This is an optimization exercise on Yosys and OpenROAD, whose aim is small area, not a production implementation. Where RTL was checked, it was by simulation tests only, not by an equivalence proof against the original. Not every run is shown, and edits may drop behaviour that the tests do not exercise. For runs 3, 5 and 6, only the layout was checked, not whether the RTL still works.

==> flow/design.v <==
module adctest
(
	input         clk,
	input         reset,
	input         scandouble,
	input  [23:0] adc_value,
	input         range,
	output reg    ce_pix,
	output reg    HBlank,
	output reg    HSync,
	output reg    VBlank,
	output reg    VSync,
	output reg [7:0] video_r,
	output reg [7:0] video_g,
	output reg [7:0] video_b
);
reg   [9:0] hc;
reg   [9:0] vc;
reg [12*256-1:0] adc_sr_l;						 
reg [12*256-1:0] adc_sr_r;
wire [11:0] adc_val_l_0   = adc_sr_l[11:0];
wire [11:0] adc_val_l_1   = adc_sr_l[23:12];
wire [11:0] adc_val_l_255 = adc_sr_l[12*255 +: 12];
wire [11:0] adc_val_r_0   = adc_sr_r[11:0];
wire [11:0] adc_val_r_1   = adc_sr_r[23:12];
wire [11:0] adc_val_r_255 = adc_sr_r[12*255 +: 12];
reg [20:0] adc_total_l;
reg [20:0] adc_total_r;
reg [11:0] adc_avg_l;
reg [11:0] adc_avg_r;
localparam [8:0] left_edge_3v3 = 9'd159;
localparam [8:0] limit_3v3 = 9'd208;
localparam [8:0] pervolt_3v3 = 9'd63;
reg [8:0] start_l_3v3;
reg [8:0] end_l_3v3;
reg [8:0] start_r_3v3;
reg [8:0] end_r_3v3;
localparam [8:0] left_edge_audio = 9'd106;
localparam [8:0] red_zone_l_audio = 9'd152;
localparam [8:0] red_zone_r_audio = 9'd378;
localparam [8:0] limit_audio = 9'd318;
localparam [8:0] half_limit_audio = 9'd159;
reg [9:0] start_l_line;
reg [9:0] end_l_line;
reg [9:0] start_r_line;
reg [9:0] end_r_line;
reg[8:0] left_edge;
reg[8:0] limit;
always @(posedge clk) begin
	if(reset) ce_pix <= 0;
	else if(scandouble) ce_pix <= 1;
		else ce_pix <= ~ce_pix;
	if(reset) begin
		hc <= 0;
		vc <= 0;
		adc_sr_l <= 0;
		adc_sr_r <= 0;
		adc_total_l <= 0;
		adc_total_r <= 0;
		adc_avg_l <= 0;
		adc_avg_r <= 0;
	end
	else if(ce_pix) begin
		if(hc == 637) begin									 
			adc_total_l  <= adc_total_l - adc_val_l_255 + adc_value[11:0];
			adc_total_r  <= adc_total_r - adc_val_r_255 + adc_value[23:12];
			adc_sr_l <= {adc_sr_l[12*255-1:0], adc_value[11:0]};
			adc_sr_r <= {adc_sr_r[12*255-1:0], adc_value[23:12]};
			hc <= 0;
			if(vc == (scandouble ? 523 : 261)) begin
				vc <= 0;
				adc_avg_l <= adc_total_l[19:8];			 
				adc_avg_r <= adc_total_r[19:8];			 
			end
			else begin
				vc <= vc + 1'd1;
			end
		end
		else begin
			hc <= hc + 1'd1;
		end
	end
end
always @(posedge clk) begin
	if (reset) begin
		HBlank <= 0;
		HSync <= 0;
		VBlank <= 0;
		VSync <= 0;
		video_r <= 0;
		video_g <= 0;
		video_b <= 0;
		left_edge <= 0;
		limit <= 0;
		start_l_3v3 <= 0;
		end_l_3v3 <= 0;
		start_r_3v3 <= 0;
		end_r_3v3 <= 0;
		start_l_line <= 0;
		end_l_line <= 0;
		start_r_line <= 0;
		end_r_line <= 0;
	end
	else begin
	if (hc == 529)
		HBlank <= 1;
	else if (hc == 0)
		HBlank <= 0;
	if (hc == 544) begin
		HSync <= 1;
		if(vc == (scandouble ? 490 : 245)) VSync <= 1;
			else if (vc == (scandouble ? 496 : 248)) VSync <= 0;
		if(vc == (scandouble ? 480 : 240)) VBlank <= 1;
			else if (vc == 0) VBlank <= 0;
	end
	video_r <= 0;
	video_g <= 0;
	video_b <= 0;
	if (hc == 2) begin								 
		if (range == 0) begin
			limit			<= limit_3v3;
			left_edge	<= left_edge_3v3;
		end else begin
			limit			<= limit_audio;
			left_edge	<= left_edge_audio;
		end
	end
	if (hc == 3) begin								 
		start_l_3v3 <= adc_val_l_0[11:4] + left_edge_3v3;
		end_l_3v3   <= adc_val_l_1[11:4] + left_edge_3v3;
	   start_r_3v3 <= adc_val_r_0[11:4] + left_edge_3v3;
		end_r_3v3   <= adc_val_r_1[11:4] + left_edge_3v3;
		if (adc_val_l_0 > adc_avg_l) begin
			if (adc_val_l_0[11:2] - adc_avg_l[11:2] > half_limit_audio)
				start_l_line <= limit_audio + left_edge_audio;
			else
				start_l_line <= left_edge_audio + adc_val_l_0[11:2] - adc_avg_l[11:2] + half_limit_audio;
		end else begin
			if (adc_avg_l[11:2] - adc_val_l_0[11:2] > half_limit_audio)
				start_l_line <= left_edge_audio;
			else
				start_l_line <= left_edge_audio + adc_val_l_0[11:2] - adc_avg_l[11:2] + half_limit_audio;
		end
		if (adc_val_l_1 > adc_avg_l) begin
			if (adc_val_l_1[11:2] - adc_avg_l[11:2] > half_limit_audio)
				end_l_line <= limit_audio + left_edge_audio;
			else
				end_l_line <= left_edge_audio + adc_val_l_1[11:2] - adc_avg_l[11:2] + half_limit_audio;
		end else begin
			if (adc_avg_l[11:2] - adc_val_l_1[11:2] > half_limit_audio)
				end_l_line <= left_edge_audio;
			else
				end_l_line <= left_edge_audio + adc_val_l_1[11:2] - adc_avg_l[11:2] + half_limit_audio;
		end
		if (adc_val_r_0 > adc_avg_r) begin
			if (adc_val_r_0[11:2] - adc_avg_r[11:2] > half_limit_audio)
				start_r_line <= limit_audio + left_edge_audio;
			else
				start_r_line <= left_edge_audio + adc_val_r_0[11:2] - adc_avg_r[11:2] + half_limit_audio;
		end else begin
			if (adc_avg_r[11:2] - adc_val_r_0[11:2] > half_limit_audio)
				start_r_line <= left_edge_audio;
			else
				start_r_line <= left_edge_audio + adc_val_r_0[11:2] - adc_avg_r[11:2] + half_limit_audio;
		end
		if (adc_val_r_1 > adc_avg_r) begin
			if (adc_val_r_1[11:2] - adc_avg_r[11:2] > half_limit_audio)
				end_r_line <= limit_audio + left_edge_audio;
			else
				end_r_line <= left_edge_audio + adc_val_r_1[11:2] - adc_avg_r[11:2] + half_limit_audio;
		end else begin
			if (adc_avg_r[11:2] - adc_val_r_1[11:2] > half_limit_audio)
				end_r_line <= left_edge_audio;
			else
				end_r_line <= left_edge_audio + adc_val_r_1[11:2] - adc_avg_r[11:2] + half_limit_audio;
		end
	end
	if (hc == 4) begin						 
		if (start_l_3v3 > (left_edge_3v3 + limit_3v3))
		   start_l_3v3 <= (left_edge_3v3 + limit_3v3);
		if (end_l_3v3 > (left_edge_3v3 + limit_3v3))
		   end_l_3v3 <= (left_edge_3v3 + limit_3v3);
		if (start_r_3v3 > (left_edge_3v3 + limit_3v3))
		   start_r_3v3 <= (left_edge_3v3 + limit_3v3);
		if (end_r_3v3 > (left_edge_3v3 + limit_3v3))
		   end_r_3v3 <= (left_edge_3v3 + limit_3v3);		
	end
	if (hc == 5) begin						 
		if (start_l_3v3 > end_l_3v3) begin
			start_l_3v3 <= end_l_3v3;
			end_l_3v3   <= start_l_3v3;
		end
		if (start_r_3v3 > end_r_3v3) begin
			start_r_3v3 <= end_r_3v3;
			end_r_3v3   <= start_r_3v3;
		end
		if (start_l_line > end_l_line) begin
			end_l_line		<= start_l_line;
			start_l_line	<= end_l_line;
		end
		if (start_r_line > end_r_line) begin
			end_r_line		<= start_r_line;
			start_r_line	<= end_r_line;
		end
	end
	if (range == 0) begin				 
		if ((hc == left_edge_3v3 + pervolt_3v3) ||
			 (hc == left_edge_3v3 + (pervolt_3v3 << 1)) ||
			 (hc == left_edge_3v3 + (pervolt_3v3 << 1) + pervolt_3v3))							 
		begin
			video_r <= 8'h00;
			video_g <= 8'h3F;
			video_b <= 8'h00;
		end
		if (vc & 2) begin
			if ((hc == left_edge_3v3 + (pervolt_3v3 >> 1)) ||
			    (hc == left_edge_3v3 + pervolt_3v3 + (pervolt_3v3 >> 1)) ||
				 (hc == left_edge_3v3 + (pervolt_3v3 << 1) + (pervolt_3v3 >> 1)) )			 
			begin
				video_r <= 8'h00;
				video_g <= 8'h1F;
				video_b <= 8'h00;
			end
		end
		if (hc == (left_edge_3v3 + adc_avg_l[11:4])) begin											 
			video_r <= 8'h4F;
			video_g <= 8'h4F;
			video_b <= 8'h4F;
		end
		if (hc == (left_edge_3v3 + adc_avg_r[11:4])) begin											 
			video_r <= 8'h7F;
			video_g <= 8'h00;
			video_b <= 8'h00;
		end
		if ((hc >= start_l_3v3) && (hc <= end_l_3v3)) begin										 
			video_r <= 8'hBF;
			video_g <= 8'hBF;
			video_b <= 8'hBF;
		end
		if ((hc >= start_r_3v3) && (hc <= end_r_3v3)) begin										 
			video_r <= 8'hFF;
			video_g <= 8'h00;
			video_b <= 8'h00;
		end
	end
	else begin								 
		if ((vc & 2) && (hc == left_edge + (limit >> 1)) ) begin									 
			video_r <= 8'h00;
			video_g <= 8'h3F;
			video_b <= 8'h00;
		end
		if ((hc >= left_edge_audio) && (hc <= red_zone_l_audio)) begin							 
			video_r <= 8'h1F;
			video_g <= 8'h00;
			video_b <= 8'h00;
		end
		if ((hc >= red_zone_r_audio) && (hc <= (left_edge_audio + limit_audio))) begin	 
			video_r <= 8'h1F;
			video_g <= 8'h00;
			video_b <= 8'h00;
		end
		if ((hc >= start_l_line) && (hc <= end_l_line))														 
		begin
			video_r <= 8'hBF;
			video_g <= 8'hBF;
			video_b <= 8'hBF;
		end
		if ((hc >= start_r_line) && (hc <= end_r_line))														 
		begin
			video_r <= 8'hFF;
			video_g <= 8'h00;
			video_b <= 8'h00;
		end
	end
	if (hc == left_edge) begin				 
		video_r <= 8'hFF;
		video_g <= 8'hFF;
		video_b <= 8'h00;
	end
	if (hc == left_edge + limit) begin	 
		video_r <= 8'hFF;
		video_g <= 8'hFF;
		video_b <= 8'h00;
	end
	if (hc == 590) HSync <= 0;
	end
end
endmodule
==> flow/run.sh <==
#!/bin/bash
# synth_recipe.tcl (not shown) runs the flow's synth.tcl, then flattens the netlist and writes it again
# the make line also repeats each setting of config.mk as NAME=value (left out here)
make -C /OpenROAD-flow-scripts/flow DESIGN_CONFIG=/design/flow/config.mk WORK_HOME=/design/flow/orfs CLKGATE_MAP_FILE= SYNTH_SCRIPT=/design/flow/synth_recipe.tcl finish
==> flow/config.mk <==
export PLATFORM = sky130hd
export DESIGN_NAME = adctest
export DESIGN_NICKNAME = adctest
export VERILOG_FILES = /design/flow/design.v
export SDC_FILE = /design/flow/constraint.sdc
export NUM_CORES = 4
export LEC_CHECK = 0
export CAP_MARGIN = 20
export CORE_MARGIN = 2
export CORE_UTILIZATION = 45
export PLACE_DENSITY = 0.6
export SLEW_MARGIN = 20
==> flow/constraint.sdc <==
create_clock -name core_clock -period 10.0 [get_ports {clk}]
set_input_delay 2.0000 -clock core_clock [delete_from_list [all_inputs] [get_ports {clk}]]
set_output_delay 2.0000 -clock core_clock [all_outputs]
set_load 0.01 [all_outputs]
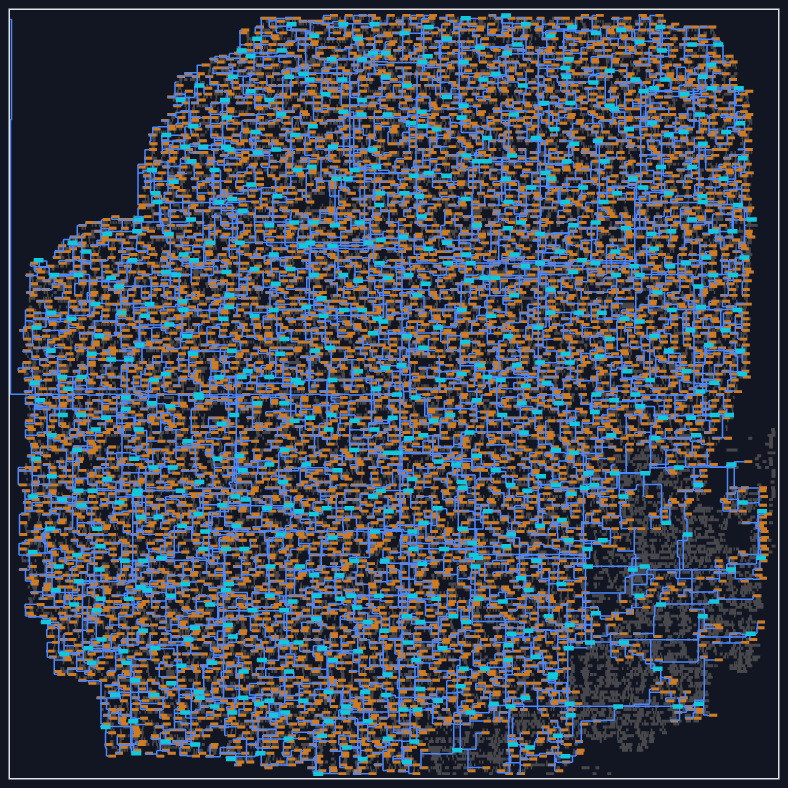
Fig. 1. Clock distribution (run 1).
[orange] flip-flops | count: 6,325
[blue] clock wires | length: 74.2 mm
[cyan] clock-net drivers | count: 651
flops lie: all over the die
Clock Skew: 0.0576 ns
Worst-Skew Late Latency: 1.07 ns

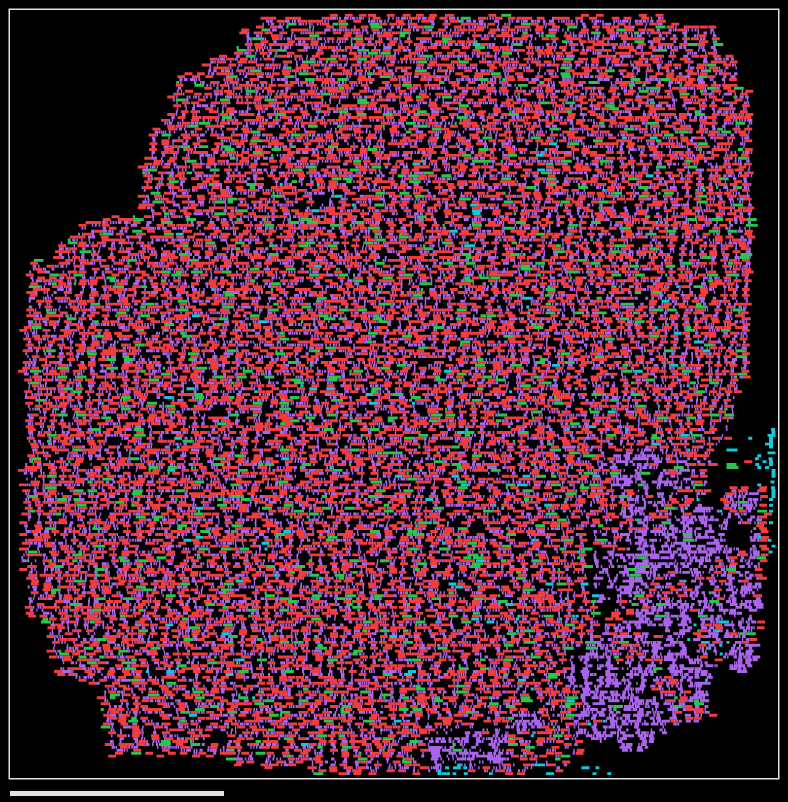
Fig. 2. Placement by cell class (run 1).
Bar = 200 um.
[purple] remaining logic cells | cells: 20,741 | share of their area: 38%
[green] clock drivers and dummy loads | cells: 1,173 | share of their area: 9.0%
[red] sequential cells | cells: 6,325 | share of their area: 52%
[cyan] remaining buffers and delay cells | cells: 224 | share of their area: 1.2%
Util after Layout: 50.0%
core footprint: 0.505 mm2
fin area: 0.253 mm2
Row Count: 261

==> results.txt, run 1 <==
dpl cells=34,000; Synth cell types=87; Non-Clock Buffer Count=224; #MultiIn Comb=20,400; Synth Area in XOR/XNOR=0.564%; adder-cell area share of the yosys netlist=2.22%; Worst Hold Class=reg -> reg; Clock Tree Buf Depth=4; top cell category=registers; Initial Util=45.2%; Metal-1 WL=209,000 um; routed length on met3=14,800 um; vias in the first global route=161,000; simple-gate portion of the synthesized area=21.8%; fill count=48,400; CP max stage delay=0.70 ns; Logic inverters=337; arrival time at the worst endpoint=5.71 ns; Cells after Synth=29,200; total negative slack=0 ns; hold_buf cts=0; initial antenna violation count=2; synthesized flop and latch total=6,325; status=timing/DRC/antenna clean; routed wl met2=190,000 um; vias per inst=4.96; CP endpoint kind=flip-flop; Setup WS post-layout=5.27 ns; multi-input combinational area share=36.3%; Req. time, crit path=10.98 ns; crit path max-delay cell type=clkdlybuf4s50_1; DR DRC count=0; fraction of layout cells with a size suffix above 1=4.31%; Detailed Place HPWL=223,000 um; Initial DRT Pass Iterations=6; area grow syn2layout=10.7%; nets@finish=28,300; final setup violation count=0; RSZ-0062 raised after global routing=false; Area contributors post-synth=dfxtp_1, nand2_1, a21oi_1; Place WS=4.15 ns; post-route ant nets=0; initial detailed-routing violation count=12,600; Mapped Area=0.228 mm2; most used flip-flop cell after synthesis=dfxtp_1; largest family of logic cells by synthesized area=simple AND/OR/NAND/NOR gates; mux cell area share after synthesis=0.0504%; syn nets=29,600; total gr overflow=0; area leader, netlist=dfxtp_1; Post-synth EDFFs=0
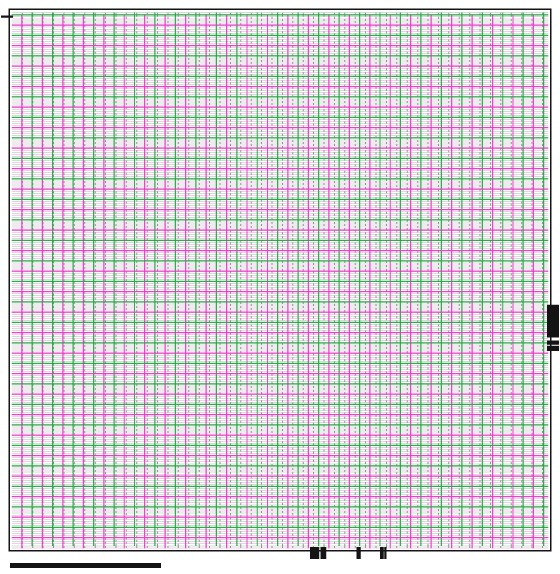
Fig. 3. Floorplan with the power grid (run 1).
Bar = 200 um. Pins as bars on the die edge. Tap cells in grey.
[magenta] VSS
[green] VDD
tap cells: 6,706
met4 straps: 52
Die H: 716 um
Die X: 716 um

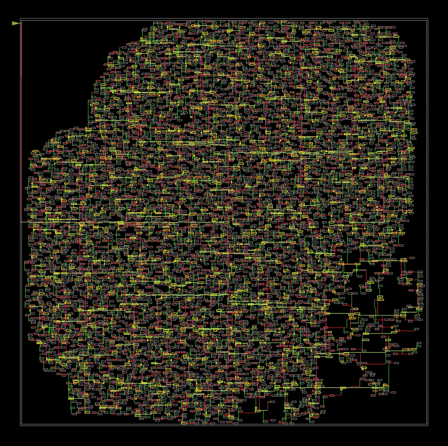
Fig. 4. The clock network (run 1).
clock sinks: 6,325
clkbuf count: 972
CTS buffer count: 651
FF+latch count: 6,325

run 1: cells in the final DEF (no fill, tap or decap), drive strengths merged, types with 27 or more instances in the layout:
master	n
nand4	39
fa	64
xnor2	93
inv	362
xor2	54
nand2	12500
dfxtp	6325
nor2	170
nand2b	30
a31oi	27
nor3	80
nand3	62
o211ai	40
clkdlybuf4s50	55
o21ai	89
a21oi	6347
nor2b	31
clkbuf	972
buf	169
a21o	51
bufinv	37
clkinv	129
ha	302
a211oi	68
run 1: worst max-delay path, delay by kind of cell:
family	cells	cell delay, ns
AND/OR/NAND/NOR	2	0.25
buffers and inverters	2	0.85
XOR/XNOR	1	0.16
AO/OA/AOI/OAI	6	1.42
adder cells (fa/ha/maj)	2	1.00
run 1: final timing paths:
path / startpoint / to / slack [ns] / depth (start not counted)
setup reg to reg: ce_pix / adc_sr_l[1457] / 5.60 / 7
hold / removal: adc_sr_l[1601] / adc_sr_l[1613] / 0.42 / 2
setup / recovery: adc_value[13] / adc_total_r[16] / 5.27 / 13
hold reg to reg: adc_sr_l[1601] / adc_sr_l[1613] / 0.42 / 2
Fig. 5: run 1, routed metal, one colour a layer
Only two layers are drawn.
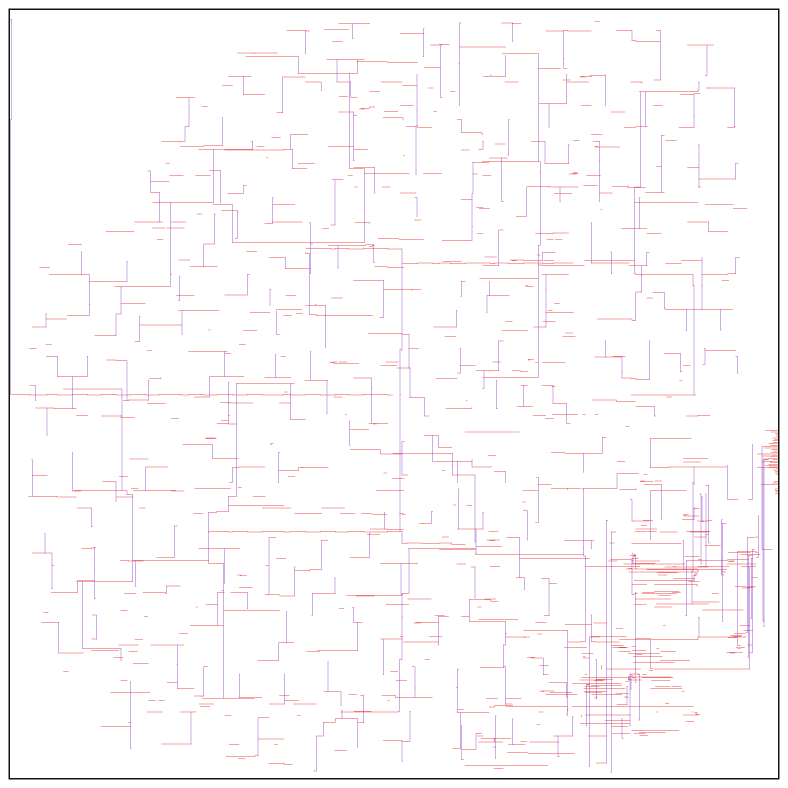

==> run 1 -> run 2 <==
--- a/flow/design.v
+++ b/flow/design.v
@@ -16,16 +16,12 @@
 );
 reg   [9:0] hc;
 reg   [9:0] vc;
-reg [12*256-1:0] adc_sr_l;						 
-reg [12*256-1:0] adc_sr_r;
-wire [11:0] adc_val_l_0   = adc_sr_l[11:0];
-wire [11:0] adc_val_l_1   = adc_sr_l[23:12];
-wire [11:0] adc_val_l_255 = adc_sr_l[12*255 +: 12];
-wire [11:0] adc_val_r_0   = adc_sr_r[11:0];
-wire [11:0] adc_val_r_1   = adc_sr_r[23:12];
-wire [11:0] adc_val_r_255 = adc_sr_r[12*255 +: 12];
-reg [20:0] adc_total_l;
-reg [20:0] adc_total_r;
+reg [11:0] adc_val_l_0;
+reg [11:0] adc_val_l_1;
+reg [11:0] adc_val_r_0;
+reg [11:0] adc_val_r_1;
+reg [19:0] adc_total_l;
+reg [19:0] adc_total_r;
 reg [11:0] adc_avg_l;
 reg [11:0] adc_avg_r;
 localparam [8:0] left_edge_3v3 = 9'd159;
@@ -53,19 +49,26 @@
 	if(reset) begin
 		hc <= 0;
 		vc <= 0;
-		adc_sr_l <= 0;
-		adc_sr_r <= 0;
-		adc_total_l <= 0;
-		adc_total_r <= 0;
+		adc_val_l_0 <= 0;
+		adc_val_l_1 <= 0;
+		adc_val_r_0 <= 0;
+		adc_val_r_1 <= 0;
 		adc_avg_l <= 0;
 		adc_avg_r <= 0;
 	end
 	else if(ce_pix) begin
 		if(hc == 637) begin									 
-			adc_total_l  <= adc_total_l - adc_val_l_255 + adc_value[11:0];
-			adc_total_r  <= adc_total_r - adc_val_r_255 + adc_value[23:12];
-			adc_sr_l <= {adc_sr_l[12*255-1:0], adc_value[11:0]};
-			adc_sr_r <= {adc_sr_r[12*255-1:0], adc_value[23:12]};
+			if(vc == 5 || vc == 267) begin
+				adc_total_l <= adc_value[11:0];
+				adc_total_r <= adc_value[23:12];
+			end else begin
+				adc_total_l <= adc_total_l + adc_value[11:0];
+				adc_total_r <= adc_total_r + adc_value[23:12];
+			end
+			adc_val_l_0 <= adc_value[11:0];
+			adc_val_l_1 <= adc_val_l_0;
+			adc_val_r_0 <= adc_value[23:12];
+			adc_val_r_1 <= adc_val_r_0;
 			hc <= 0;
 			if(vc == (scandouble ? 523 : 261)) begin
 				vc <= 0;
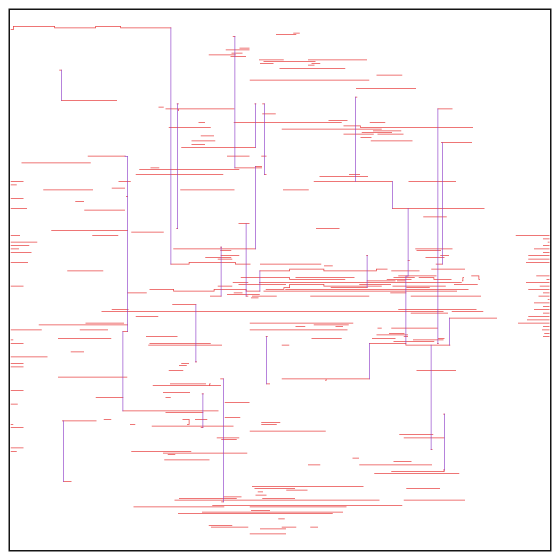
Fig. 6. Routed metal, one colour a layer (run 2).
Only two layers are drawn.
[purple] M4 | wire length: 927 um
[red] M3 | wire length: 3,990 um
Tot GR Track Use: 24.5%
vias: 18,300
WL final: 58,600 um

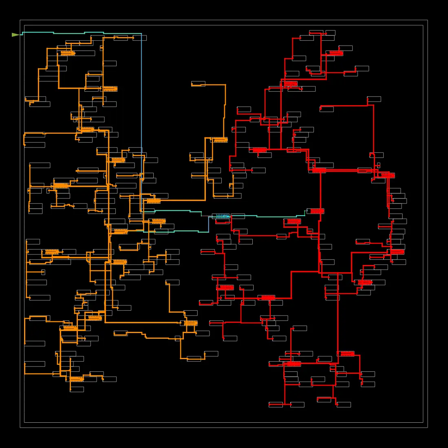
Fig. 7. Clock tree branches (run 2).
H-Tree Depth: 1
FF+latch count: 229

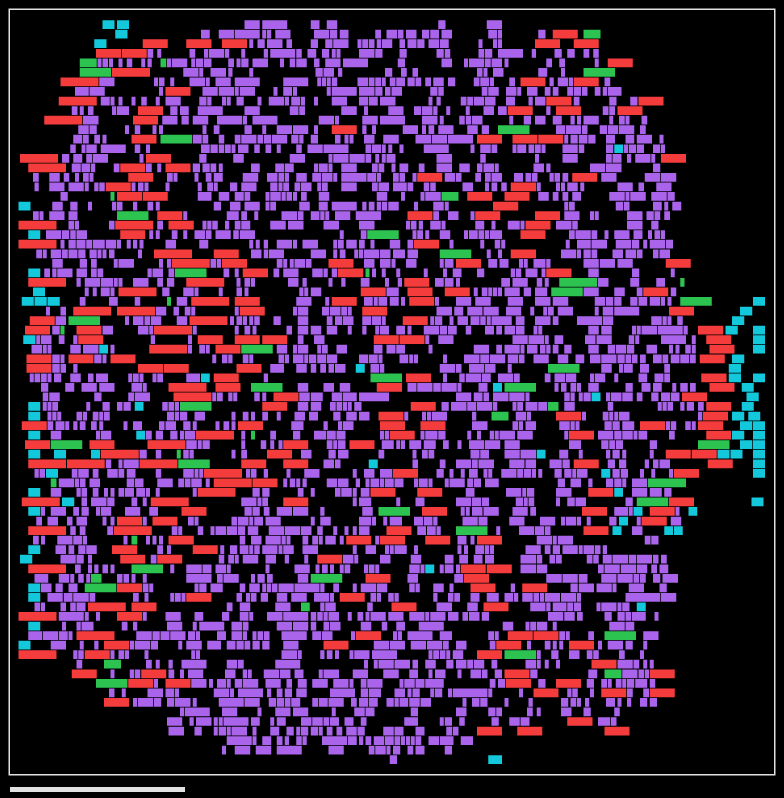
Fig. 8. Placement by cell class (run 2).
Bar = 50 um.
[green] clock drivers and dummy loads | cells: 50 | share of their area: 4.3%
[purple] remaining logic cells | cells: 2,212 | share of their area: 69%
[cyan] remaining buffers and delay cells | cells: 77 | share of their area: 3.3%
[red] sequential cells | cells: 229 | share of their area: 23%
Util after Layout: 49.8%
Row Count: 78
fraction of area in registers: 22.2%

==> run 2 against run 1 <==
Still clean; non-clock buffer count shrank 147; design area shrank 91%; register-to-register slack gained 0.44 ns; critical path type unchanged.
==> results.txt, run 2 <==
Non-Clock Buffer Count=77 (-66%); Hold EP=adc_val_l_1[0]; Clock Tree Buf Depth=3 (-1); total negative slack=0 ns (unchanged); RSZ-0062 raised after global routing=false; fraction of layout cells with a size suffix above 1=4.28% (-0.031 points); crit-path leading delay family=compound AO/OA/AOI/OAI gates; Die X=218 um (-70%); Initial DRT Pass Iterations=7 (+1); post-route ant nets=0 (unchanged); total gr overflow=0 (unchanged); hold_sp=adc_val_l_1[0]; status=timing/DRC/antenna clean; fin area=0.0225 mm2 (-91%); synthesized flop and latch total=229 (-96%); clkbuf count=42 (-96%); Worst-Skew Late Latency=0.57 ns (-0.50 ns); initial detailed-routing violation count=1,282 (-90%); multi-input combinational area share=63.3% (+27 points); fill count=4,435 (-91%); sum of buffers and inverters on the critical path=2 (unchanged); most used flip-flop cell after synthesis=dfxtp_1; #MultiIn Comb=1,983 (-90%); most common cell after layout, fill and taps aside=ha_1; vias in the first global route=17,500 (-89%); largest family of logic cells by synthesized area=adder cells; dpl cells=3,118 (-91%); Setup WS post-layout=5.44 ns (+0.168 ns); top cell category=multi-input combinational cells; simple-gate portion of the synthesized area=18.7% (-3.1 points); nets@finish=2,906 (-90%); DR DRC count=0 (unchanged)
-- run 2: changes by cell type after synthesis, sizes merged, moves of 28 or more --
| cell | delta |
|---|---|
| buf | -559 |
| nand2 | -12300 |
| a21oi | -6125 |
| edfxtp | +40 |
| clkbuf | -1486 |
| inv | -108 |
| nor2 | +28 |
| dfxtp | -6136 |
-- run 2: per-layer routing --
metal | GRT usage (%) | part of all wire (%) | routed length (um) | vias up
li1 | - | - | - | 9014
met1 | 35.1 | 48 | 28000 | 8683
met2 | 38.8 | 44 | 25700 | 502
met3 | 4.10 | 6.8 | 3990 | 64
met4 | 4.54 | 1.6 | 927 | 0
met5 | 0 | 0 | 0 | -
-- run 2: worst max path at each step --
| stage | start | to | slack [ns] | depth (start not counted) |
|---|---|---|---|---|
| 4_1_cts | adc_value[12] | adc_total_r[16] | 5.50 | 12 |
| 6_report | adc_value[12] | adc_total_r[16] | 5.44 | 12 |
| 3_5_place_dp | adc_value[12] | adc_total_r[16] | 4.90 | 12 |
| 3_3_place_gp | adc_value[12] | adc_total_r[16] | 5.00 | 12 |
| 2_1_floorplan | reset | adc_total_l[0] | 5.11 | 5 |
| 5_1_grt | adc_value[13] | adc_total_r[19] | 5.19 | 10 |
Fig. 9: run 2, floorplan with the power grid
Bar = 50 um. Pins as bars on the die edge. Tap cells in grey.
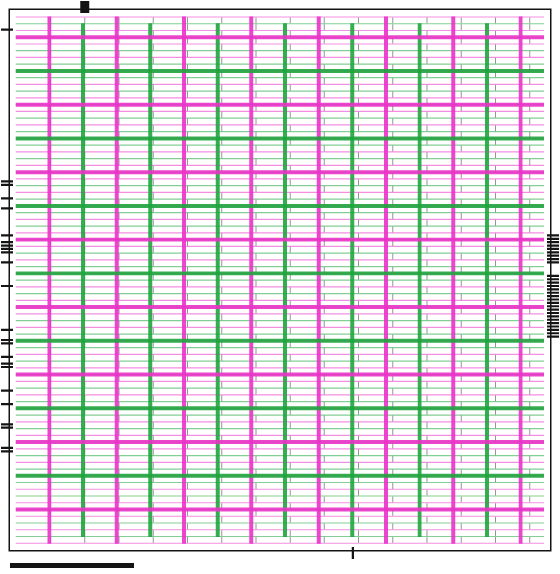

==> run 3: a larger rewrite; changed files in full <==
==> flow/design.v <==
module adctest
(
	input         clk,
	input         reset,
	input         scandouble,
	input  [23:0] adc_value,
	input         range,
	output reg    ce_pix,
	output reg    HBlank,
	output reg    HSync,
	output reg    VBlank,
	output reg    VSync,
	output reg [7:0] video_r,
	output reg [7:0] video_g,
	output reg [7:0] video_b
);
function [12:0] add13(input [12:0] a, input [12:0] b);
	integer i;
	reg c;
	begin
		c = 1'b0;
		for (i = 0; i < 13; i = i + 1) begin
			add13[i] = a[i] ^ b[i] ^ c;
			c = (a[i] & b[i]) | (a[i] & c) | (b[i] & c);
		end
	end
endfunction
function [9:0] inc10(input [9:0] a);
	integer i;
	reg c;
	begin
		c = 1'b1;
		for (i = 0; i < 10; i = i + 1) begin
			inc10[i] = a[i] ^ c;
			c = a[i] & c;
		end
	end
endfunction
function ge12(input [11:0] a, input [11:0] b);
	integer i;
	reg br;
	begin
		br = 1'b0;
		for (i = 0; i < 12; i = i + 1)
			br = (~a[i] & b[i]) | (~a[i] & br) | (b[i] & br);
		ge12 = ~br;
	end
endfunction
reg  [9:0] hc;
reg  [9:0] vc;
wire hc_end = (hc == 10'd637);
wire samp   = ce_pix & hc_end;				 
wire vc_end = (vc == (scandouble ? 10'd523 : 10'd261));
reg  [9:0] avg_l;
reg  [9:0] avg_r;
reg  [9:0] s0_l, s1_l, s0_r, s1_r;
reg  [1:0] s0lo_l, s0lo_r;
reg  [4:0] ph;
reg        pend;			 
reg        act;				 
reg        snp;				 
reg [19:0] ring_l, ring_r;
reg        cy_l, cy_r;
wire ph_last = (ph == 5'd19);
wire snap_now = act & snp & (ph == 5'd0);
wire restart = (vc == 10'd6) | (vc == 10'd268);		 
wire [11:0] smp_l = {s0_l, s0lo_l};
wire [11:0] smp_r = {s0_r, s0lo_r};
wire sb_l = (ph < 5'd12) & smp_l[ph[3:0]];
wire sb_r = (ph < 5'd12) & smp_r[ph[3:0]];
wire ra_l = ring_l[0] & ~(act & restart);
wire ra_r = ring_r[0] & ~(act & restart);
always @(posedge clk) begin
	if (reset) ce_pix <= 1'b0;
	else ce_pix <= scandouble | ~ce_pix;
	if (reset) begin
		hc <= 10'd0;
		vc <= 10'd0;
		s0_l <= 10'd0;
		s1_l <= 10'd0;
		s0_r <= 10'd0;
		s1_r <= 10'd0;
	end
	else if (ce_pix) begin
		if (hc_end) begin
			hc <= 10'd0;
			if (vc_end) vc <= 10'd0;
			else vc <= inc10(vc);
			s0_l <= adc_value[11:2];
			s1_l <= s0_l;
			s0_r <= adc_value[23:14];
			s1_r <= s0_r;
		end
		else hc <= inc10(hc);
	end
	if (samp) begin
		s0lo_l <= adc_value[1:0];
		s0lo_r <= adc_value[13:12];
	end
	if (reset) begin
		ph <= 5'd0;
		pend <= 1'b0;
		act <= 1'b0;
		snp <= 1'b0;
		cy_l <= 1'b0;
		cy_r <= 1'b0;
		avg_l <= 10'd0;
		avg_r <= 10'd0;
	end
	else begin
		ph <= ph_last ? 5'd0 : ph + 5'd1;
		if (samp) begin
			pend <= 1'b1;
			snp <= vc_end;
		end
		else begin
			if (ph_last) pend <= 1'b0;
			if (snap_now) snp <= 1'b0;
		end
		if (ph_last) act <= pend;
		cy_l <= act & ((ra_l & sb_l) | (ra_l & cy_l) | (sb_l & cy_l));
		cy_r <= act & ((ra_r & sb_r) | (ra_r & cy_r) | (sb_r & cy_r));
		if (snap_now) begin
			avg_l <= ring_l[19:10];
			avg_r <= ring_r[19:10];
		end
	end
	ring_l <= {act ? (ra_l ^ sb_l ^ cy_l) : ring_l[0], ring_l[19:1]};
	ring_r <= {act ? (ra_r ^ sb_r ^ cy_r) : ring_r[0], ring_r[19:1]};
end
reg le_set;
reg le_aud;
always @(posedge clk) begin
	if (reset) begin
		le_set <= 1'b0;
		le_aud <= 1'b0;
	end
	else if (hc == 10'd2) begin
		le_set <= 1'b1;
		le_aud <= range;
	end
end
wire [12:0] pb   = range ? ({3'b000, hc} + 13'd759) : ({1'b0, hc, 2'b00} + 13'd391);
wire [12:0] xb_l = add13(pb, {3'b000, avg_l & {10{range}}});
wire [12:0] xb_r = add13(pb, {3'b000, avg_r & {10{range}}});
wire s_lt_l = ~ge12({2'b00, s0_l}, {2'b00, s1_l});
wire s_lt_r = ~ge12({2'b00, s0_r}, {2'b00, s1_r});
wire [9:0] mn_l = s_lt_l ? s0_l : s1_l;
wire [9:0] mx_l = s_lt_l ? s1_l : s0_l;
wire [9:0] mn_r = s_lt_r ? s0_r : s1_r;
wire [9:0] mx_r = s_lt_r ? s1_r : s0_r;
wire [9:0] mxo_l = mx_l | {8'd0, {2{~range}}};
wire [9:0] mxo_r = mx_r | {8'd0, {2{~range}}};
wire ge_l = ~xb_l[12] & ge12(xb_l[11:0], {2'b01, mn_l});
wire le_l =  ~xb_l[12] & ge12({2'b01, mxo_l}, xb_l[11:0]);
wire ge_r = ~xb_r[12] & ge12(xb_r[11:0], {2'b01, mn_r});
wire le_r =  ~xb_r[12] & ge12({2'b01, mxo_r}, xb_r[11:0]);
wire seg_ok   = range ? (hc >= 10'd106 && hc <= 10'd424) : (hc <= 10'd367);
wire seg_hi   = range ? (hc == 10'd424) : (hc == 10'd367);
wire seg_lo   = range & (hc == 10'd106);
wire draw_l = seg_ok & (seg_hi | ge_l) & (seg_lo | le_l);
wire draw_r = seg_ok & (seg_hi | ge_r) & (seg_lo | le_r);
wire [9:0] y = hc - 10'd159;
wire mark_l = (y == {2'b00, avg_l[9:2]});
wire mark_r = (y == {2'b00, avg_r[9:2]});
wire [8:0] left_edge = le_set ? (le_aud ? 9'd106 : 9'd159) : 9'd0;
wire [8:0] limit     = le_set ? (le_aud ? 9'd318 : 9'd208) : 9'd0;
always @(posedge clk) begin
	if (reset) begin
		HBlank <= 0;
		HSync <= 0;
		VBlank <= 0;
		VSync <= 0;
		video_r <= 0;
		video_g <= 0;
		video_b <= 0;
	end
	else begin
	HBlank <= (hc >= 10'd529);
	HSync  <= (hc >= 10'd544) && (hc < 10'd590);
	if (hc == 544) begin
		if(vc == (scandouble ? 490 : 245)) VSync <= 1;
			else if (vc == (scandouble ? 496 : 248)) VSync <= 0;
		if(vc == (scandouble ? 480 : 240)) VBlank <= 1;
			else if (vc == 0) VBlank <= 0;
	end
	video_r <= 0;
	video_g <= 0;
	video_b <= 0;
	if (range == 0) begin
		if ((hc == 222) || (hc == 285) || (hc == 348)) begin
			video_r <= 8'h00;
			video_g <= 8'h3F;
			video_b <= 8'h00;
		end
		if (vc[1]) begin
			if ((hc == 190) || (hc == 253) || (hc == 316)) begin
				video_r <= 8'h00;
				video_g <= 8'h1F;
				video_b <= 8'h00;
			end
		end
		if (mark_l) begin
			video_r <= 8'h4F;
			video_g <= 8'h4F;
			video_b <= 8'h4F;
		end
		if (mark_r) begin
			video_r <= 8'h7F;
			video_g <= 8'h00;
			video_b <= 8'h00;
		end
	end
	else begin
		if (vc[1] && (hc == left_edge + (limit >> 1))) begin
			video_r <= 8'h00;
			video_g <= 8'h3F;
			video_b <= 8'h00;
		end
		if ((hc >= 106 && hc <= 152) || (hc >= 378 && hc <= 424)) begin
			video_r <= 8'h1F;
			video_g <= 8'h00;
			video_b <= 8'h00;
		end
	end
	if (draw_l) begin
		video_r <= 8'hBF;
		video_g <= 8'hBF;
		video_b <= 8'hBF;
	end
	if (draw_r) begin
		video_r <= 8'hFF;
		video_g <= 8'h00;
		video_b <= 8'h00;
	end
	if ((hc == left_edge) || (hc == left_edge + limit)) begin
		video_r <= 8'hFF;
		video_g <= 8'hFF;
		video_b <= 8'h00;
	end
	end
end
endmodule
==> flow/config.mk <==
export PLATFORM = sky130hd
export DESIGN_NAME = adctest
export DESIGN_NICKNAME = adctest
export VERILOG_FILES = /design/flow/design.v
export SDC_FILE = /design/flow/constraint.sdc
export NUM_CORES = 4
export LEC_CHECK = 0
export ABC_AREA = 1
export CAP_MARGIN = 20
export CORE_MARGIN = 2
export CORE_UTILIZATION = 45
export PLACE_DENSITY = 0.6
export SLEW_MARGIN = 20
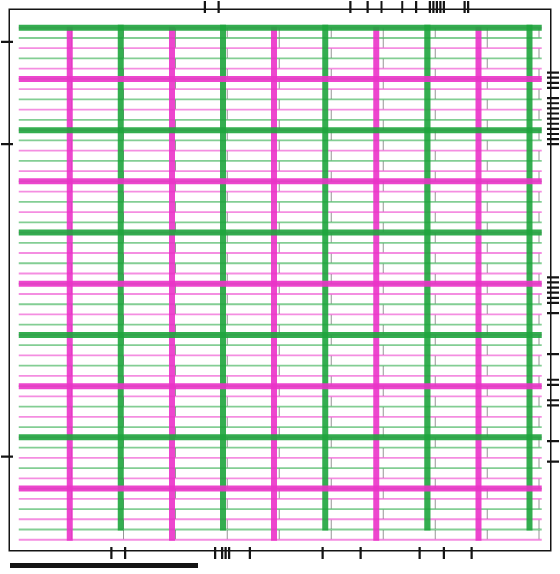
Fig. 10. Floorplan with the power grid (run 3).
Bar = 50 um. Pins as bars on the die edge. Tap cells in grey.
[magenta] VSS
[green] VDD
rows: 50
met1 rails: 51
Die H: 143 um
core footprint: 0.0189 mm2
Die X: 143 um

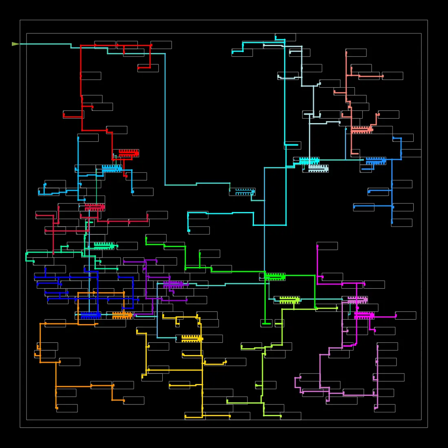
Fig. 11. Clock tree branches (run 3).
H-Tree Depth: 4
CTS buffer count: 17
Root Buffer: clkbuf_16
FF+latch count: 154

==> run 3 against run 2 <==
Synthesized cell count decreased by 52%; sequential share of layout area rose by 9.1 points; non-clock buffer count decreased by 15; clock-buffer cell count down 23; die area is 57% lower; clock skew about the same; hold slack worse by 0.13 ns; global-route usage decreased by 0.59 points; maximum frequency is 42% lower; critical endpoint is now video_r[3].
==> results.txt, run 3 <==
final setup violation count=0; crit-path leading delay family=adder cells; most common cell after layout, fill and taps aside=nand2_1; DR DRC count=0 (unchanged); Highest Signal Layer=met4; Util after Layout=53.0% (+3.2 points); GR met1 Demand/Resource=33.2% (-2.0 points); Clock Tree Buf Depth=2 (-1); synthesized flop and latch total=154 (-33%); hold path depth=0; dpl cells=1,504 (-52%); routed length on met3=1250 um (-69%); simple-gate portion of the synthesized area=24.0% (+5.3 points); fin area=0.0100 mm2 (-56%); largest family of logic cells by synthesized area=simple AND/OR/NAND/NOR gates; RSZ-0062 raised after global routing=false; initial detailed-routing violation count=578 (-55%); vias in the first global route=7,518 (-57%); nets@finish=1,340 (-54%); met2 Use GR=38.1% (-0.66 points); met3 GRT Util=3.73% (-0.37 points); Crit. path cell count=25 (+13); fraction of layout cells with a size suffix above 1=5.25% (+0.97 points); Row Count=50 (-36%); Setup WS post-layout=2.14 ns (-3.30 ns); total negative slack=0 ns (unchanged); most used flip-flop cell after synthesis=dfxtp_1; sum of buffers and inverters on the critical path=5 (+3); Initial DRT Pass Iterations=5 (-2); status=timing/DRC/antenna clean; layer with the highest usage=met2; post-route ant nets=0 (unchanged); top flop regs=ring_l x20, ring_r x20; final worst-path cycle share=78.6%; Metal-1 WL=11,500 um (-59%); Worst-Skew Late Latency=0.42 ns (-0.15 ns)
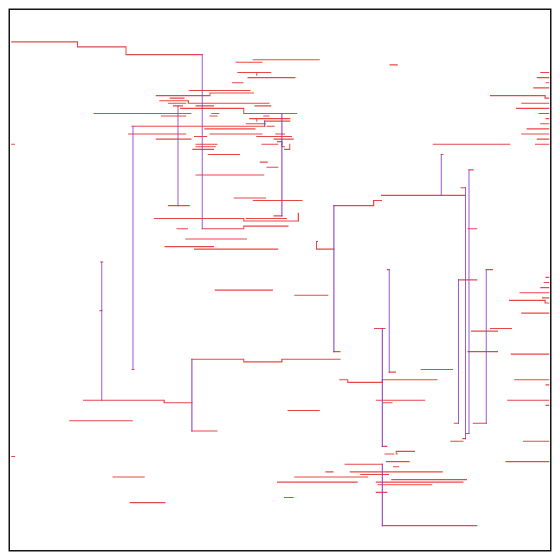
Fig. 12. Routed metal, one colour a layer (run 3).
Only two layers are drawn.
[red] M3 | wire length: 1,250 um
[purple] M4 | wire length: 562 um
WL/cell: 15.5 um
WL final: 23,800 um
Tot GR Track Use: 23.9%
vias: 8,124

[run 3: worst register-to-register path: cells and delay by family (launching register included)]
family | cells | cell delay (ns)
adder cells (fa/ha/maj) | 12 | 4.34
AND/OR/NAND/NOR | 7 | 0.70
XOR/XNOR | 1 | 0.18
flip-flops | 1 | 0.76
buffers and inverters | 4 | 0.59
AO/OA/AOI/OAI | 1 | 0.14
[run 3: cell type report]
type,count,area (um2)
Tap cell,260,325
Clock inverter,13,150
Timing Repair Buffer,62,606
Sequential cell,154,3120
Inverter,203,762
Multi-Input combinational cell,825,4590
Clock buffer,19,454
Fill cell,1867,8880
[run 3: cell families (layout without fill, tap and decap cells)]
family          count (synthesis)  after routing
simple gates                  488            488
xor+xnor                       17             17
flops                         154            154
compound gates                271            271
fa+ha+maj                      49             49
buf+inv                       258            297
[run 3: final timing paths]
kind | start | to | slack, ns
setup / recovery | range | video_r[3] | 2.14
hold / removal | ring_r[8] | ring_r[7] | 0.32
setup reg to reg | hc[0] | video_r[3] | 3.26
hold reg to reg | ring_r[8] | ring_r[7] | 0.32
Fig. 13: run 3, the clock network
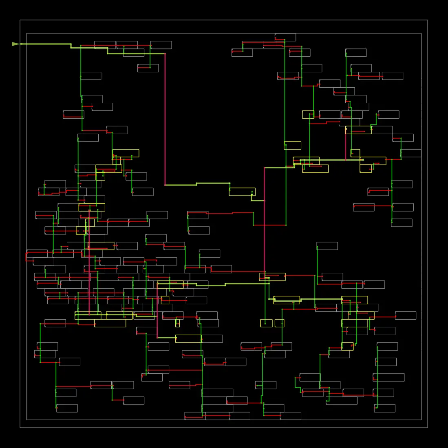

==> run 3 -> run 4 <==
--- a/flow/design.v
+++ b/flow/design.v
@@ -25,6 +25,18 @@
 		end
 	end
 endfunction
+function [19:0] add20(input [19:0] a, input [11:0] b);
+	integer i;
+	reg c, bb;
+	begin
+		c = 1'b0;
+		for (i = 0; i < 20; i = i + 1) begin
+			bb = (i < 12) ? b[i] : 1'b0;
+			add20[i] = a[i] ^ bb ^ c;
+			c = (a[i] & bb) | (a[i] & c) | (bb & c);
+		end
+	end
+endfunction
 function [9:0] inc10(input [9:0] a);
 	integer i;
 	reg c;
@@ -42,7 +54,7 @@
 	begin
 		br = 1'b0;
 		for (i = 0; i < 12; i = i + 1)
-			br = (~a[i] & b[i]) | (~a[i] & br) | (b[i] & br);
+			br = (~a[i] & b[i]) | (~(a[i] ^ b[i]) & br);
 		ge12 = ~br;
 	end
 endfunction
@@ -51,31 +63,20 @@
 wire hc_end = (hc == 10'd637);
 wire samp   = ce_pix & hc_end;				 
 wire vc_end = (vc == (scandouble ? 10'd523 : 10'd261));
+reg [19:0] acc_l;
+reg [19:0] acc_r;
+wire acc_restart = (vc == 10'd5) | (vc == 10'd267);
 reg  [9:0] avg_l;
 reg  [9:0] avg_r;
 reg  [9:0] s0_l, s1_l, s0_r, s1_r;
-reg  [1:0] s0lo_l, s0lo_r;
-reg  [4:0] ph;
-reg        pend;			 
-reg        act;				 
-reg        snp;				 
-reg [19:0] ring_l, ring_r;
-reg        cy_l, cy_r;
-wire ph_last = (ph == 5'd19);
-wire snap_now = act & snp & (ph == 5'd0);
-wire restart = (vc == 10'd6) | (vc == 10'd268);		 
-wire [11:0] smp_l = {s0_l, s0lo_l};
-wire [11:0] smp_r = {s0_r, s0lo_r};
-wire sb_l = (ph < 5'd12) & smp_l[ph[3:0]];
-wire sb_r = (ph < 5'd12) & smp_r[ph[3:0]];
-wire ra_l = ring_l[0] & ~(act & restart);
-wire ra_r = ring_r[0] & ~(act & restart);
 always @(posedge clk) begin
 	if (reset) ce_pix <= 1'b0;
 	else ce_pix <= scandouble | ~ce_pix;
 	if (reset) begin
 		hc <= 10'd0;
 		vc <= 10'd0;
+		avg_l <= 10'd0;
+		avg_r <= 10'd0;
 		s0_l <= 10'd0;
 		s1_l <= 10'd0;
 		s0_r <= 10'd0;
@@ -84,7 +85,11 @@
 	else if (ce_pix) begin
 		if (hc_end) begin
 			hc <= 10'd0;
-			if (vc_end) vc <= 10'd0;
+			if (vc_end) begin
+				vc <= 10'd0;
+				avg_l <= acc_l[19:10];
+				avg_r <= acc_r[19:10];
+			end
 			else vc <= inc10(vc);
 			s0_l <= adc_value[11:2];
 			s1_l <= s0_l;
@@ -94,39 +99,9 @@
 		else hc <= inc10(hc);
 	end
 	if (samp) begin
-		s0lo_l <= adc_value[1:0];
-		s0lo_r <= adc_value[13:12];
-	end
-	if (reset) begin
-		ph <= 5'd0;
-		pend <= 1'b0;
-		act <= 1'b0;
-		snp <= 1'b0;
-		cy_l <= 1'b0;
-		cy_r <= 1'b0;
-		avg_l <= 10'd0;
-		avg_r <= 10'd0;
-	end
-	else begin
-		ph <= ph_last ? 5'd0 : ph + 5'd1;
-		if (samp) begin
-			pend <= 1'b1;
-			snp <= vc_end;
-		end
-		else begin
-			if (ph_last) pend <= 1'b0;
-			if (snap_now) snp <= 1'b0;
-		end
-		if (ph_last) act <= pend;
-		cy_l <= act & ((ra_l & sb_l) | (ra_l & cy_l) | (sb_l & cy_l));
-		cy_r <= act & ((ra_r & sb_r) | (ra_r & cy_r) | (sb_r & cy_r));
-		if (snap_now) begin
-			avg_l <= ring_l[19:10];
-			avg_r <= ring_r[19:10];
-		end
-	end
-	ring_l <= {act ? (ra_l ^ sb_l ^ cy_l) : ring_l[0], ring_l[19:1]};
-	ring_r <= {act ? (ra_r ^ sb_r ^ cy_r) : ring_r[0], ring_r[19:1]};
+		acc_l <= add20(acc_restart ? 20'd0 : acc_l, adc_value[11:0]);
+		acc_r <= add20(acc_restart ? 20'd0 : acc_r, adc_value[23:12]);
+	end
 end
 reg le_set;
 reg le_aud;
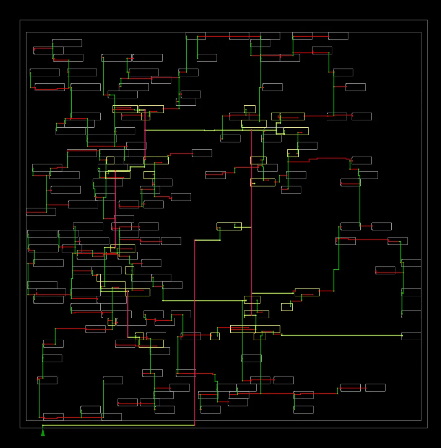
Fig. 14. The clock network (run 4).
FF+latch count: 140

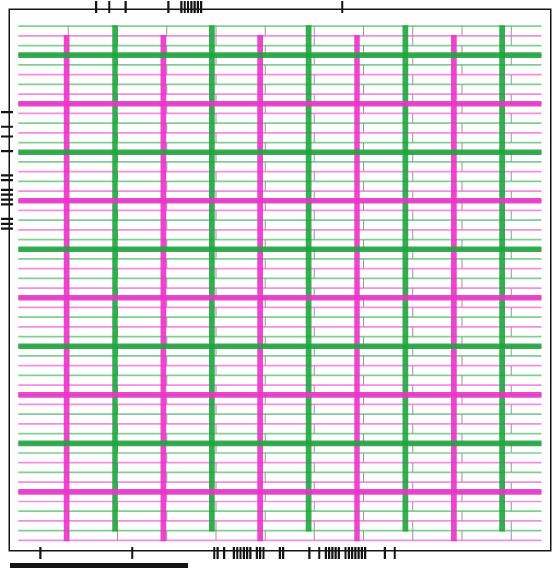
Fig. 15. Floorplan with the power grid (run 4).
Bar = 50 um. Pins as bars on the die edge. Tap cells in grey.
[magenta] VSS
[green] VDD
tap cells: 275
met1 rails: 54
rows: 53
met5 straps: 10
met4 straps: 10
Die X: 151 um
Die H: 151 um

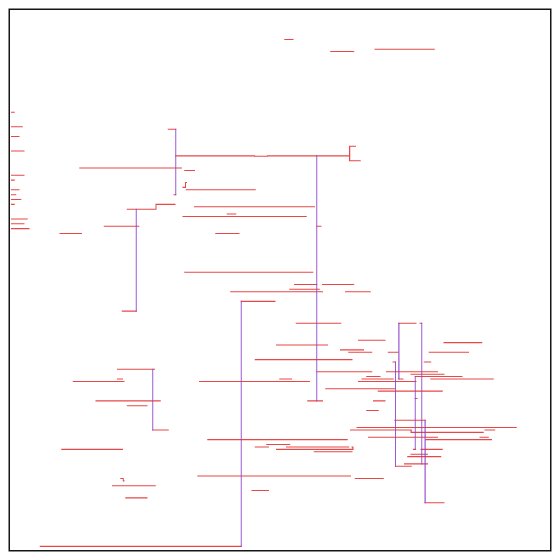
Fig. 16. Routed metal, one colour a layer (run 4).
Only two layers are drawn.
[purple] M4 | wire length: 329 um
[red] M3 | wire length: 1,140 um
WL/cell: 14.7 um
vias: 8,050
WL final: 23,500 um

==> run 4 against run 3 <==
Synthesized area increased by 12%; synthesized cell count increased by 3.8%; largest cell class unchanged; via count decreased by 0.91%; non-clock buffer count increased by 1.
==> results.txt, run 4 <==
crit-path leading delay family=adder cells; hold path depth=2 (+2); final worst-path cycle share=81.6% (+2.9 points); worst setup path start=adc_value[0]; CTS buffer count=17 (unchanged); simple-gate portion of the synthesized area=21.0% (-2.9 points); vias in the first global route=7,369 (-2.0%); status=timing/DRC/antenna clean; Final clock-cell share=5.22% (-0.82 points); Multi-input gate area=0.00542 mm2 (+18%); Highest Signal Layer=met4; total negative slack=0 ns (unchanged); Row Count=53 (+6.0%); most common cell after layout, fill and taps aside=nand2_1; met3 GRT Util=2.68% (-1.1 points); fill count=2,090 (+12%); initial detailed-routing violation count=618 (+6.9%); largest family of logic cells by synthesized area=adder cells; Crit. path cell count=21 (-16%); Worst-Skew Late Latency=0.43 ns (about the same); reg-to-reg startpoint=vc[4]; multi-input combinational area share=49.0% (+3.2 points); post-route ant nets=0 (unchanged); met2 Use GR=32.3% (-5.8 points); r2r endpoint=acc_l[19]; CP Capture Point=acc_l[19]; nets@finish=1,477 (+10%); fraction of area in registers=29.0% (-2.2 points)
[run 4: cell count changes after synthesis, sizes merged, moves of 7 or more]
cell,before,now
nor2,82,133
nand3,85,46
a21oi,54,22
dfxtp,150,100
a211oi,11,28
o21ai,127,90
ha,29,101
edfxtp,4,40
clkbuf,32,39
o22ai,40,21
fa,20,40
inv,200,239
[run 4: per-stage QoR]
step | cells | utilization (%) | area (um2) | worst slack [ns]
after global routing | 1596 | 52.3 | 11100 | 1.61
after detailed placement | 1564 | 49.5 | 10500 | 1.37
after floorplan | 1284 | - | 9780 | 2.08
final | 1596 | 52.3 | 11100 | 1.84
after global placement | 1564 | 49.5 | 10500 | 1.44
after CTS | 1596 | 52.3 | 11100 | 1.82
[run 4: logic make-up after synthesis]
group / count (synthesis)
buf+inv: 299
xor+xnor: 28
flops: 140
fa+ha+maj: 141
simple gates: 498
compound gates: 178
Fig. 17: run 4, clock tree branches
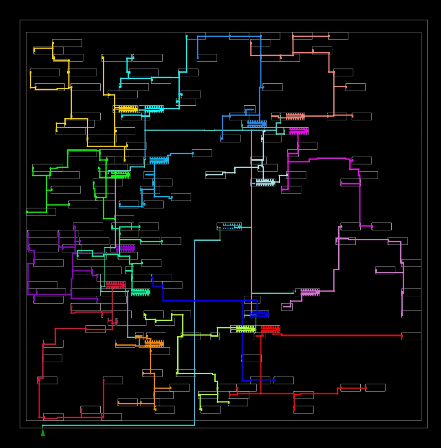

--- run 5 (changed files replaced; the others as in run 4) ---
==> flow/design.v <==
module adctest
(
	input         clk,
	input         reset,
	input         scandouble,
	input  [23:0] adc_value,
	input         range,
	output reg    ce_pix,
	output reg    HBlank,
	output reg    HSync,
	output reg    VBlank,
	output reg    VSync,
	output     [7:0] video_r,
	output     [7:0] video_g,
	output     [7:0] video_b
);
function [11:0] add12(input [11:0] a, input [11:0] b);
	integer i;
	reg c;
	begin
		c = 1'b0;
		for (i = 0; i < 12; i = i + 1) begin
			add12[i] = a[i] ^ b[i] ^ c;
			c = (a[i] & b[i]) | (a[i] & c) | (b[i] & c);
		end
	end
endfunction
function [9:0] inc10(input [9:0] a);
	integer i;
	reg c;
	begin
		c = 1'b1;
		for (i = 0; i < 10; i = i + 1) begin
			inc10[i] = a[i] ^ c;
			c = a[i] & c;
		end
	end
endfunction
function ge12(input [11:0] a, input [11:0] b);
	integer i;
	reg br;
	begin
		br = 1'b0;
		for (i = 0; i < 12; i = i + 1)
			br = (~a[i] & b[i]) | (~a[i] & br) | (b[i] & br);
		ge12 = ~br;
	end
endfunction
reg  [9:0] hc;
reg  [9:0] vc;
wire hc_end = (hc == 10'd637);
wire samp   = ce_pix & hc_end;				 
wire vc_end = (vc == (scandouble ? 10'd523 : 10'd261));
reg  [9:0] avg_l;
reg  [9:0] avg_r;
reg  [9:0] s0_l, s1_l, s0_r, s1_r;
reg  [1:0] s0lo_l, s0lo_r;
reg  [4:0] ph;
reg        pend;			 
reg        act;				 
reg        snp;				 
reg [19:0] ring_l, ring_r;
reg        cy_l, cy_r;
wire ph_last = (ph == 5'd19);
wire snap_now = act & snp & (ph == 5'd0);
wire restart = (vc == 10'd6) | (vc == 10'd268);		 
wire [11:0] smp_l = {s0_l, s0lo_l};
wire [11:0] smp_r = {s0_r, s0lo_r};
wire sb_l = (ph < 5'd12) & smp_l[ph[3:0]];
wire sb_r = (ph < 5'd12) & smp_r[ph[3:0]];
wire ra_l = ring_l[0] & ~(act & restart);
wire ra_r = ring_r[0] & ~(act & restart);
always @(posedge clk) begin
	if (reset) ce_pix <= 1'b0;
	else ce_pix <= scandouble | ~ce_pix;
	if (reset) begin
		hc <= 10'd0;
		vc <= 10'd0;
		s0_l <= 10'd0;
		s1_l <= 10'd0;
		s0_r <= 10'd0;
		s1_r <= 10'd0;
	end
	else if (ce_pix) begin
		if (hc_end) begin
			hc <= 10'd0;
			if (vc_end) vc <= 10'd0;
			else vc <= inc10(vc);
			s0_l <= adc_value[11:2];
			s1_l <= s0_l;
			s0_r <= adc_value[23:14];
			s1_r <= s0_r;
		end
		else hc <= inc10(hc);
	end
	if (samp) begin
		s0lo_l <= adc_value[1:0];
		s0lo_r <= adc_value[13:12];
	end
	if (reset) begin
		ph <= 5'd0;
		pend <= 1'b0;
		act <= 1'b0;
		snp <= 1'b0;
		cy_l <= 1'b0;
		cy_r <= 1'b0;
		avg_l <= 10'd0;
		avg_r <= 10'd0;
	end
	else begin
		ph <= ph_last ? 5'd0 : ph + 5'd1;
		if (samp) begin
			pend <= 1'b1;
			snp <= vc_end;
		end
		else begin
			if (ph_last) pend <= 1'b0;
			if (snap_now) snp <= 1'b0;
		end
		if (ph_last) act <= pend;
		cy_l <= act & ((ra_l & sb_l) | (ra_l & cy_l) | (sb_l & cy_l));
		cy_r <= act & ((ra_r & sb_r) | (ra_r & cy_r) | (sb_r & cy_r));
		if (snap_now) begin
			avg_l <= ring_l[19:10];
			avg_r <= ring_r[19:10];
		end
	end
	ring_l <= {act ? (ra_l ^ sb_l ^ cy_l) : ring_l[0], ring_l[19:1]};
	ring_r <= {act ? (ra_r ^ sb_r ^ cy_r) : ring_r[0], ring_r[19:1]};
end
reg le_set;
reg le_aud;
always @(posedge clk) begin
	if (reset) begin
		le_set <= 1'b0;
		le_aud <= 1'b0;
	end
	else if (hc == 10'd2) begin
		le_set <= 1'b1;
		le_aud <= range;
	end
end
wire [11:0] pb   = range ? ({2'b00, hc} + 12'd759) : ({hc, 2'b00} + 12'd391);
wire [11:0] xb_l = add12(pb, {2'b00, avg_l & {10{range}}});
wire [11:0] xb_r = add12(pb, {2'b00, avg_r & {10{range}}});
wire s_lt_l = ~ge12({2'b00, s0_l}, {2'b00, s1_l});
wire s_lt_r = ~ge12({2'b00, s0_r}, {2'b00, s1_r});
wire [9:0] mn_l = s_lt_l ? s0_l : s1_l;
wire [9:0] mx_l = s_lt_l ? s1_l : s0_l;
wire [9:0] mn_r = s_lt_r ? s0_r : s1_r;
wire [9:0] mx_r = s_lt_r ? s1_r : s0_r;
wire [9:0] mxo_l = mx_l | {8'd0, {2{~range}}};
wire [9:0] mxo_r = mx_r | {8'd0, {2{~range}}};
wire ge_l = ge12(xb_l, {2'b01, mn_l});
wire le_l = ge12({2'b01, mxo_l}, xb_l);
wire ge_r = ge12(xb_r, {2'b01, mn_r});
wire le_r = ge12({2'b01, mxo_r}, xb_r);
wire seg_ok   = range ? (hc >= 10'd106 && hc <= 10'd424) : (hc <= 10'd367);
wire seg_hi   = range ? (hc == 10'd424) : (hc == 10'd367);
wire seg_lo   = range & (hc == 10'd106);
wire draw_l = seg_ok & (seg_hi | ge_l) & (seg_lo | le_l);
wire draw_r = seg_ok & (seg_hi | ge_r) & (seg_lo | le_r);
wire mark_l = (pb[11:2] == {2'b01, avg_l[9:2]});
wire mark_r = (pb[11:2] == {2'b01, avg_r[9:2]});
wire [8:0] left_edge = le_set ? (le_aud ? 9'd106 : 9'd159) : 9'd0;
wire [8:0] limit     = le_set ? (le_aud ? 9'd318 : 9'd208) : 9'd0;
localparam [3:0] C_K  = 4'd0,		 
                 C_G3 = 4'd1,		 
                 C_G1 = 4'd2,		 
                 C_GR = 4'd3,		 
                 C_R7 = 4'd4,		 
                 C_W  = 4'd5,		 
                 C_RF = 4'd6,		 
                 C_RZ = 4'd7,		 
                 C_Y  = 4'd8;		 
reg [3:0] col;
reg [23:0] rgb;
always @* begin
	case (col)
		C_G3:    rgb = 24'h003F00;
		C_G1:    rgb = 24'h001F00;
		C_GR:    rgb = 24'h4F4F4F;
		C_R7:    rgb = 24'h7F0000;
		C_W:     rgb = 24'hBFBFBF;
		C_RF:    rgb = 24'hFF0000;
		C_RZ:    rgb = 24'h1F0000;
		C_Y:     rgb = 24'hFFFF00;
		default: rgb = 24'h000000;
	endcase
end
assign video_r = rgb[23:16];
assign video_g = rgb[15:8];
assign video_b = rgb[7:0];
always @(posedge clk) begin
	if (reset) begin
		HBlank <= 0;
		HSync <= 0;
		VBlank <= 0;
		VSync <= 0;
		col <= C_K;
	end
	else begin
	HBlank <= (hc >= 10'd529);
	HSync  <= (hc >= 10'd544) && (hc < 10'd590);
	if (hc == 544) begin
		if(vc == (scandouble ? 490 : 245)) VSync <= 1;
			else if (vc == (scandouble ? 496 : 248)) VSync <= 0;
		if(vc == (scandouble ? 480 : 240)) VBlank <= 1;
			else if (vc == 0) VBlank <= 0;
	end
	col <= C_K;
	if (range == 0) begin
		if ((hc == 222) || (hc == 285) || (hc == 348))
			col <= C_G3;
		if (vc[1] && ((hc == 190) || (hc == 253) || (hc == 316)))
			col <= C_G1;
		if (mark_l)
			col <= C_GR;
		if (mark_r)
			col <= C_R7;
	end
	else begin
		if (vc[1] && (hc == left_edge + (limit >> 1)))
			col <= C_G3;
		if ((hc >= 106 && hc <= 152) || (hc >= 378 && hc <= 424))
			col <= C_RZ;
	end
	if (draw_l)
		col <= C_W;
	if (draw_r)
		col <= C_RF;
	if ((hc == left_edge) || (hc == left_edge + limit))
		col <= C_Y;
	end
end
endmodule
==> flow/config.mk <==
export PLATFORM = sky130hd
export DESIGN_NAME = adctest
export DESIGN_NICKNAME = adctest
export VERILOG_FILES = /design/flow/design.v
export SDC_FILE = /design/flow/constraint.sdc
export NUM_CORES = 4
export LEC_CHECK = 0
export ABC_AREA = 1
export CAP_MARGIN = 20
export CORE_MARGIN = 2
export CORE_UTILIZATION = 45
export CTS_BUF_LIST = sky130_fd_sc_hd__clkbuf_8
export PLACE_DENSITY = 0.6
export SLEW_MARGIN = 20
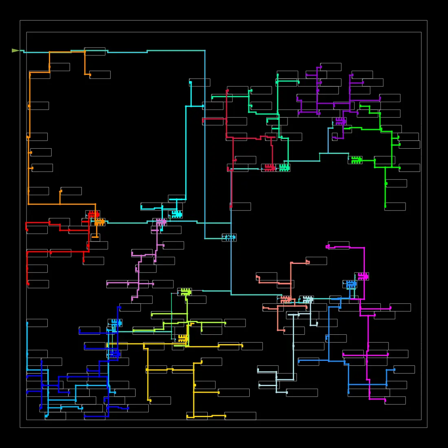
Fig. 18. Clock tree branches (run 5).
clock sinks: 145
FF+latch count: 145
Root Buffer: clkbuf_8

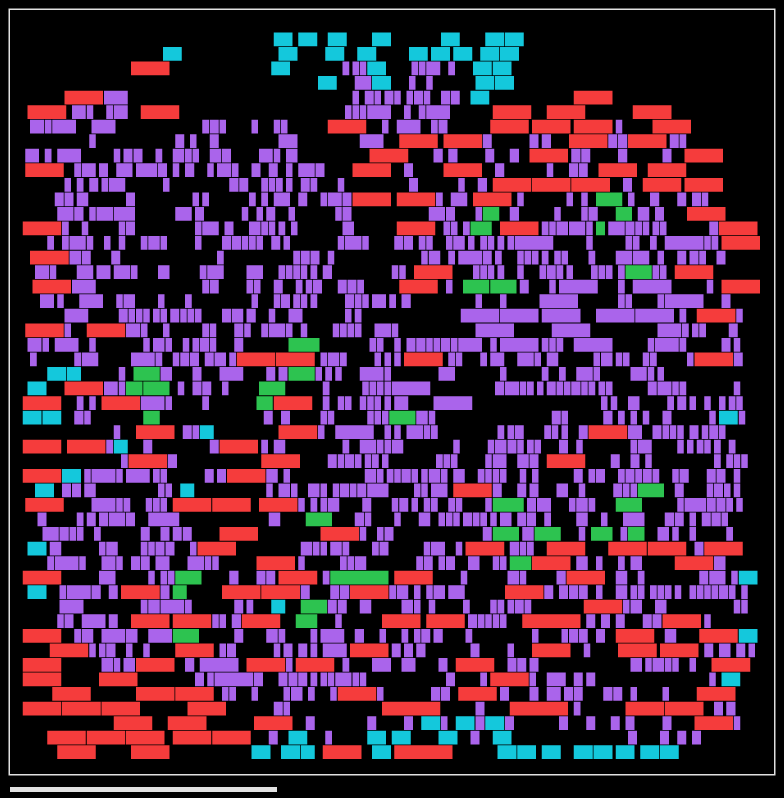
Fig. 19. Placement by cell class (run 5).
Bar = 50 um.
[cyan] remaining buffers and delay cells | cells: 62 | share of their area: 6.4%
[red] sequential cells | cells: 145 | share of their area: 31%
[purple] remaining logic cells | cells: 1,049 | share of their area: 58%
[green] clock drivers and dummy loads | cells: 32 | share of their area: 4.3%
fin area: 0.00972 mm2
Row Count: 50
Util after Layout: 51.6%
core footprint: 0.0188 mm2

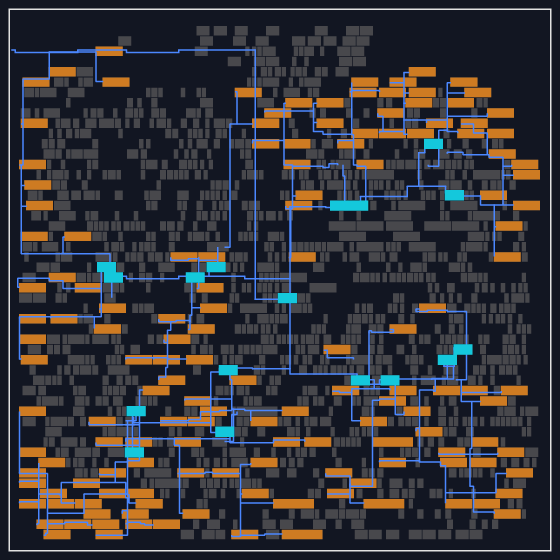
Fig. 20. Clock distribution (run 5).
[orange] flip-flops | count: 145
[blue] clock wires | length: 1,960 um
[cyan] clock-net drivers | count: 17
routed clock nets: 18
Clock Skew: 0.0191 ns
Worst-Skew Late Latency: 0.45 ns

==> run 5 against run 4 <==
Critical path depth is 1 lower; design area is 12% lower; still clean on timing, DRC and antenna; critical endpoint is now col[2]; clock skew is 0.0074 ns higher; non-clock buffer count is 1 lower; critical path type unchanged.
==> results.txt, run 5 <==
total negative slack=0 ns (unchanged); Die H=143 um (-5.7%); Cell Area, Placed=0.00931 mm2 (-11%); r2r endpoint=col[2]; Clock Tree Buf Depth=2; crit-path leading delay family=adder cells; CTS buffer count=17 (unchanged); WL/cell=15.0 um (+1.5%); area leader, netlist=dfxtp_1; hold path depth=0 (-2); status=timing/DRC/antenna clean; Setup WS post-layout=2.56 ns (+0.715 ns); RSZ-0062 raised after global routing=false; Place WS=2.05 ns (+0.678 ns); nets@finish=1,354 (-8.3%); initial detailed-routing violation count=557 (-9.9%); post-route ant nets=0 (unchanged); most common cell after layout, fill and taps aside=nand2_1; final worst-path cycle share=74.4% (-7.2 points); simple-gate portion of the synthesized area=22.9% (+1.9 points); Avg Cell Area, Syn=6.95 um2; reg-to-reg startpoint=hc[0]; largest family of logic cells by synthesized area=simple AND/OR/NAND/NOR gates; Setup CP Type=in -> reg; vias in the first global route=7,612 (+3.3%); WL final=23,200 um (-1.6%); Die X=143 um (-5.7%)
run 5: changes by cell type in the layout (fill, tap and decap cells not counted), sizes merged, moves of 24 or more:
cell,delta
inv,-24
nor2,-43
dfxtp,+41
o21ai,+38
ha,-70
nand3,+30
a21oi,+41
edfxtp,-36
run 5: per-layer routing:
layer	routed length [um]	share of wire (%)	GRT usage (%)
met5	12	0.052	0
met4	388	1.7	6.31
met3	1300	5.6	4.90
met2	10900	47	40.2
met1	10600	46	31.5
run 5: worst max path at each step:
| stage | startpoint | cells after the start | to | slack [ns] |
|---|---|---|---|---|
| 2_1_floorplan | range | 26 | col[0] | 2.79 |
| 3_3_place_gp | range | 24 | col[0] | 2.21 |
| 3_5_place_dp | range | 21 | col[0] | 2.05 |
| 4_1_cts | range | 20 | col[2] | 2.58 |
| 5_1_grt | range | 22 | col[2] | 2.16 |
| 6_report | range | 20 | col[2] | 2.56 |
run 5: cell type report:
cell class                 instances  area, um2
fill                            1909       9110
multi-input combinational        827       4610
inverter                         222        833
clock buffer                      17        234
tap                              260        325
timing repair buffer              62        606
clock inverter                    15        173
sequential                       145       2940
==> run 5 -> run 6 <==
--- a/flow/config.mk
+++ b/flow/config.mk
@@ -9,6 +9,6 @@
 export CAP_MARGIN = 20
 export CORE_MARGIN = 2
 export CORE_UTILIZATION = 45
-export CTS_BUF_LIST = sky130_fd_sc_hd__clkbuf_8
+export CTS_BUF_LIST = sky130_fd_sc_hd__clkbuf_4 sky130_fd_sc_hd__clkbuf_8
 export PLACE_DENSITY = 0.6
 export SLEW_MARGIN = 20
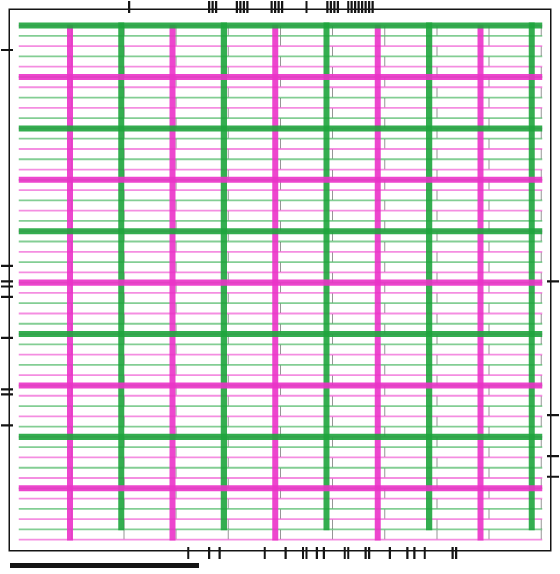
Fig. 21. Floorplan with the power grid (run 6).
Bar = 50 um. Pins as bars on the die edge. Tap cells in grey.
[magenta] VSS
[green] VDD
tap cells: 260
signal pins: 57
met5 straps: 10
met1 rails: 51
Die H: 143 um

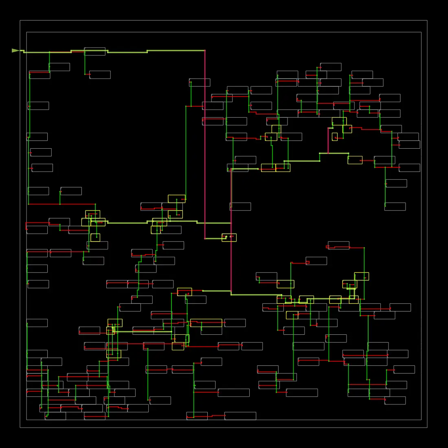
Fig. 22. The clock network (run 6).
clkbuf count: 17

==> run 6 against run 5 <==
Synthesized area unchanged; global-route usage stayed put; clock skew unchanged; sequential cell count did not move; register-to-register slack is essentially flat; first-iteration DRC count did not move; synthesized cell count did not move; critical endpoint unchanged.
==> results.txt, run 6 <==
Multi-input gate area=0.00461 mm2 (unchanged); fin area=0.00972 mm2 (unchanged); CTS buffer count=17 (unchanged); core footprint=0.0188 mm2 (unchanged); r2r endpoint=col[2]; RSZ-0062 raised after global routing=false; area leader, netlist=dfxtp_1; hold path depth=0 (unchanged); nets@finish=1,354 (unchanged); worst setup path start=range; reg-to-reg startpoint=hc[0]; Clock Skew=0.0191 ns (unchanged); Metal-1 WL=10,600 um (unchanged); vias in the first global route=7,612 (unchanged); status=timing/DRC/antenna clean; Worst-Skew Late Latency=0.45 ns (about the same); layer with the highest usage=met2; post-route ant nets=0 (unchanged); fill count=1,909 (unchanged); routed length on met3=1300 um (unchanged)
[run 6: critical path, cell delays in order]
cell and delay [ns]:
clkdlybuf4s50_1 0.39, buf_4 0.25, inv_1 0.38, a21oi_1 0.06, o21ai_0 0.13, o21ai_0 0.36, fa_1 0.54, fa_1 0.40
fa_1 0.41, fa_1 0.39, fa_1 0.40, fa_1 0.39, fa_1 0.40, fa_1 0.39, ha_1 0.21, xnor2_1 0.20
nor2_1 0.07, a21boi_1 0.16, nand2_1 0.11, a21oi_1 0.14
[run 6: cells by family (layout without fill, tap and decap cells)]
logic type / after synthesis / after routing / synth area share, %
xor gates and xnor gates: 19 / 19 / 1.92
AOI/OAI and AO/OA: 285 / 285 / 19.1
and+or+nand+nor: 472 / 472 / 22.9
adders and majority gates: 51 / 51 / 9.09
buffers and inverters: 277 / 316 / 13.1
DFF: 145 / 145 / 33.9
[run 6: layout make-up]
class,instances,share of cell area (%)
Sequential cell,145,30.3
Inverter,222,8.57
Timing Repair Buffer,62,6.23
Multi-Input combinational cell,827,47.4
Tap cell,260,3.35
Clock inverter,15,1.78
Clock buffer,17,2.41
==> run 6 -> run 7 <==
--- a/flow/design.v
+++ b/flow/design.v
@@ -143,18 +143,12 @@
 wire [11:0] pb   = range ? ({2'b00, hc} + 12'd759) : ({hc, 2'b00} + 12'd391);
 wire [11:0] xb_l = add12(pb, {2'b00, avg_l & {10{range}}});
 wire [11:0] xb_r = add12(pb, {2'b00, avg_r & {10{range}}});
-wire s_lt_l = ~ge12({2'b00, s0_l}, {2'b00, s1_l});
-wire s_lt_r = ~ge12({2'b00, s0_r}, {2'b00, s1_r});
-wire [9:0] mn_l = s_lt_l ? s0_l : s1_l;
-wire [9:0] mx_l = s_lt_l ? s1_l : s0_l;
-wire [9:0] mn_r = s_lt_r ? s0_r : s1_r;
-wire [9:0] mx_r = s_lt_r ? s1_r : s0_r;
-wire [9:0] mxo_l = mx_l | {8'd0, {2{~range}}};
-wire [9:0] mxo_r = mx_r | {8'd0, {2{~range}}};
-wire ge_l = ge12(xb_l, {2'b01, mn_l});
-wire le_l = ge12({2'b01, mxo_l}, xb_l);
-wire ge_r = ge12(xb_r, {2'b01, mn_r});
-wire le_r = ge12({2'b01, mxo_r}, xb_r);
+wire [11:0] xl_l = {xb_l[11:2], xb_l[1:0] & {2{range}}};
+wire [11:0] xl_r = {xb_r[11:2], xb_r[1:0] & {2{range}}};
+wire ge_l = ge12(xb_l, {2'b01, s0_l}) | ge12(xb_l, {2'b01, s1_l});
+wire le_l = ge12({2'b01, s0_l}, xl_l) | ge12({2'b01, s1_l}, xl_l);
+wire ge_r = ge12(xb_r, {2'b01, s0_r}) | ge12(xb_r, {2'b01, s1_r});
+wire le_r = ge12({2'b01, s0_r}, xl_r) | ge12({2'b01, s1_r}, xl_r);
 wire seg_ok   = range ? (hc >= 10'd106 && hc <= 10'd424) : (hc <= 10'd367);
 wire seg_hi   = range ? (hc == 10'd424) : (hc == 10'd367);
 wire seg_lo   = range & (hc == 10'd106);
--- a/flow/config.mk
+++ b/flow/config.mk
@@ -9,6 +9,8 @@
 export CAP_MARGIN = 20
 export CORE_MARGIN = 2
 export CORE_UTILIZATION = 45
-export CTS_BUF_LIST = sky130_fd_sc_hd__clkbuf_4 sky130_fd_sc_hd__clkbuf_8
+export CTS_BUF_LIST = sky130_fd_sc_hd__clkbuf_8
+export CTS_CLUSTER_DIAMETER = 80
+export CTS_CLUSTER_SIZE = 30
 export PLACE_DENSITY = 0.6
 export SLEW_MARGIN = 20
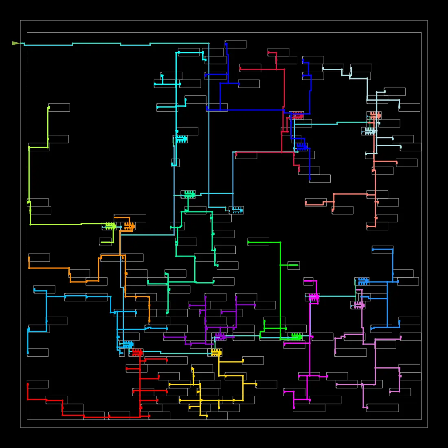
Fig. 23. Clock tree branches (run 7).

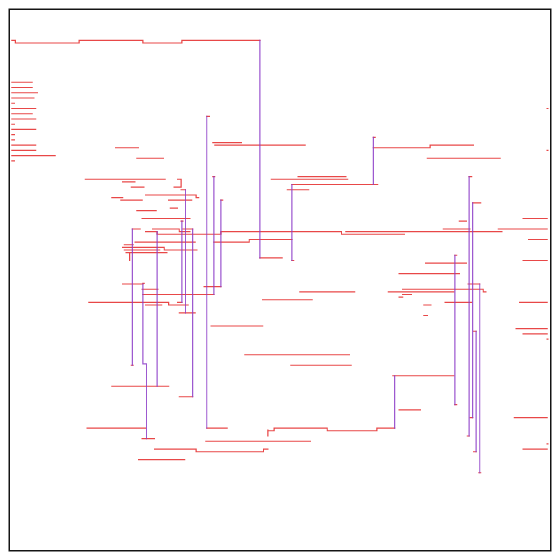
Fig. 24. Routed metal, one colour a layer (run 7).
Only two layers are drawn.
[purple] M4 | wire length: 691 um
[red] M3 | wire length: 1,070 um
WL/cell: 15.9 um
Tot GR Track Use: 24.1%

==> run 7 against run 6 <==
Sequential share of layout area up 1.2 points; synthesized cell count down 4.0%; hold slack better by 0.010 ns; synthesized area down 3.9%; wire length up 0.36%; core utilization up 0.084 points; global-route usage up 0.11 points; maximum frequency up 6.7%; sequential cell count unchanged; non-clock buffer count unchanged; critical endpoint is now col[1].
==> results.txt, run 7 <==
Worst-Skew Late Latency=0.46 ns (about the same); CP max stage delay=0.70 ns (+0.16 ns); Synth Area in XOR/XNOR=2.73% (+0.81 points); register area=0.00294 mm2; mux cell area share after synthesis=0% (unchanged); compound-gate portion of the synthesized area=14.4% (-4.7 points); crit path max-delay cell type=buf_2; Logic inverters=170 (-23%); CTS buffer count=17 (unchanged); nets@finish=1,303 (-3.8%); Crit. path cell count=21 (+5.0%); vias per inst=5.26; post-route ant nets=0 (unchanged); Place WS=2.59 ns; Clock Skew=0.0114 ns (-0.00766 ns); synthesized flop and latch total=145; final setup violation count=0; r2r endpoint=col[1]; fill count=1,826 (-4.3%); Final clock-cell share=4.28% (+0.098 points); top cell category=multi-input combinational cells; Non-Clock Buffer Count=62 (unchanged); multi-input combinational area share=47.9% (+0.55 points); worst path cell trace=buf_2 > o21a_1 > inv_1 > fa_1 > fa_1 > fa_1 > fa_1 > fa_1 > fa_1 > fa_1 > fa_1 > nor2_1 > nor2_1 > nand2_1 > nand2_1 > nand2_1 > nand2_1 > a21oi_1 > nand2_1 > nand2_1 > a21oi_1; Worst Hold Class=reg -> reg; Final non-clock buffer share=6.42% (+0.19 points); vias in the first global route=7,347 (-3.5%); WL final=23,300 um; RSZ-0062 raised after global routing=false; crit-path leading delay family=adder cells; Post-synth EDFFs=4; simple-gate portion of the synthesized area=27.6% (+4.7 points); Multi-input gate area=0.00448 mm2 (-2.7%); FF+latch count=145 (unchanged); clk slew on worst S/H paths=0.08 ns; largest family of logic cells by synthesized area=simple AND/OR/NAND/NOR gates; tap cells=229 (-12%); Cells after Synth=1,199; total negative slack=0 ns; #MultiIn Comb=830 (+0.36%); Pins Over Slew Limit=0; area leader, netlist=dfxtp_1; Row Count=49; clkbuf count=18 (+1); Die H=140 um (-1.9%); CP endpoint kind=flip-flop; CP dominant cell by count=fa_1; die area=0.0196 mm2; hold path depth=0 (unchanged); status=timing/DRC/antenna clean; placer's final routability congestion estimate=0.995; adder-cell area share of the yosys netlist=8.97% (-0.12 points); worst setup path start=range; sum of buffers and inverters on the critical path=2 (-1)
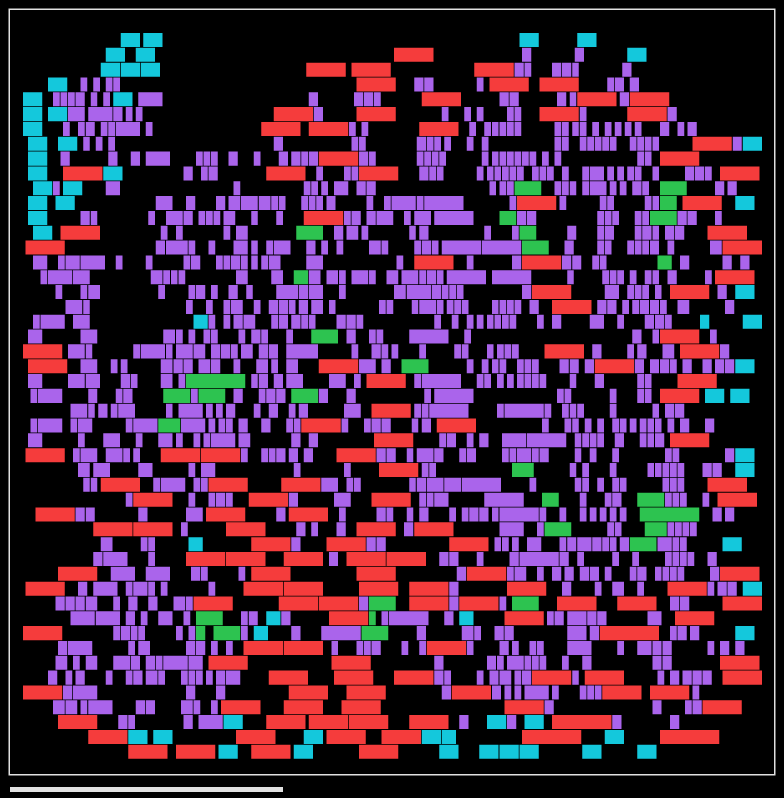
Fig. 25. Placement by cell class (run 7).
Bar = 50 um.
[cyan] remaining buffers and delay cells | cells: 62 | share of their area: 6.6%
[green] clock drivers and dummy loads | cells: 31 | share of their area: 4.4%
[red] sequential cells | cells: 145 | share of their area: 32%
[purple] remaining logic cells | cells: 1,000 | share of their area: 56%
Util after Layout: 51.7%
fraction of area in registers: 31.5%
fin area: 0.00935 mm2
core footprint: 0.0181 mm2

run 7: cell count changes after synthesis, sizes merged, moves of 5 or more:
cell | before | now
a22o | 6 | 0
clkbuf | 28 | 23
inv | 217 | 167
nand2 | 266 | 271
nand3 | 76 | 96
nor2 | 90 | 129
nor3 | 13 | 21
o21ai | 128 | 104
o22ai | 43 | 13
or2 | 6 | 1
xor2 | 16 | 24
run 7: stage by stage:
step	hold slack [ns]	std cells
6_report	0.332	1467
5_1_grt	0.339	1467
4_1_cts	0.335	1467
3_5_place_dp	0.313	1436
3_3_place_gp	0.311	1436
2_1_floorplan	0.310	1199
run 7: metal layers:
| metal | up-vias | wire length [um] | track usage, % |
|---|---|---|---|
| met2 | 187 | 10500 | 38.9 |
| li1 | 3928 | - | - |
| met4 | 0 | 691 | 9.30 |
| met5 | - | 0 | 0 |
| met3 | 40 | 1070 | 4.00 |
| met1 | 3557 | 11000 | 32.3 |
==> run 7 -> run 8 <==
--- a/flow/config.mk
+++ b/flow/config.mk
@@ -10,7 +10,5 @@
 export CORE_MARGIN = 2
 export CORE_UTILIZATION = 45
 export CTS_BUF_LIST = sky130_fd_sc_hd__clkbuf_8
-export CTS_CLUSTER_DIAMETER = 80
-export CTS_CLUSTER_SIZE = 30
 export PLACE_DENSITY = 0.6
 export SLEW_MARGIN = 20
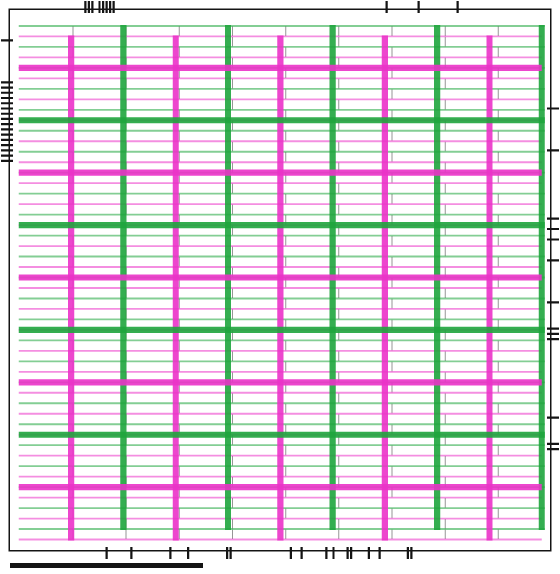
Fig. 26. Floorplan with the power grid (run 8).
Bar = 50 um. Pins as bars on the die edge. Tap cells in grey.
[magenta] VSS
[green] VDD
tap cells: 229
rows: 49
met4 straps: 10
signal pins: 57
met5 straps: 9
Die H: 140 um
Die X: 140 um

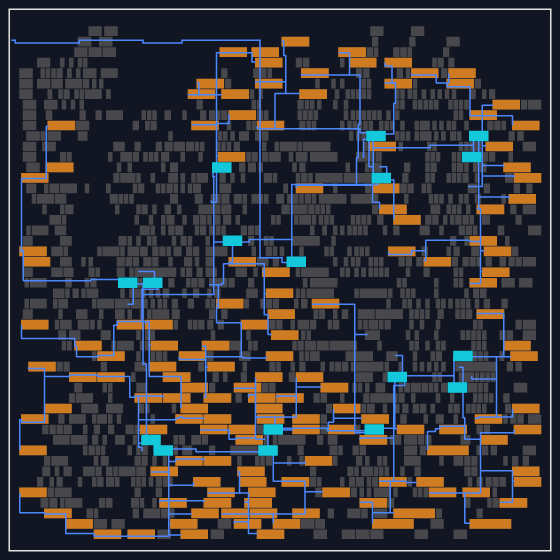
Fig. 27. Clock distribution (run 8).
[cyan] clock-net drivers | count: 17
[orange] flip-flops | count: 145
[blue] clock wires | length: 1,970 um
flops lie: all over the die
Clock Skew: 0.0114 ns
Worst-Skew Late Latency: 0.46 ns

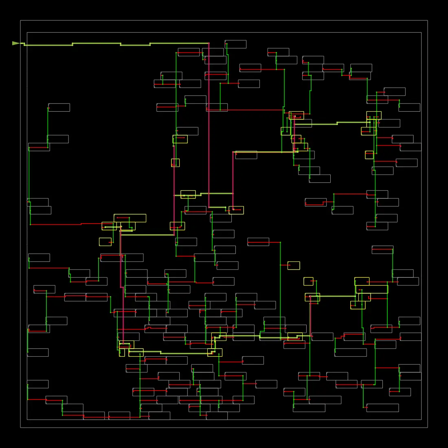
Fig. 28. The clock network (run 8).
clkbuf count: 18

==> run 8 against run 7 <==
Wire length did not move; clock-buffer cell count did not move; global-route usage did not move; first-iteration DRC count did not move; critical path depth did not move; sequential share of layout area did not move; core utilization did not move; sequential cell count did not move.
==> results.txt, run 8 <==
top cell category=multi-input combinational cells; status=timing/DRC/antenna clean; Tot GR Track Use=24.1% (unchanged); fraction of area in registers=31.5% (unchanged); RSZ-0062 raised after global routing=false; post-route ant nets=0 (unchanged); largest family of logic cells by synthesized area=simple AND/OR/NAND/NOR gates; Multi-input gate area=0.00448 mm2 (unchanged); #MultiIn Comb=830 (unchanged); fill count=1,826 (unchanged); Logic inverters=170 (unchanged); simple-gate portion of the synthesized area=27.6% (unchanged); register area=0.00294 mm2 (unchanged); Non-Clock Buffer Count=62 (unchanged); met2 Use GR=38.9% (unchanged); Row Count=49 (unchanged); Cells after Synth=1,199 (unchanged); tap cells=229 (unchanged); Final non-clock buffer share=6.42% (unchanged); CP max stage delay=0.70 ns (about the same); adder-cell area share of the yosys netlist=8.97% (unchanged); mux cell area share after synthesis=0% (unchanged); total negative slack=0 ns (unchanged); die area=0.0196 mm2 (unchanged); GR met1 Demand/Resource=32.3% (unchanged); crit path max-delay cell type=buf_2; CP dominant cell by count=fa_1; Worst Hold Class=reg -> reg; clk slew on worst S/H paths=0.08 ns (about the same); area leader, netlist=dfxtp_1; Synth Area in XOR/XNOR=2.73% (unchanged); sum of buffers and inverters on the critical path=2 (unchanged); vias in the first global route=7,347 (unchanged); met3 GRT Util=4.00% (unchanged); routed length on met3=1070 um (unchanged); vias per inst=5.26 (unchanged); dpl cells=1,436 (unchanged); nets@finish=1,303 (unchanged); crit-path leading delay family=adder cells; core footprint=0.0181 mm2 (unchanged); Final clock-cell share=4.28% (unchanged); WL/cell=15.9 um (unchanged); compound-gate portion of the synthesized area=14.4% (unchanged)
-- run 8: cell counts after synthesis --
Identical to the previous run, type by type.
-- run 8: path summary, 6_finish.rpt --
| check | startpoint | endpoint | depth (start not counted) |
|---|---|---|---|
| setup / recovery | range | col[1] | 21 |
| hold / removal | ring_r[1] | ring_r[0] | 0 |
| setup reg to reg | hc[0] | col[1] | 25 |
| hold reg to reg | ring_r[1] | ring_r[0] | 0 |
-- run 8: kinds of logic after synthesis --
kind of cell | Yosys count
flip-flops | 145
AND/OR/NAND/NOR | 543
XOR/XNOR | 26
adder cells (fa/ha/maj) | 49
buffers and inverters | 224
AO/OA/AOI/OAI | 212
-- run 8: metrics by stage --
stage / util, % / setup slack (ns) / cell area [um2] / hold WS, ns
2_1_floorplan: - / 2.89 / 8340 / 0.310
3_3_place_gp: 49.5 / 2.71 / 8950 / 0.311
3_5_place_dp: 49.5 / 2.59 / 8950 / 0.313
4_1_cts: 51.7 / 3.09 / 9350 / 0.335
5_1_grt: 51.7 / 2.67 / 9350 / 0.339
6_report: 51.7 / 3.03 / 9350 / 0.332
==> run 8 -> run 9 <==
==> flow/flow/run.sh (new file) <==
#!/bin/bash
# Own layout flow: the standard ORFS flow (standard.sh), unchanged except for
#  - the port buffers, which are the smallest buffer (buf_1) instead of the resizer's pick;
#  - clock tree synthesis without dummy loads, from clkbuf_4/clkbuf_8.
# Every tool's full output goes to own_flow.log in the work folder.
set -euo pipefail
W=$PWD
cp config.mk own_config.mk
cat >> own_config.mk <<'EOC'
export BUFFER_PORTS_ARGS = -buffer_cell sky130_fd_sc_hd__buf_1
export CTS_ARGS = -sink_clustering_enable -repair_clock_nets -dont_use_dummy_load -buf_list {sky130_fd_sc_hd__clkbuf_4 sky130_fd_sc_hd__clkbuf_8} -sink_clustering_buffer sky130_fd_sc_hd__clkbuf_4 -root_buf sky130_fd_sc_hd__clkbuf_8 -tree_buf sky130_fd_sc_hd__clkbuf_8
EOC
sed "s#DESIGN_CONFIG=[^ ]*#DESIGN_CONFIG=$W/own_config.mk#" standard.sh > own_standard.sh
bash own_standard.sh finish > own_flow.log 2>&1
==> flow/standard.sh (new file) <==
#!/bin/bash
# synth_recipe.tcl (not shown) runs the flow's synth.tcl, then flattens the netlist and writes it again
# the make line also repeats each setting of config.mk as NAME=value (left out here)
make -C /OpenROAD-flow-scripts/flow DESIGN_CONFIG=/design/flow/config.mk WORK_HOME=/design/flow/orfs CLKGATE_MAP_FILE= SYNTH_SCRIPT=/design/flow/synth_recipe.tcl "${@:-finish}"
removed: flow/run.sh
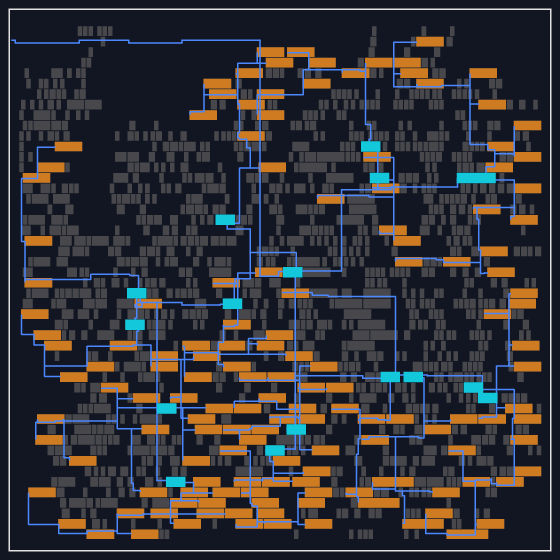
Fig. 29. Clock distribution (run 9).
[orange] flip-flops | count: 145
[cyan] clock-net drivers | count: 17
[blue] clock wires | length: 1,930 um
routed clock nets: 18
Clock Skew: 0.0300 ns

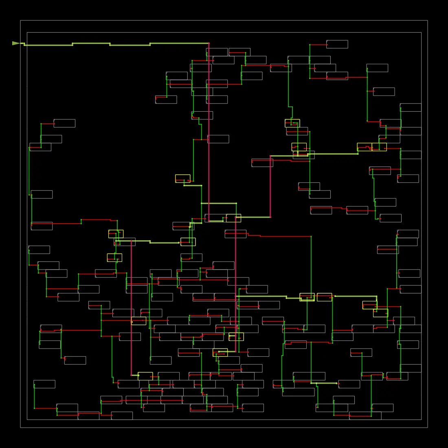
Fig. 30. The clock network (run 9).
clkbuf count: 17

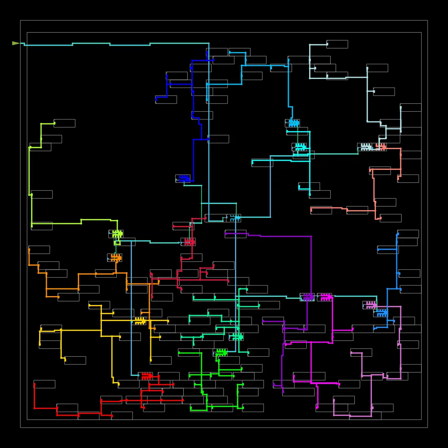
Fig. 31. Clock tree branches (run 9).

==> run 9 against run 8 <==
Synthesized cell count is the same; critical endpoint is now col[2]; largest cell class unchanged; clock-buffer cell count shrank 1; core utilization shrank 2.8 points; still clean on timing, DRC and antenna; clock skew grew 0.019 ns; maximum frequency grew 7.2%; final cell count shrank 0.89%; highest routed layer unchanged.
==> results.txt, run 9 <==
RSZ-0062 raised after global routing=false; CP max stage delay=0.57 ns (-0.13 ns); CP dominant cell by count=fa_1; core footprint=0.0181 mm2 (unchanged); hold path depth=0 (unchanged); Worst Hold Class=reg -> reg; Worst Hold Slack=0.332 ns (-0.000128 ns); CP Capture Point=col[2]; r2r endpoint=col[2]; reg-to-reg startpoint=hc[0]; Tot GR Track Use=24.2% (+0.11 points); worst setup path start=range; status=timing/DRC/antenna clean; clk slew on worst S/H paths=0.08 ns (about the same); die area=0.0196 mm2 (unchanged); Row Count=49 (unchanged); cells on worst reg2reg path=26 (+4.0%); Hold EP=ring_r[5]; routed length on met3=895 um (-16%); post-cts sizing count=0; Cells after Synth=1,199 (unchanged); GR met1 Demand/Resource=32.0% (-0.28 points); nets@finish=1,304 (+0.077%); Die H=140 um (unchanged); vias in the first global route=7,182 (-2.2%); Die X=140 um (unchanged); vias per inst=5.28 (+0.44%); met3 GRT Util=4.17% (+0.17 points); crit path max-delay cell type=fa_1; post-route ant nets=0 (unchanged); area leader, netlist=dfxtp_1
run 9: cell counts after synthesis:
Identical to the previous run, type by type.
run 9: metrics by stage:
| stage | cell area (um2) | worst slack, ns | std cells | utilization [%] |
|---|---|---|---|---|
| global placement | 8610 | 3.22 | 1437 | 47.6 |
| detailed placement | 8610 | 3.09 | 1437 | 47.6 |
| finish | 8850 | 3.50 | 1454 | 48.9 |
| CTS | 8850 | 3.55 | 1454 | 48.9 |
| global route | 8850 | 3.20 | 1454 | 48.9 |
| floorplan | 8340 | 2.89 | 1199 | - |
run 9: critical path: cells and delay by family:
family	cells	cell delay (ns)
compound gates	2	0.17
fa+ha+maj	7	2.99
buf+inv	4	0.83
simple gates	10	0.82
run 9: cell type report:
type / instances / area [um2]
tap: 229 / 287
inverter: 170 / 638
fill: 1867 / 9240
multi-input combinational: 830 / 4480
clock buffer: 17 / 234
timing repair buffer: 63 / 264
sequential: 145 / 2940
run 9: cell families after synthesis:
group	after synthesis	share of synthesized area [%]
buffers and inverters	224	11.0
AOI/OAI and AO/OA	212	14.4
xor gates and xnor gates	26	2.73
adders and majority gates	49	8.97
and+or+nand+nor	543	27.6
DFF	145	35.3
==> run 9 -> run 10 <==
--- a/flow/flow/run.sh
+++ b/flow/flow/run.sh
@@ -8,7 +8,7 @@
 cp config.mk own_config.mk
 cat >> own_config.mk <<'EOC'
 export BUFFER_PORTS_ARGS = -buffer_cell sky130_fd_sc_hd__buf_1
-export CTS_ARGS = -sink_clustering_enable -repair_clock_nets -dont_use_dummy_load -buf_list {sky130_fd_sc_hd__clkbuf_4 sky130_fd_sc_hd__clkbuf_8} -sink_clustering_buffer sky130_fd_sc_hd__clkbuf_4 -root_buf sky130_fd_sc_hd__clkbuf_8 -tree_buf sky130_fd_sc_hd__clkbuf_8
+export CTS_ARGS = -sink_clustering_enable -repair_clock_nets -dont_use_dummy_load -buf_list {sky130_fd_sc_hd__clkbuf_4 sky130_fd_sc_hd__clkbuf_8}
 EOC
 sed "s#DESIGN_CONFIG=[^ ]*#DESIGN_CONFIG=$W/own_config.mk#" standard.sh > own_standard.sh
 bash own_standard.sh finish > own_flow.log 2>&1
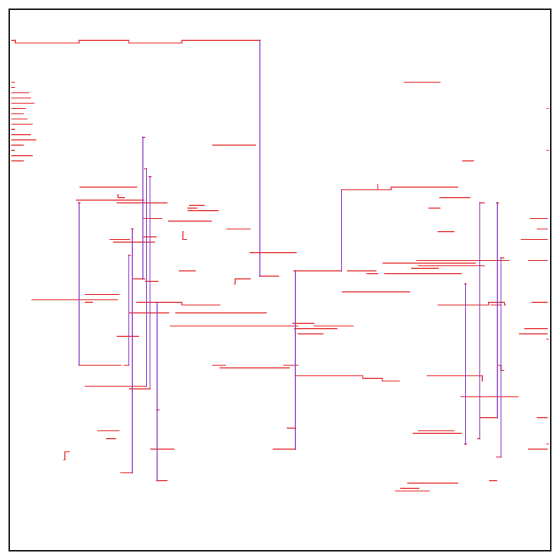
Fig. 32. Routed metal, one colour a layer (run 10).
Only two layers are drawn.
[red] M3 | wire length: 896 um
[purple] M4 | wire length: 667 um
WL/cell: 15.8 um
WL final: 22,900 um

==> run 10 against run 9 <==
Largest cell class unchanged; via count is the same; global-route usage is the same; sequential share of layout area unchanged; sequential cell count unchanged; first-iteration DRC count unchanged.
==> results.txt, run 10 <==
Worst Hold Class=reg -> reg; Area contributors post-synth=dfxtp_1, nand2_1, inv_1; Setup WS post-layout=3.50 ns (unchanged); post-cts sizing count=0 (unchanged); Worst Hold Slack=0.332 ns (unchanged); Highest Signal Layer=met4; fmax=0.154 GHz; core footprint=0.0181 mm2 (unchanged); routed length on met3=895 um (unchanged); fill count=1,867 (unchanged); CP Capture Point=col[2]; register area=0.00294 mm2 (unchanged); Die X=140 um (unchanged); status=timing/DRC/antenna clean; Multi-input gate area=0.00448 mm2 (unchanged); nets@finish=1,304 (unchanged); CP endpoint kind=flip-flop; Cells after Synth=1,199 (unchanged); worst setup path start=range; post-route ant nets=0 (unchanged); RSZ-0062 raised after global routing=false; Clock Skew=0.0300 ns (unchanged); dpl cells=1,437 (unchanged); hold path depth=0 (unchanged); die area=0.0196 mm2 (unchanged); GR met1 Demand/Resource=32.0% (unchanged); Hold EP=ring_r[5]; Die H=140 um (unchanged); r2r endpoint=col[2]; Cell Area, Placed=0.00861 mm2 (unchanged); area leader, netlist=dfxtp_1; reg-to-reg startpoint=hc[0]; final setup violation count=0; Non-Filler Instances=1,454 (unchanged)
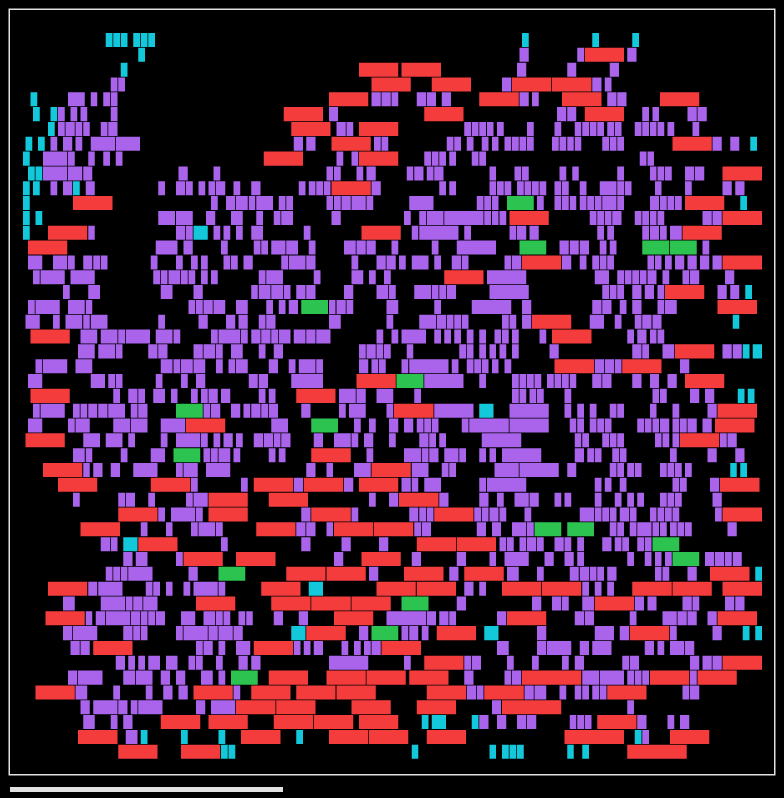
Fig. 33. Placement by cell class (run 10).
Bar = 50 um.
[cyan] remaining buffers and delay cells | cells: 63 | share of their area: 3.1%
[green] clock-net drivers | cells: 17 | share of their area: 2.7%
[red] sequential cells | cells: 145 | share of their area: 34%
[purple] remaining logic cells | cells: 1,000 | share of their area: 60%
fraction of area in registers: 33.3%
Row Count: 49
fin area: 0.00885 mm2
Util after Layout: 48.9%

==> run 10: kinds of logic after synthesis <==
group                    count (synthesis)  share of synthesized area (%)
XOR/XNOR                                26                           2.73
adder cells (fa/ha/maj)                 49                           8.97
AO/OA/AOI/OAI                          212                           14.4
flip-flops                             145                           35.3
buffers and inverters                  224                           11.0
AND/OR/NAND/NOR                        543                           27.6
==> run 10: cell type report <==
cell class / count / area share (%)
Tap cell: 229 / 3.24
Timing Repair Buffer: 63 / 2.98
Inverter: 170 / 7.21
Sequential cell: 145 / 33.3
Multi-Input combinational cell: 830 / 50.7
Clock buffer: 17 / 2.64
==> run 10: critical path, stage by stage <==
cell and delay [ns]:
clkbuf_2 0.25, buf_4 0.44, nand3_1 0.17, o21ai_2 0.12, inv_2 0.10, fa_1 0.46, fa_1 0.40, fa_1 0.39
fa_1 0.39, fa_1 0.39, fa_1 0.39, fa_1 0.57, nor2_1 0.08, nor2_1 0.10, nand2_1 0.05, nand2_1 0.05
nand2_1 0.05, nand2_1 0.05, a21oi_1 0.05, nand2_1 0.12, nand3_1 0.09, nand2_1 0.06, inv_1 0.04
==> run 10 -> run 11 <==
--- a/flow/design.v
+++ b/flow/design.v
@@ -46,6 +46,11 @@
 		ge12 = ~br;
 	end
 endfunction
+function ge10(input [9:0] a, input [9:0] b);
+	begin
+		ge10 = ge12({2'b00, a}, {2'b00, b});
+	end
+endfunction
 reg  [9:0] hc;
 reg  [9:0] vc;
 wire hc_end = (hc == 10'd637);
@@ -62,12 +67,13 @@
 reg [19:0] ring_l, ring_r;
 reg        cy_l, cy_r;
 wire ph_last = (ph == 5'd19);
+wire [9:0] ph_inc = inc10({5'd0, ph});
 wire snap_now = act & snp & (ph == 5'd0);
 wire restart = (vc == 10'd6) | (vc == 10'd268);		 
 wire [11:0] smp_l = {s0_l, s0lo_l};
 wire [11:0] smp_r = {s0_r, s0lo_r};
-wire sb_l = (ph < 5'd12) & smp_l[ph[3:0]];
-wire sb_r = (ph < 5'd12) & smp_r[ph[3:0]];
+wire sb_l = ~ge10({5'd0, ph}, 10'd12) & smp_l[ph[3:0]];
+wire sb_r = ~ge10({5'd0, ph}, 10'd12) & smp_r[ph[3:0]];
 wire ra_l = ring_l[0] & ~(act & restart);
 wire ra_r = ring_r[0] & ~(act & restart);
 always @(posedge clk) begin
@@ -108,7 +114,7 @@
 		avg_r <= 10'd0;
 	end
 	else begin
-		ph <= ph_last ? 5'd0 : ph + 5'd1;
+		ph <= ph_last ? 5'd0 : ph_inc[4:0];
 		if (samp) begin
 			pend <= 1'b1;
 			snp <= vc_end;
@@ -140,7 +146,7 @@
 		le_aud <= range;
 	end
 end
-wire [11:0] pb   = range ? ({2'b00, hc} + 12'd759) : ({hc, 2'b00} + 12'd391);
+wire [11:0] pb   = range ? add12({2'b00, hc}, 12'd759) : add12({hc, 2'b00}, 12'd391);
 wire [11:0] xb_l = add12(pb, {2'b00, avg_l & {10{range}}});
 wire [11:0] xb_r = add12(pb, {2'b00, avg_r & {10{range}}});
 wire [11:0] xl_l = {xb_l[11:2], xb_l[1:0] & {2{range}}};
@@ -149,15 +155,15 @@
 wire le_l = ge12({2'b01, s0_l}, xl_l) | ge12({2'b01, s1_l}, xl_l);
 wire ge_r = ge12(xb_r, {2'b01, s0_r}) | ge12(xb_r, {2'b01, s1_r});
 wire le_r = ge12({2'b01, s0_r}, xl_r) | ge12({2'b01, s1_r}, xl_r);
-wire seg_ok   = range ? (hc >= 10'd106 && hc <= 10'd424) : (hc <= 10'd367);
+wire seg_ok   = range ? (ge10(hc, 10'd106) & ge10(10'd424, hc)) : ge10(10'd367, hc);
 wire seg_hi   = range ? (hc == 10'd424) : (hc == 10'd367);
 wire seg_lo   = range & (hc == 10'd106);
 wire draw_l = seg_ok & (seg_hi | ge_l) & (seg_lo | le_l);
 wire draw_r = seg_ok & (seg_hi | ge_r) & (seg_lo | le_r);
 wire mark_l = (pb[11:2] == {2'b01, avg_l[9:2]});
 wire mark_r = (pb[11:2] == {2'b01, avg_r[9:2]});
-wire [8:0] left_edge = le_set ? (le_aud ? 9'd106 : 9'd159) : 9'd0;
-wire [8:0] limit     = le_set ? (le_aud ? 9'd318 : 9'd208) : 9'd0;
+wire yel = le_set ? (le_aud ? (hc == 10'd106) | (hc == 10'd424) : (hc == 10'd159) | (hc == 10'd367)) : (hc == 10'd0);
+wire mid = le_set ? (le_aud ? (hc == 10'd265) : (hc == 10'd263)) : (hc == 10'd0);
 localparam [3:0] C_K  = 4'd0,		 
                  C_G3 = 4'd1,		 
                  C_G1 = 4'd2,		 
@@ -194,8 +200,8 @@
 		col <= C_K;
 	end
 	else begin
-	HBlank <= (hc >= 10'd529);
-	HSync  <= (hc >= 10'd544) && (hc < 10'd590);
+	HBlank <= ge10(hc, 10'd529);
+	HSync  <= ge10(hc, 10'd544) & ~ge10(hc, 10'd590);
 	if (hc == 544) begin
 		if(vc == (scandouble ? 490 : 245)) VSync <= 1;
 			else if (vc == (scandouble ? 496 : 248)) VSync <= 0;
@@ -214,16 +220,16 @@
 			col <= C_R7;
 	end
 	else begin
-		if (vc[1] && (hc == left_edge + (limit >> 1)))
+		if (vc[1] && mid)
 			col <= C_G3;
-		if ((hc >= 106 && hc <= 152) || (hc >= 378 && hc <= 424))
+		if ((ge10(hc, 10'd106) & ge10(10'd152, hc)) | (ge10(hc, 10'd378) & ge10(10'd424, hc)))
 			col <= C_RZ;
 	end
 	if (draw_l)
 		col <= C_W;
 	if (draw_r)
 		col <= C_RF;
-	if ((hc == left_edge) || (hc == left_edge + limit))
+	if (yel)
 		col <= C_Y;
 	end
 end
--- a/flow/config.mk
+++ b/flow/config.mk
@@ -8,7 +8,7 @@
 export ABC_AREA = 1
 export CAP_MARGIN = 20
 export CORE_MARGIN = 2
-export CORE_UTILIZATION = 45
+export CORE_UTILIZATION = 70
 export CTS_BUF_LIST = sky130_fd_sc_hd__clkbuf_8
-export PLACE_DENSITY = 0.6
+export PLACE_DENSITY = 0.8
 export SLEW_MARGIN = 20
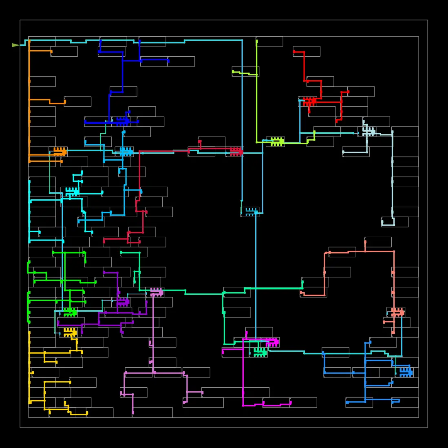
Fig. 34. Clock tree branches (run 11).

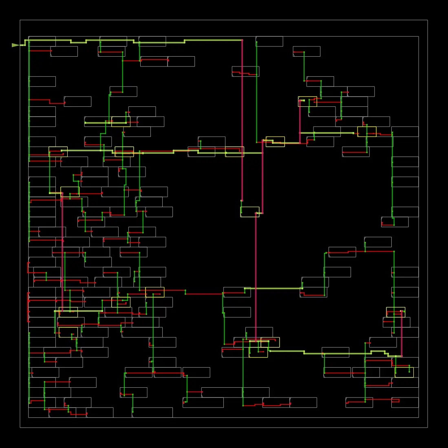
Fig. 35. The clock network (run 11).
Clock Skew: 0.0354 ns

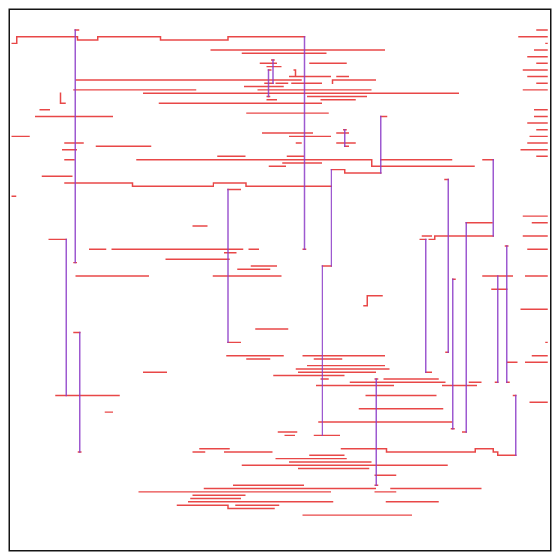
Fig. 36. Routed metal, one colour a layer (run 11).
Only two layers are drawn.
[purple] M4 | wire length: 494 um
[red] M3 | wire length: 1,520 um
vias: 7,244
Tot GR Track Use: 32.1%
WL/cell: 15.2 um
WL final: 19,400 um

==> run 11 against run 10 <==
Via count decreased by 5.6%; design area decreased by 5.5%; synthesized cell count decreased by 8.0%; clock-buffer cell count unchanged; core utilization increased by 28 points; non-clock buffer count decreased by 3; first-iteration DRC count increased by 66%; wire length decreased by 15%; maximum frequency decreased by 7.7%.
==> results.txt, run 11 <==
routed length on met3=1520 um (+70%); area leader, netlist=dfxtp_1; Cells after Synth=1,103 (-8.0%); fin area=0.00837 mm2 (-5.5%); syn nets=1,195; Die H=111 um (-21%); die area=0.0122 mm2 (-38%); post-cts sizing count=0 (unchanged); core footprint=0.0109 mm2 (-40%); sum of buffers and inverters on the critical path=3 (-1); compound-gate portion of the synthesized area=14.5% (+0.058 points); crit-path leading delay family=adder cells; synthesized flop and latch total=145; Setup CP Type=in -> reg; Yosys top cell area share=35.5%; fmax=0.142 GHz (-7.7%); worst path cell trace=clkbuf_2 > nand2_1 > inv_1 > ha_1 > a21boi_0 > fa_1 > fa_1 > fa_1 > fa_1 > fa_1 > fa_1 > fa_1 > fa_1 > nor2_1 > nor2_1 > nand2_1 > nand2_1 > nand2_1 > nand2_1 > a21oi_1 > nand2_1 > nand3_1 > nand2_1 > inv_1; hold_buf cts=0; Worst Hold Class=reg -> reg; Cell Area, Placed=0.00813 mm2 (-5.6%); Max Cap Viol=0; CP dominant cell by count=fa_1; mux cell area share after synthesis=0% (unchanged); largest family of logic cells by synthesized area=simple AND/OR/NAND/NOR gates; Synth Area in XOR/XNOR=1.54% (-1.2 points); Highest Signal Layer=met4; crit path max-delay cell type=clkbuf_2; most frequent cell after synthesis=nand2_1; Die X=111 um (-21%); simple-gate portion of the synthesized area=24.4% (-3.3 points); post-route ant nets=0 (unchanged); Worst-Skew Late Latency=0.46 ns; Post-synth EDFFs=4; Root Buffer=clkbuf_8; dpl cells=1,262 (-12%); GR met1 Demand/Resource=42.9% (+11 points); RSZ-0062 raised after global routing=false; Worst Hold Slack=0.329 ns (-0.00243 ns); Clock Tree Buf Depth=2; final setup violation count=0 (unchanged); n_diodes=0; arrival time at the worst endpoint=7.37 ns; final hold vios=0; adder-cell area share of the yosys netlist=11.8% (+2.8 points); CP max stage delay=0.67 ns (+0.10 ns); Area contributors post-synth=dfxtp_1, nand2_1, inv_1; status=timing/DRC/antenna clean; Row Count=38 (-22%); Non-Filler Instances=1,279 (-12%); nets@finish=1,233 (-5.4%); CP endpoint kind=flip-flop
run 11: kinds of logic after synthesis:
kind of cell | after synthesis
xor gates and xnor gates | 14
adders and majority gates | 64
AOI/OAI and AO/OA | 204
buffers and inverters | 208
DFF | 145
and+or+nand+nor | 468
run 11: cell type report:
type	count	area [um2]
multi-input combinational	750	4150
fill	891	2570
timing repair buffer	60	241
tap	140	175
sequential	145	2940
inverter	167	627
clock buffer	17	234
run 11: final timing paths:
check | from | endpoint | slack, ns | cells after the start
max | range | col[2] | 2.96 | 24
min | ring_l[14] | ring_l[13] | 0.33 | 0
max reg2reg | hc[0] | col[2] | 4.10 | 24
min reg2reg | ring_l[14] | ring_l[13] | 0.33 | 0
run 11: per-stage QoR:
stage | util (%) | worst slack [ns]
after global placement | 74.4 | 2.67
final | 76.5 | 2.96
after CTS | 76.5 | 3.04
after detailed placement | 74.4 | 2.59
after floorplan | - | 3.12
after global routing | 76.5 | 2.63

==> screenshots <==
Clock distribution.
(a)
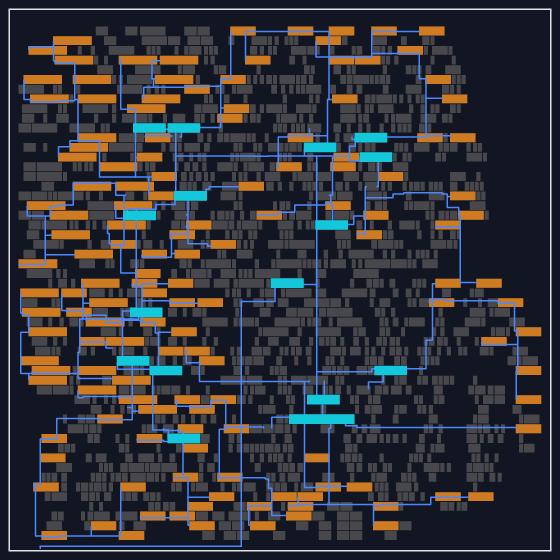
(b)
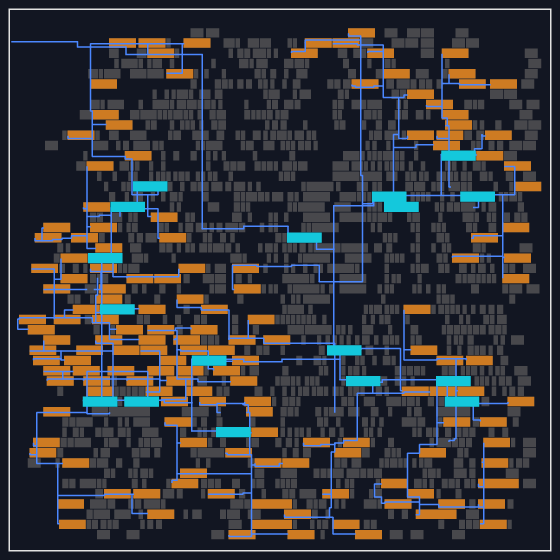
(c)
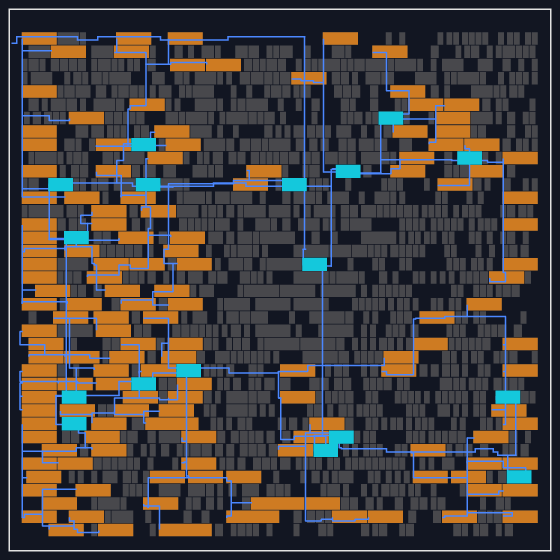
(d)
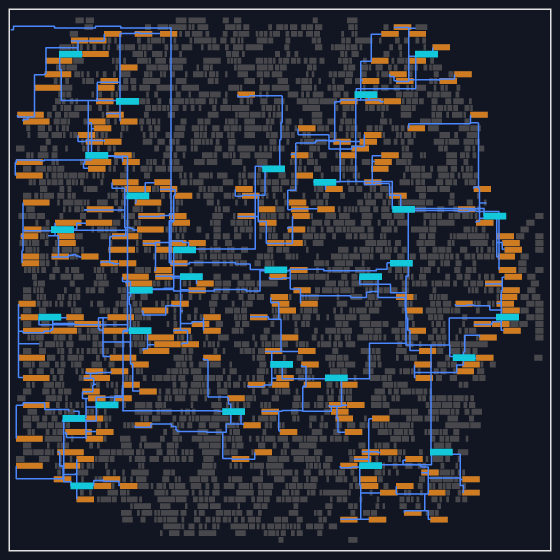
- run 2 = (d)
- run 4 = (a)
- run 3 = (b)
- run 11 = (c)
Of these, most sequential cells: (d)


==> layout pictures side by side <==
Placement by cell class.
picture 1
Bar = 20 um.
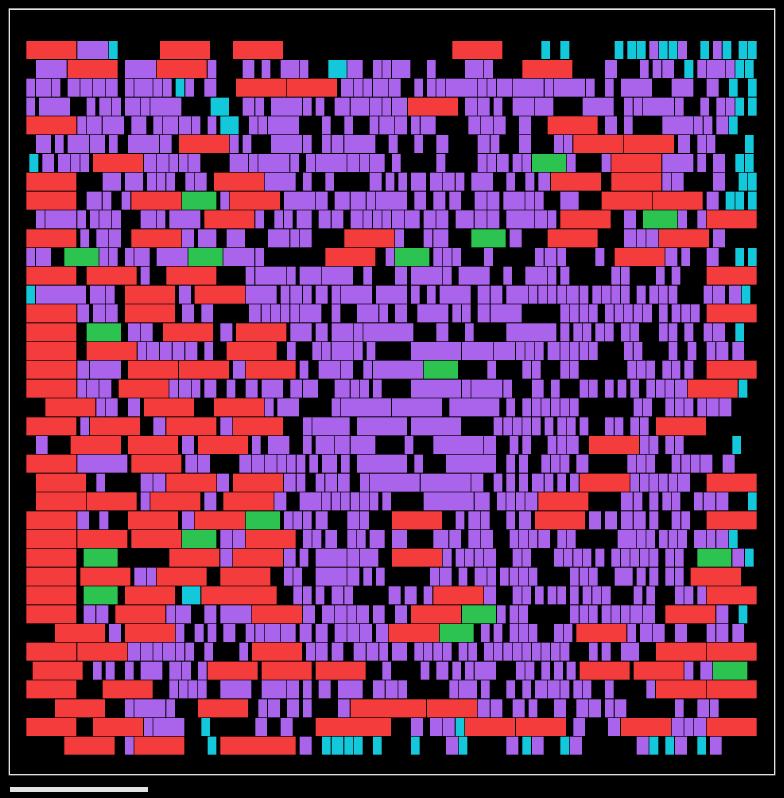
picture 2
Bar = 50 um.
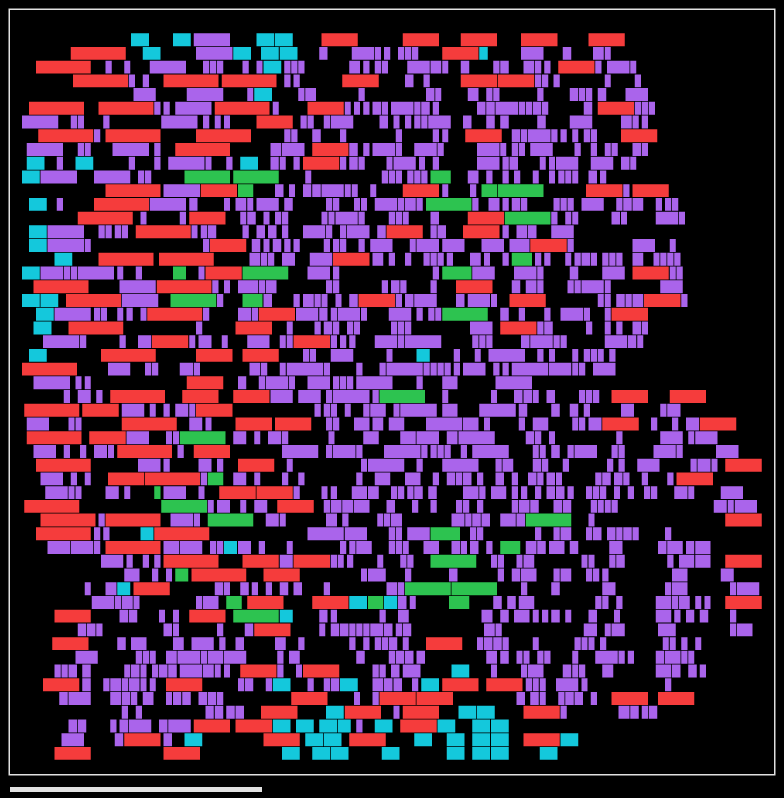
picture 3
Bar = 50 um.
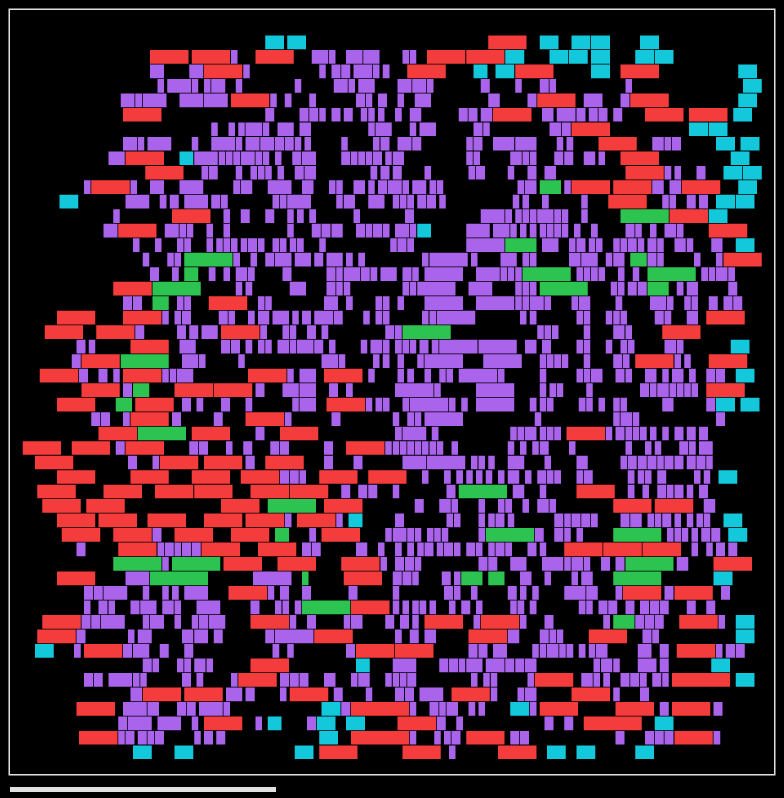
Of these, fewest cells: picture 1
picture 1 -> run 11
picture 3 -> run 3
picture 2 -> run 4

Key to picture 3:
[green] clock drivers and dummy loads | cells: 32 | share of their area: 6.2%
[red] sequential cells | cells: 154 | share of their area: 32%
[purple] remaining logic cells | cells: 1,028 | share of their area: 55%
[cyan] remaining buffers and delay cells | cells: 62 | share of their area: 6.3%

separate check: timing with driven ports:
In the flow no input, the clock included, has a driving cell. The finished layouts below were timed again as built, in two steps.
Step 1 sets driving cells, clkbuf_16 on the clock port and buf_2 on the other inputs (assumed; they add their load-dependent delay and slew).
Step 2 times the ports against the registers' clock, not the clock port: input delays grow and output delays shrink by t, the midpoint of the rising clock arrivals with the driver on.
Slacks: no drivers / after step 1 / after step 2; pairs: no drivers / after step 1.
run | t, ns | setup WS [ns] | worst setup path at the end | worst slew at a driven data input, ns | cell pins on the clock port's net
run 1 | 1.162 | 5.268 / 5.306 / 4.144 | input to register | 0.09 | 1
run 2 | 0.625 | 5.436 / 5.468 / 4.844 | input to register | 0.04 | 1
run 3 | 0.465 | 2.139 / 2.154 / 1.689 | input to register | 0.06 | 1
run 4 | 0.465 | 1.844 / 1.867 / 1.402 | input to register | 0.04 | 1
run 5 | 0.486 | 2.559 / 2.579 / 2.092 | input to register | 0.03 | 1
run 6 | 0.486 | 2.559 / 2.579 / 2.092 | input to register | 0.03 | 1
run 7 | 0.494 | 3.029 / 3.037 / 2.543 | input to register | 0.04 | 1
run 8 | 0.494 | 3.029 / 3.037 / 2.543 | input to register | 0.04 | 1
run 9 | 0.481 | 3.500 / 3.514 / 3.033 | input to register | 0.04 | 1
run 10 | 0.481 | 3.500 / 3.514 / 3.033 | input to register | 0.04 | 1
run 11 | 0.475 | 2.961 / 2.976 / 2.501 | input to register | 0.05 | 1
After both steps setup and hold are still met in every run listed. The setup slack of run 1, which loses most, moves by +0.038 ns with the drivers and by -1.124 ns with both steps.
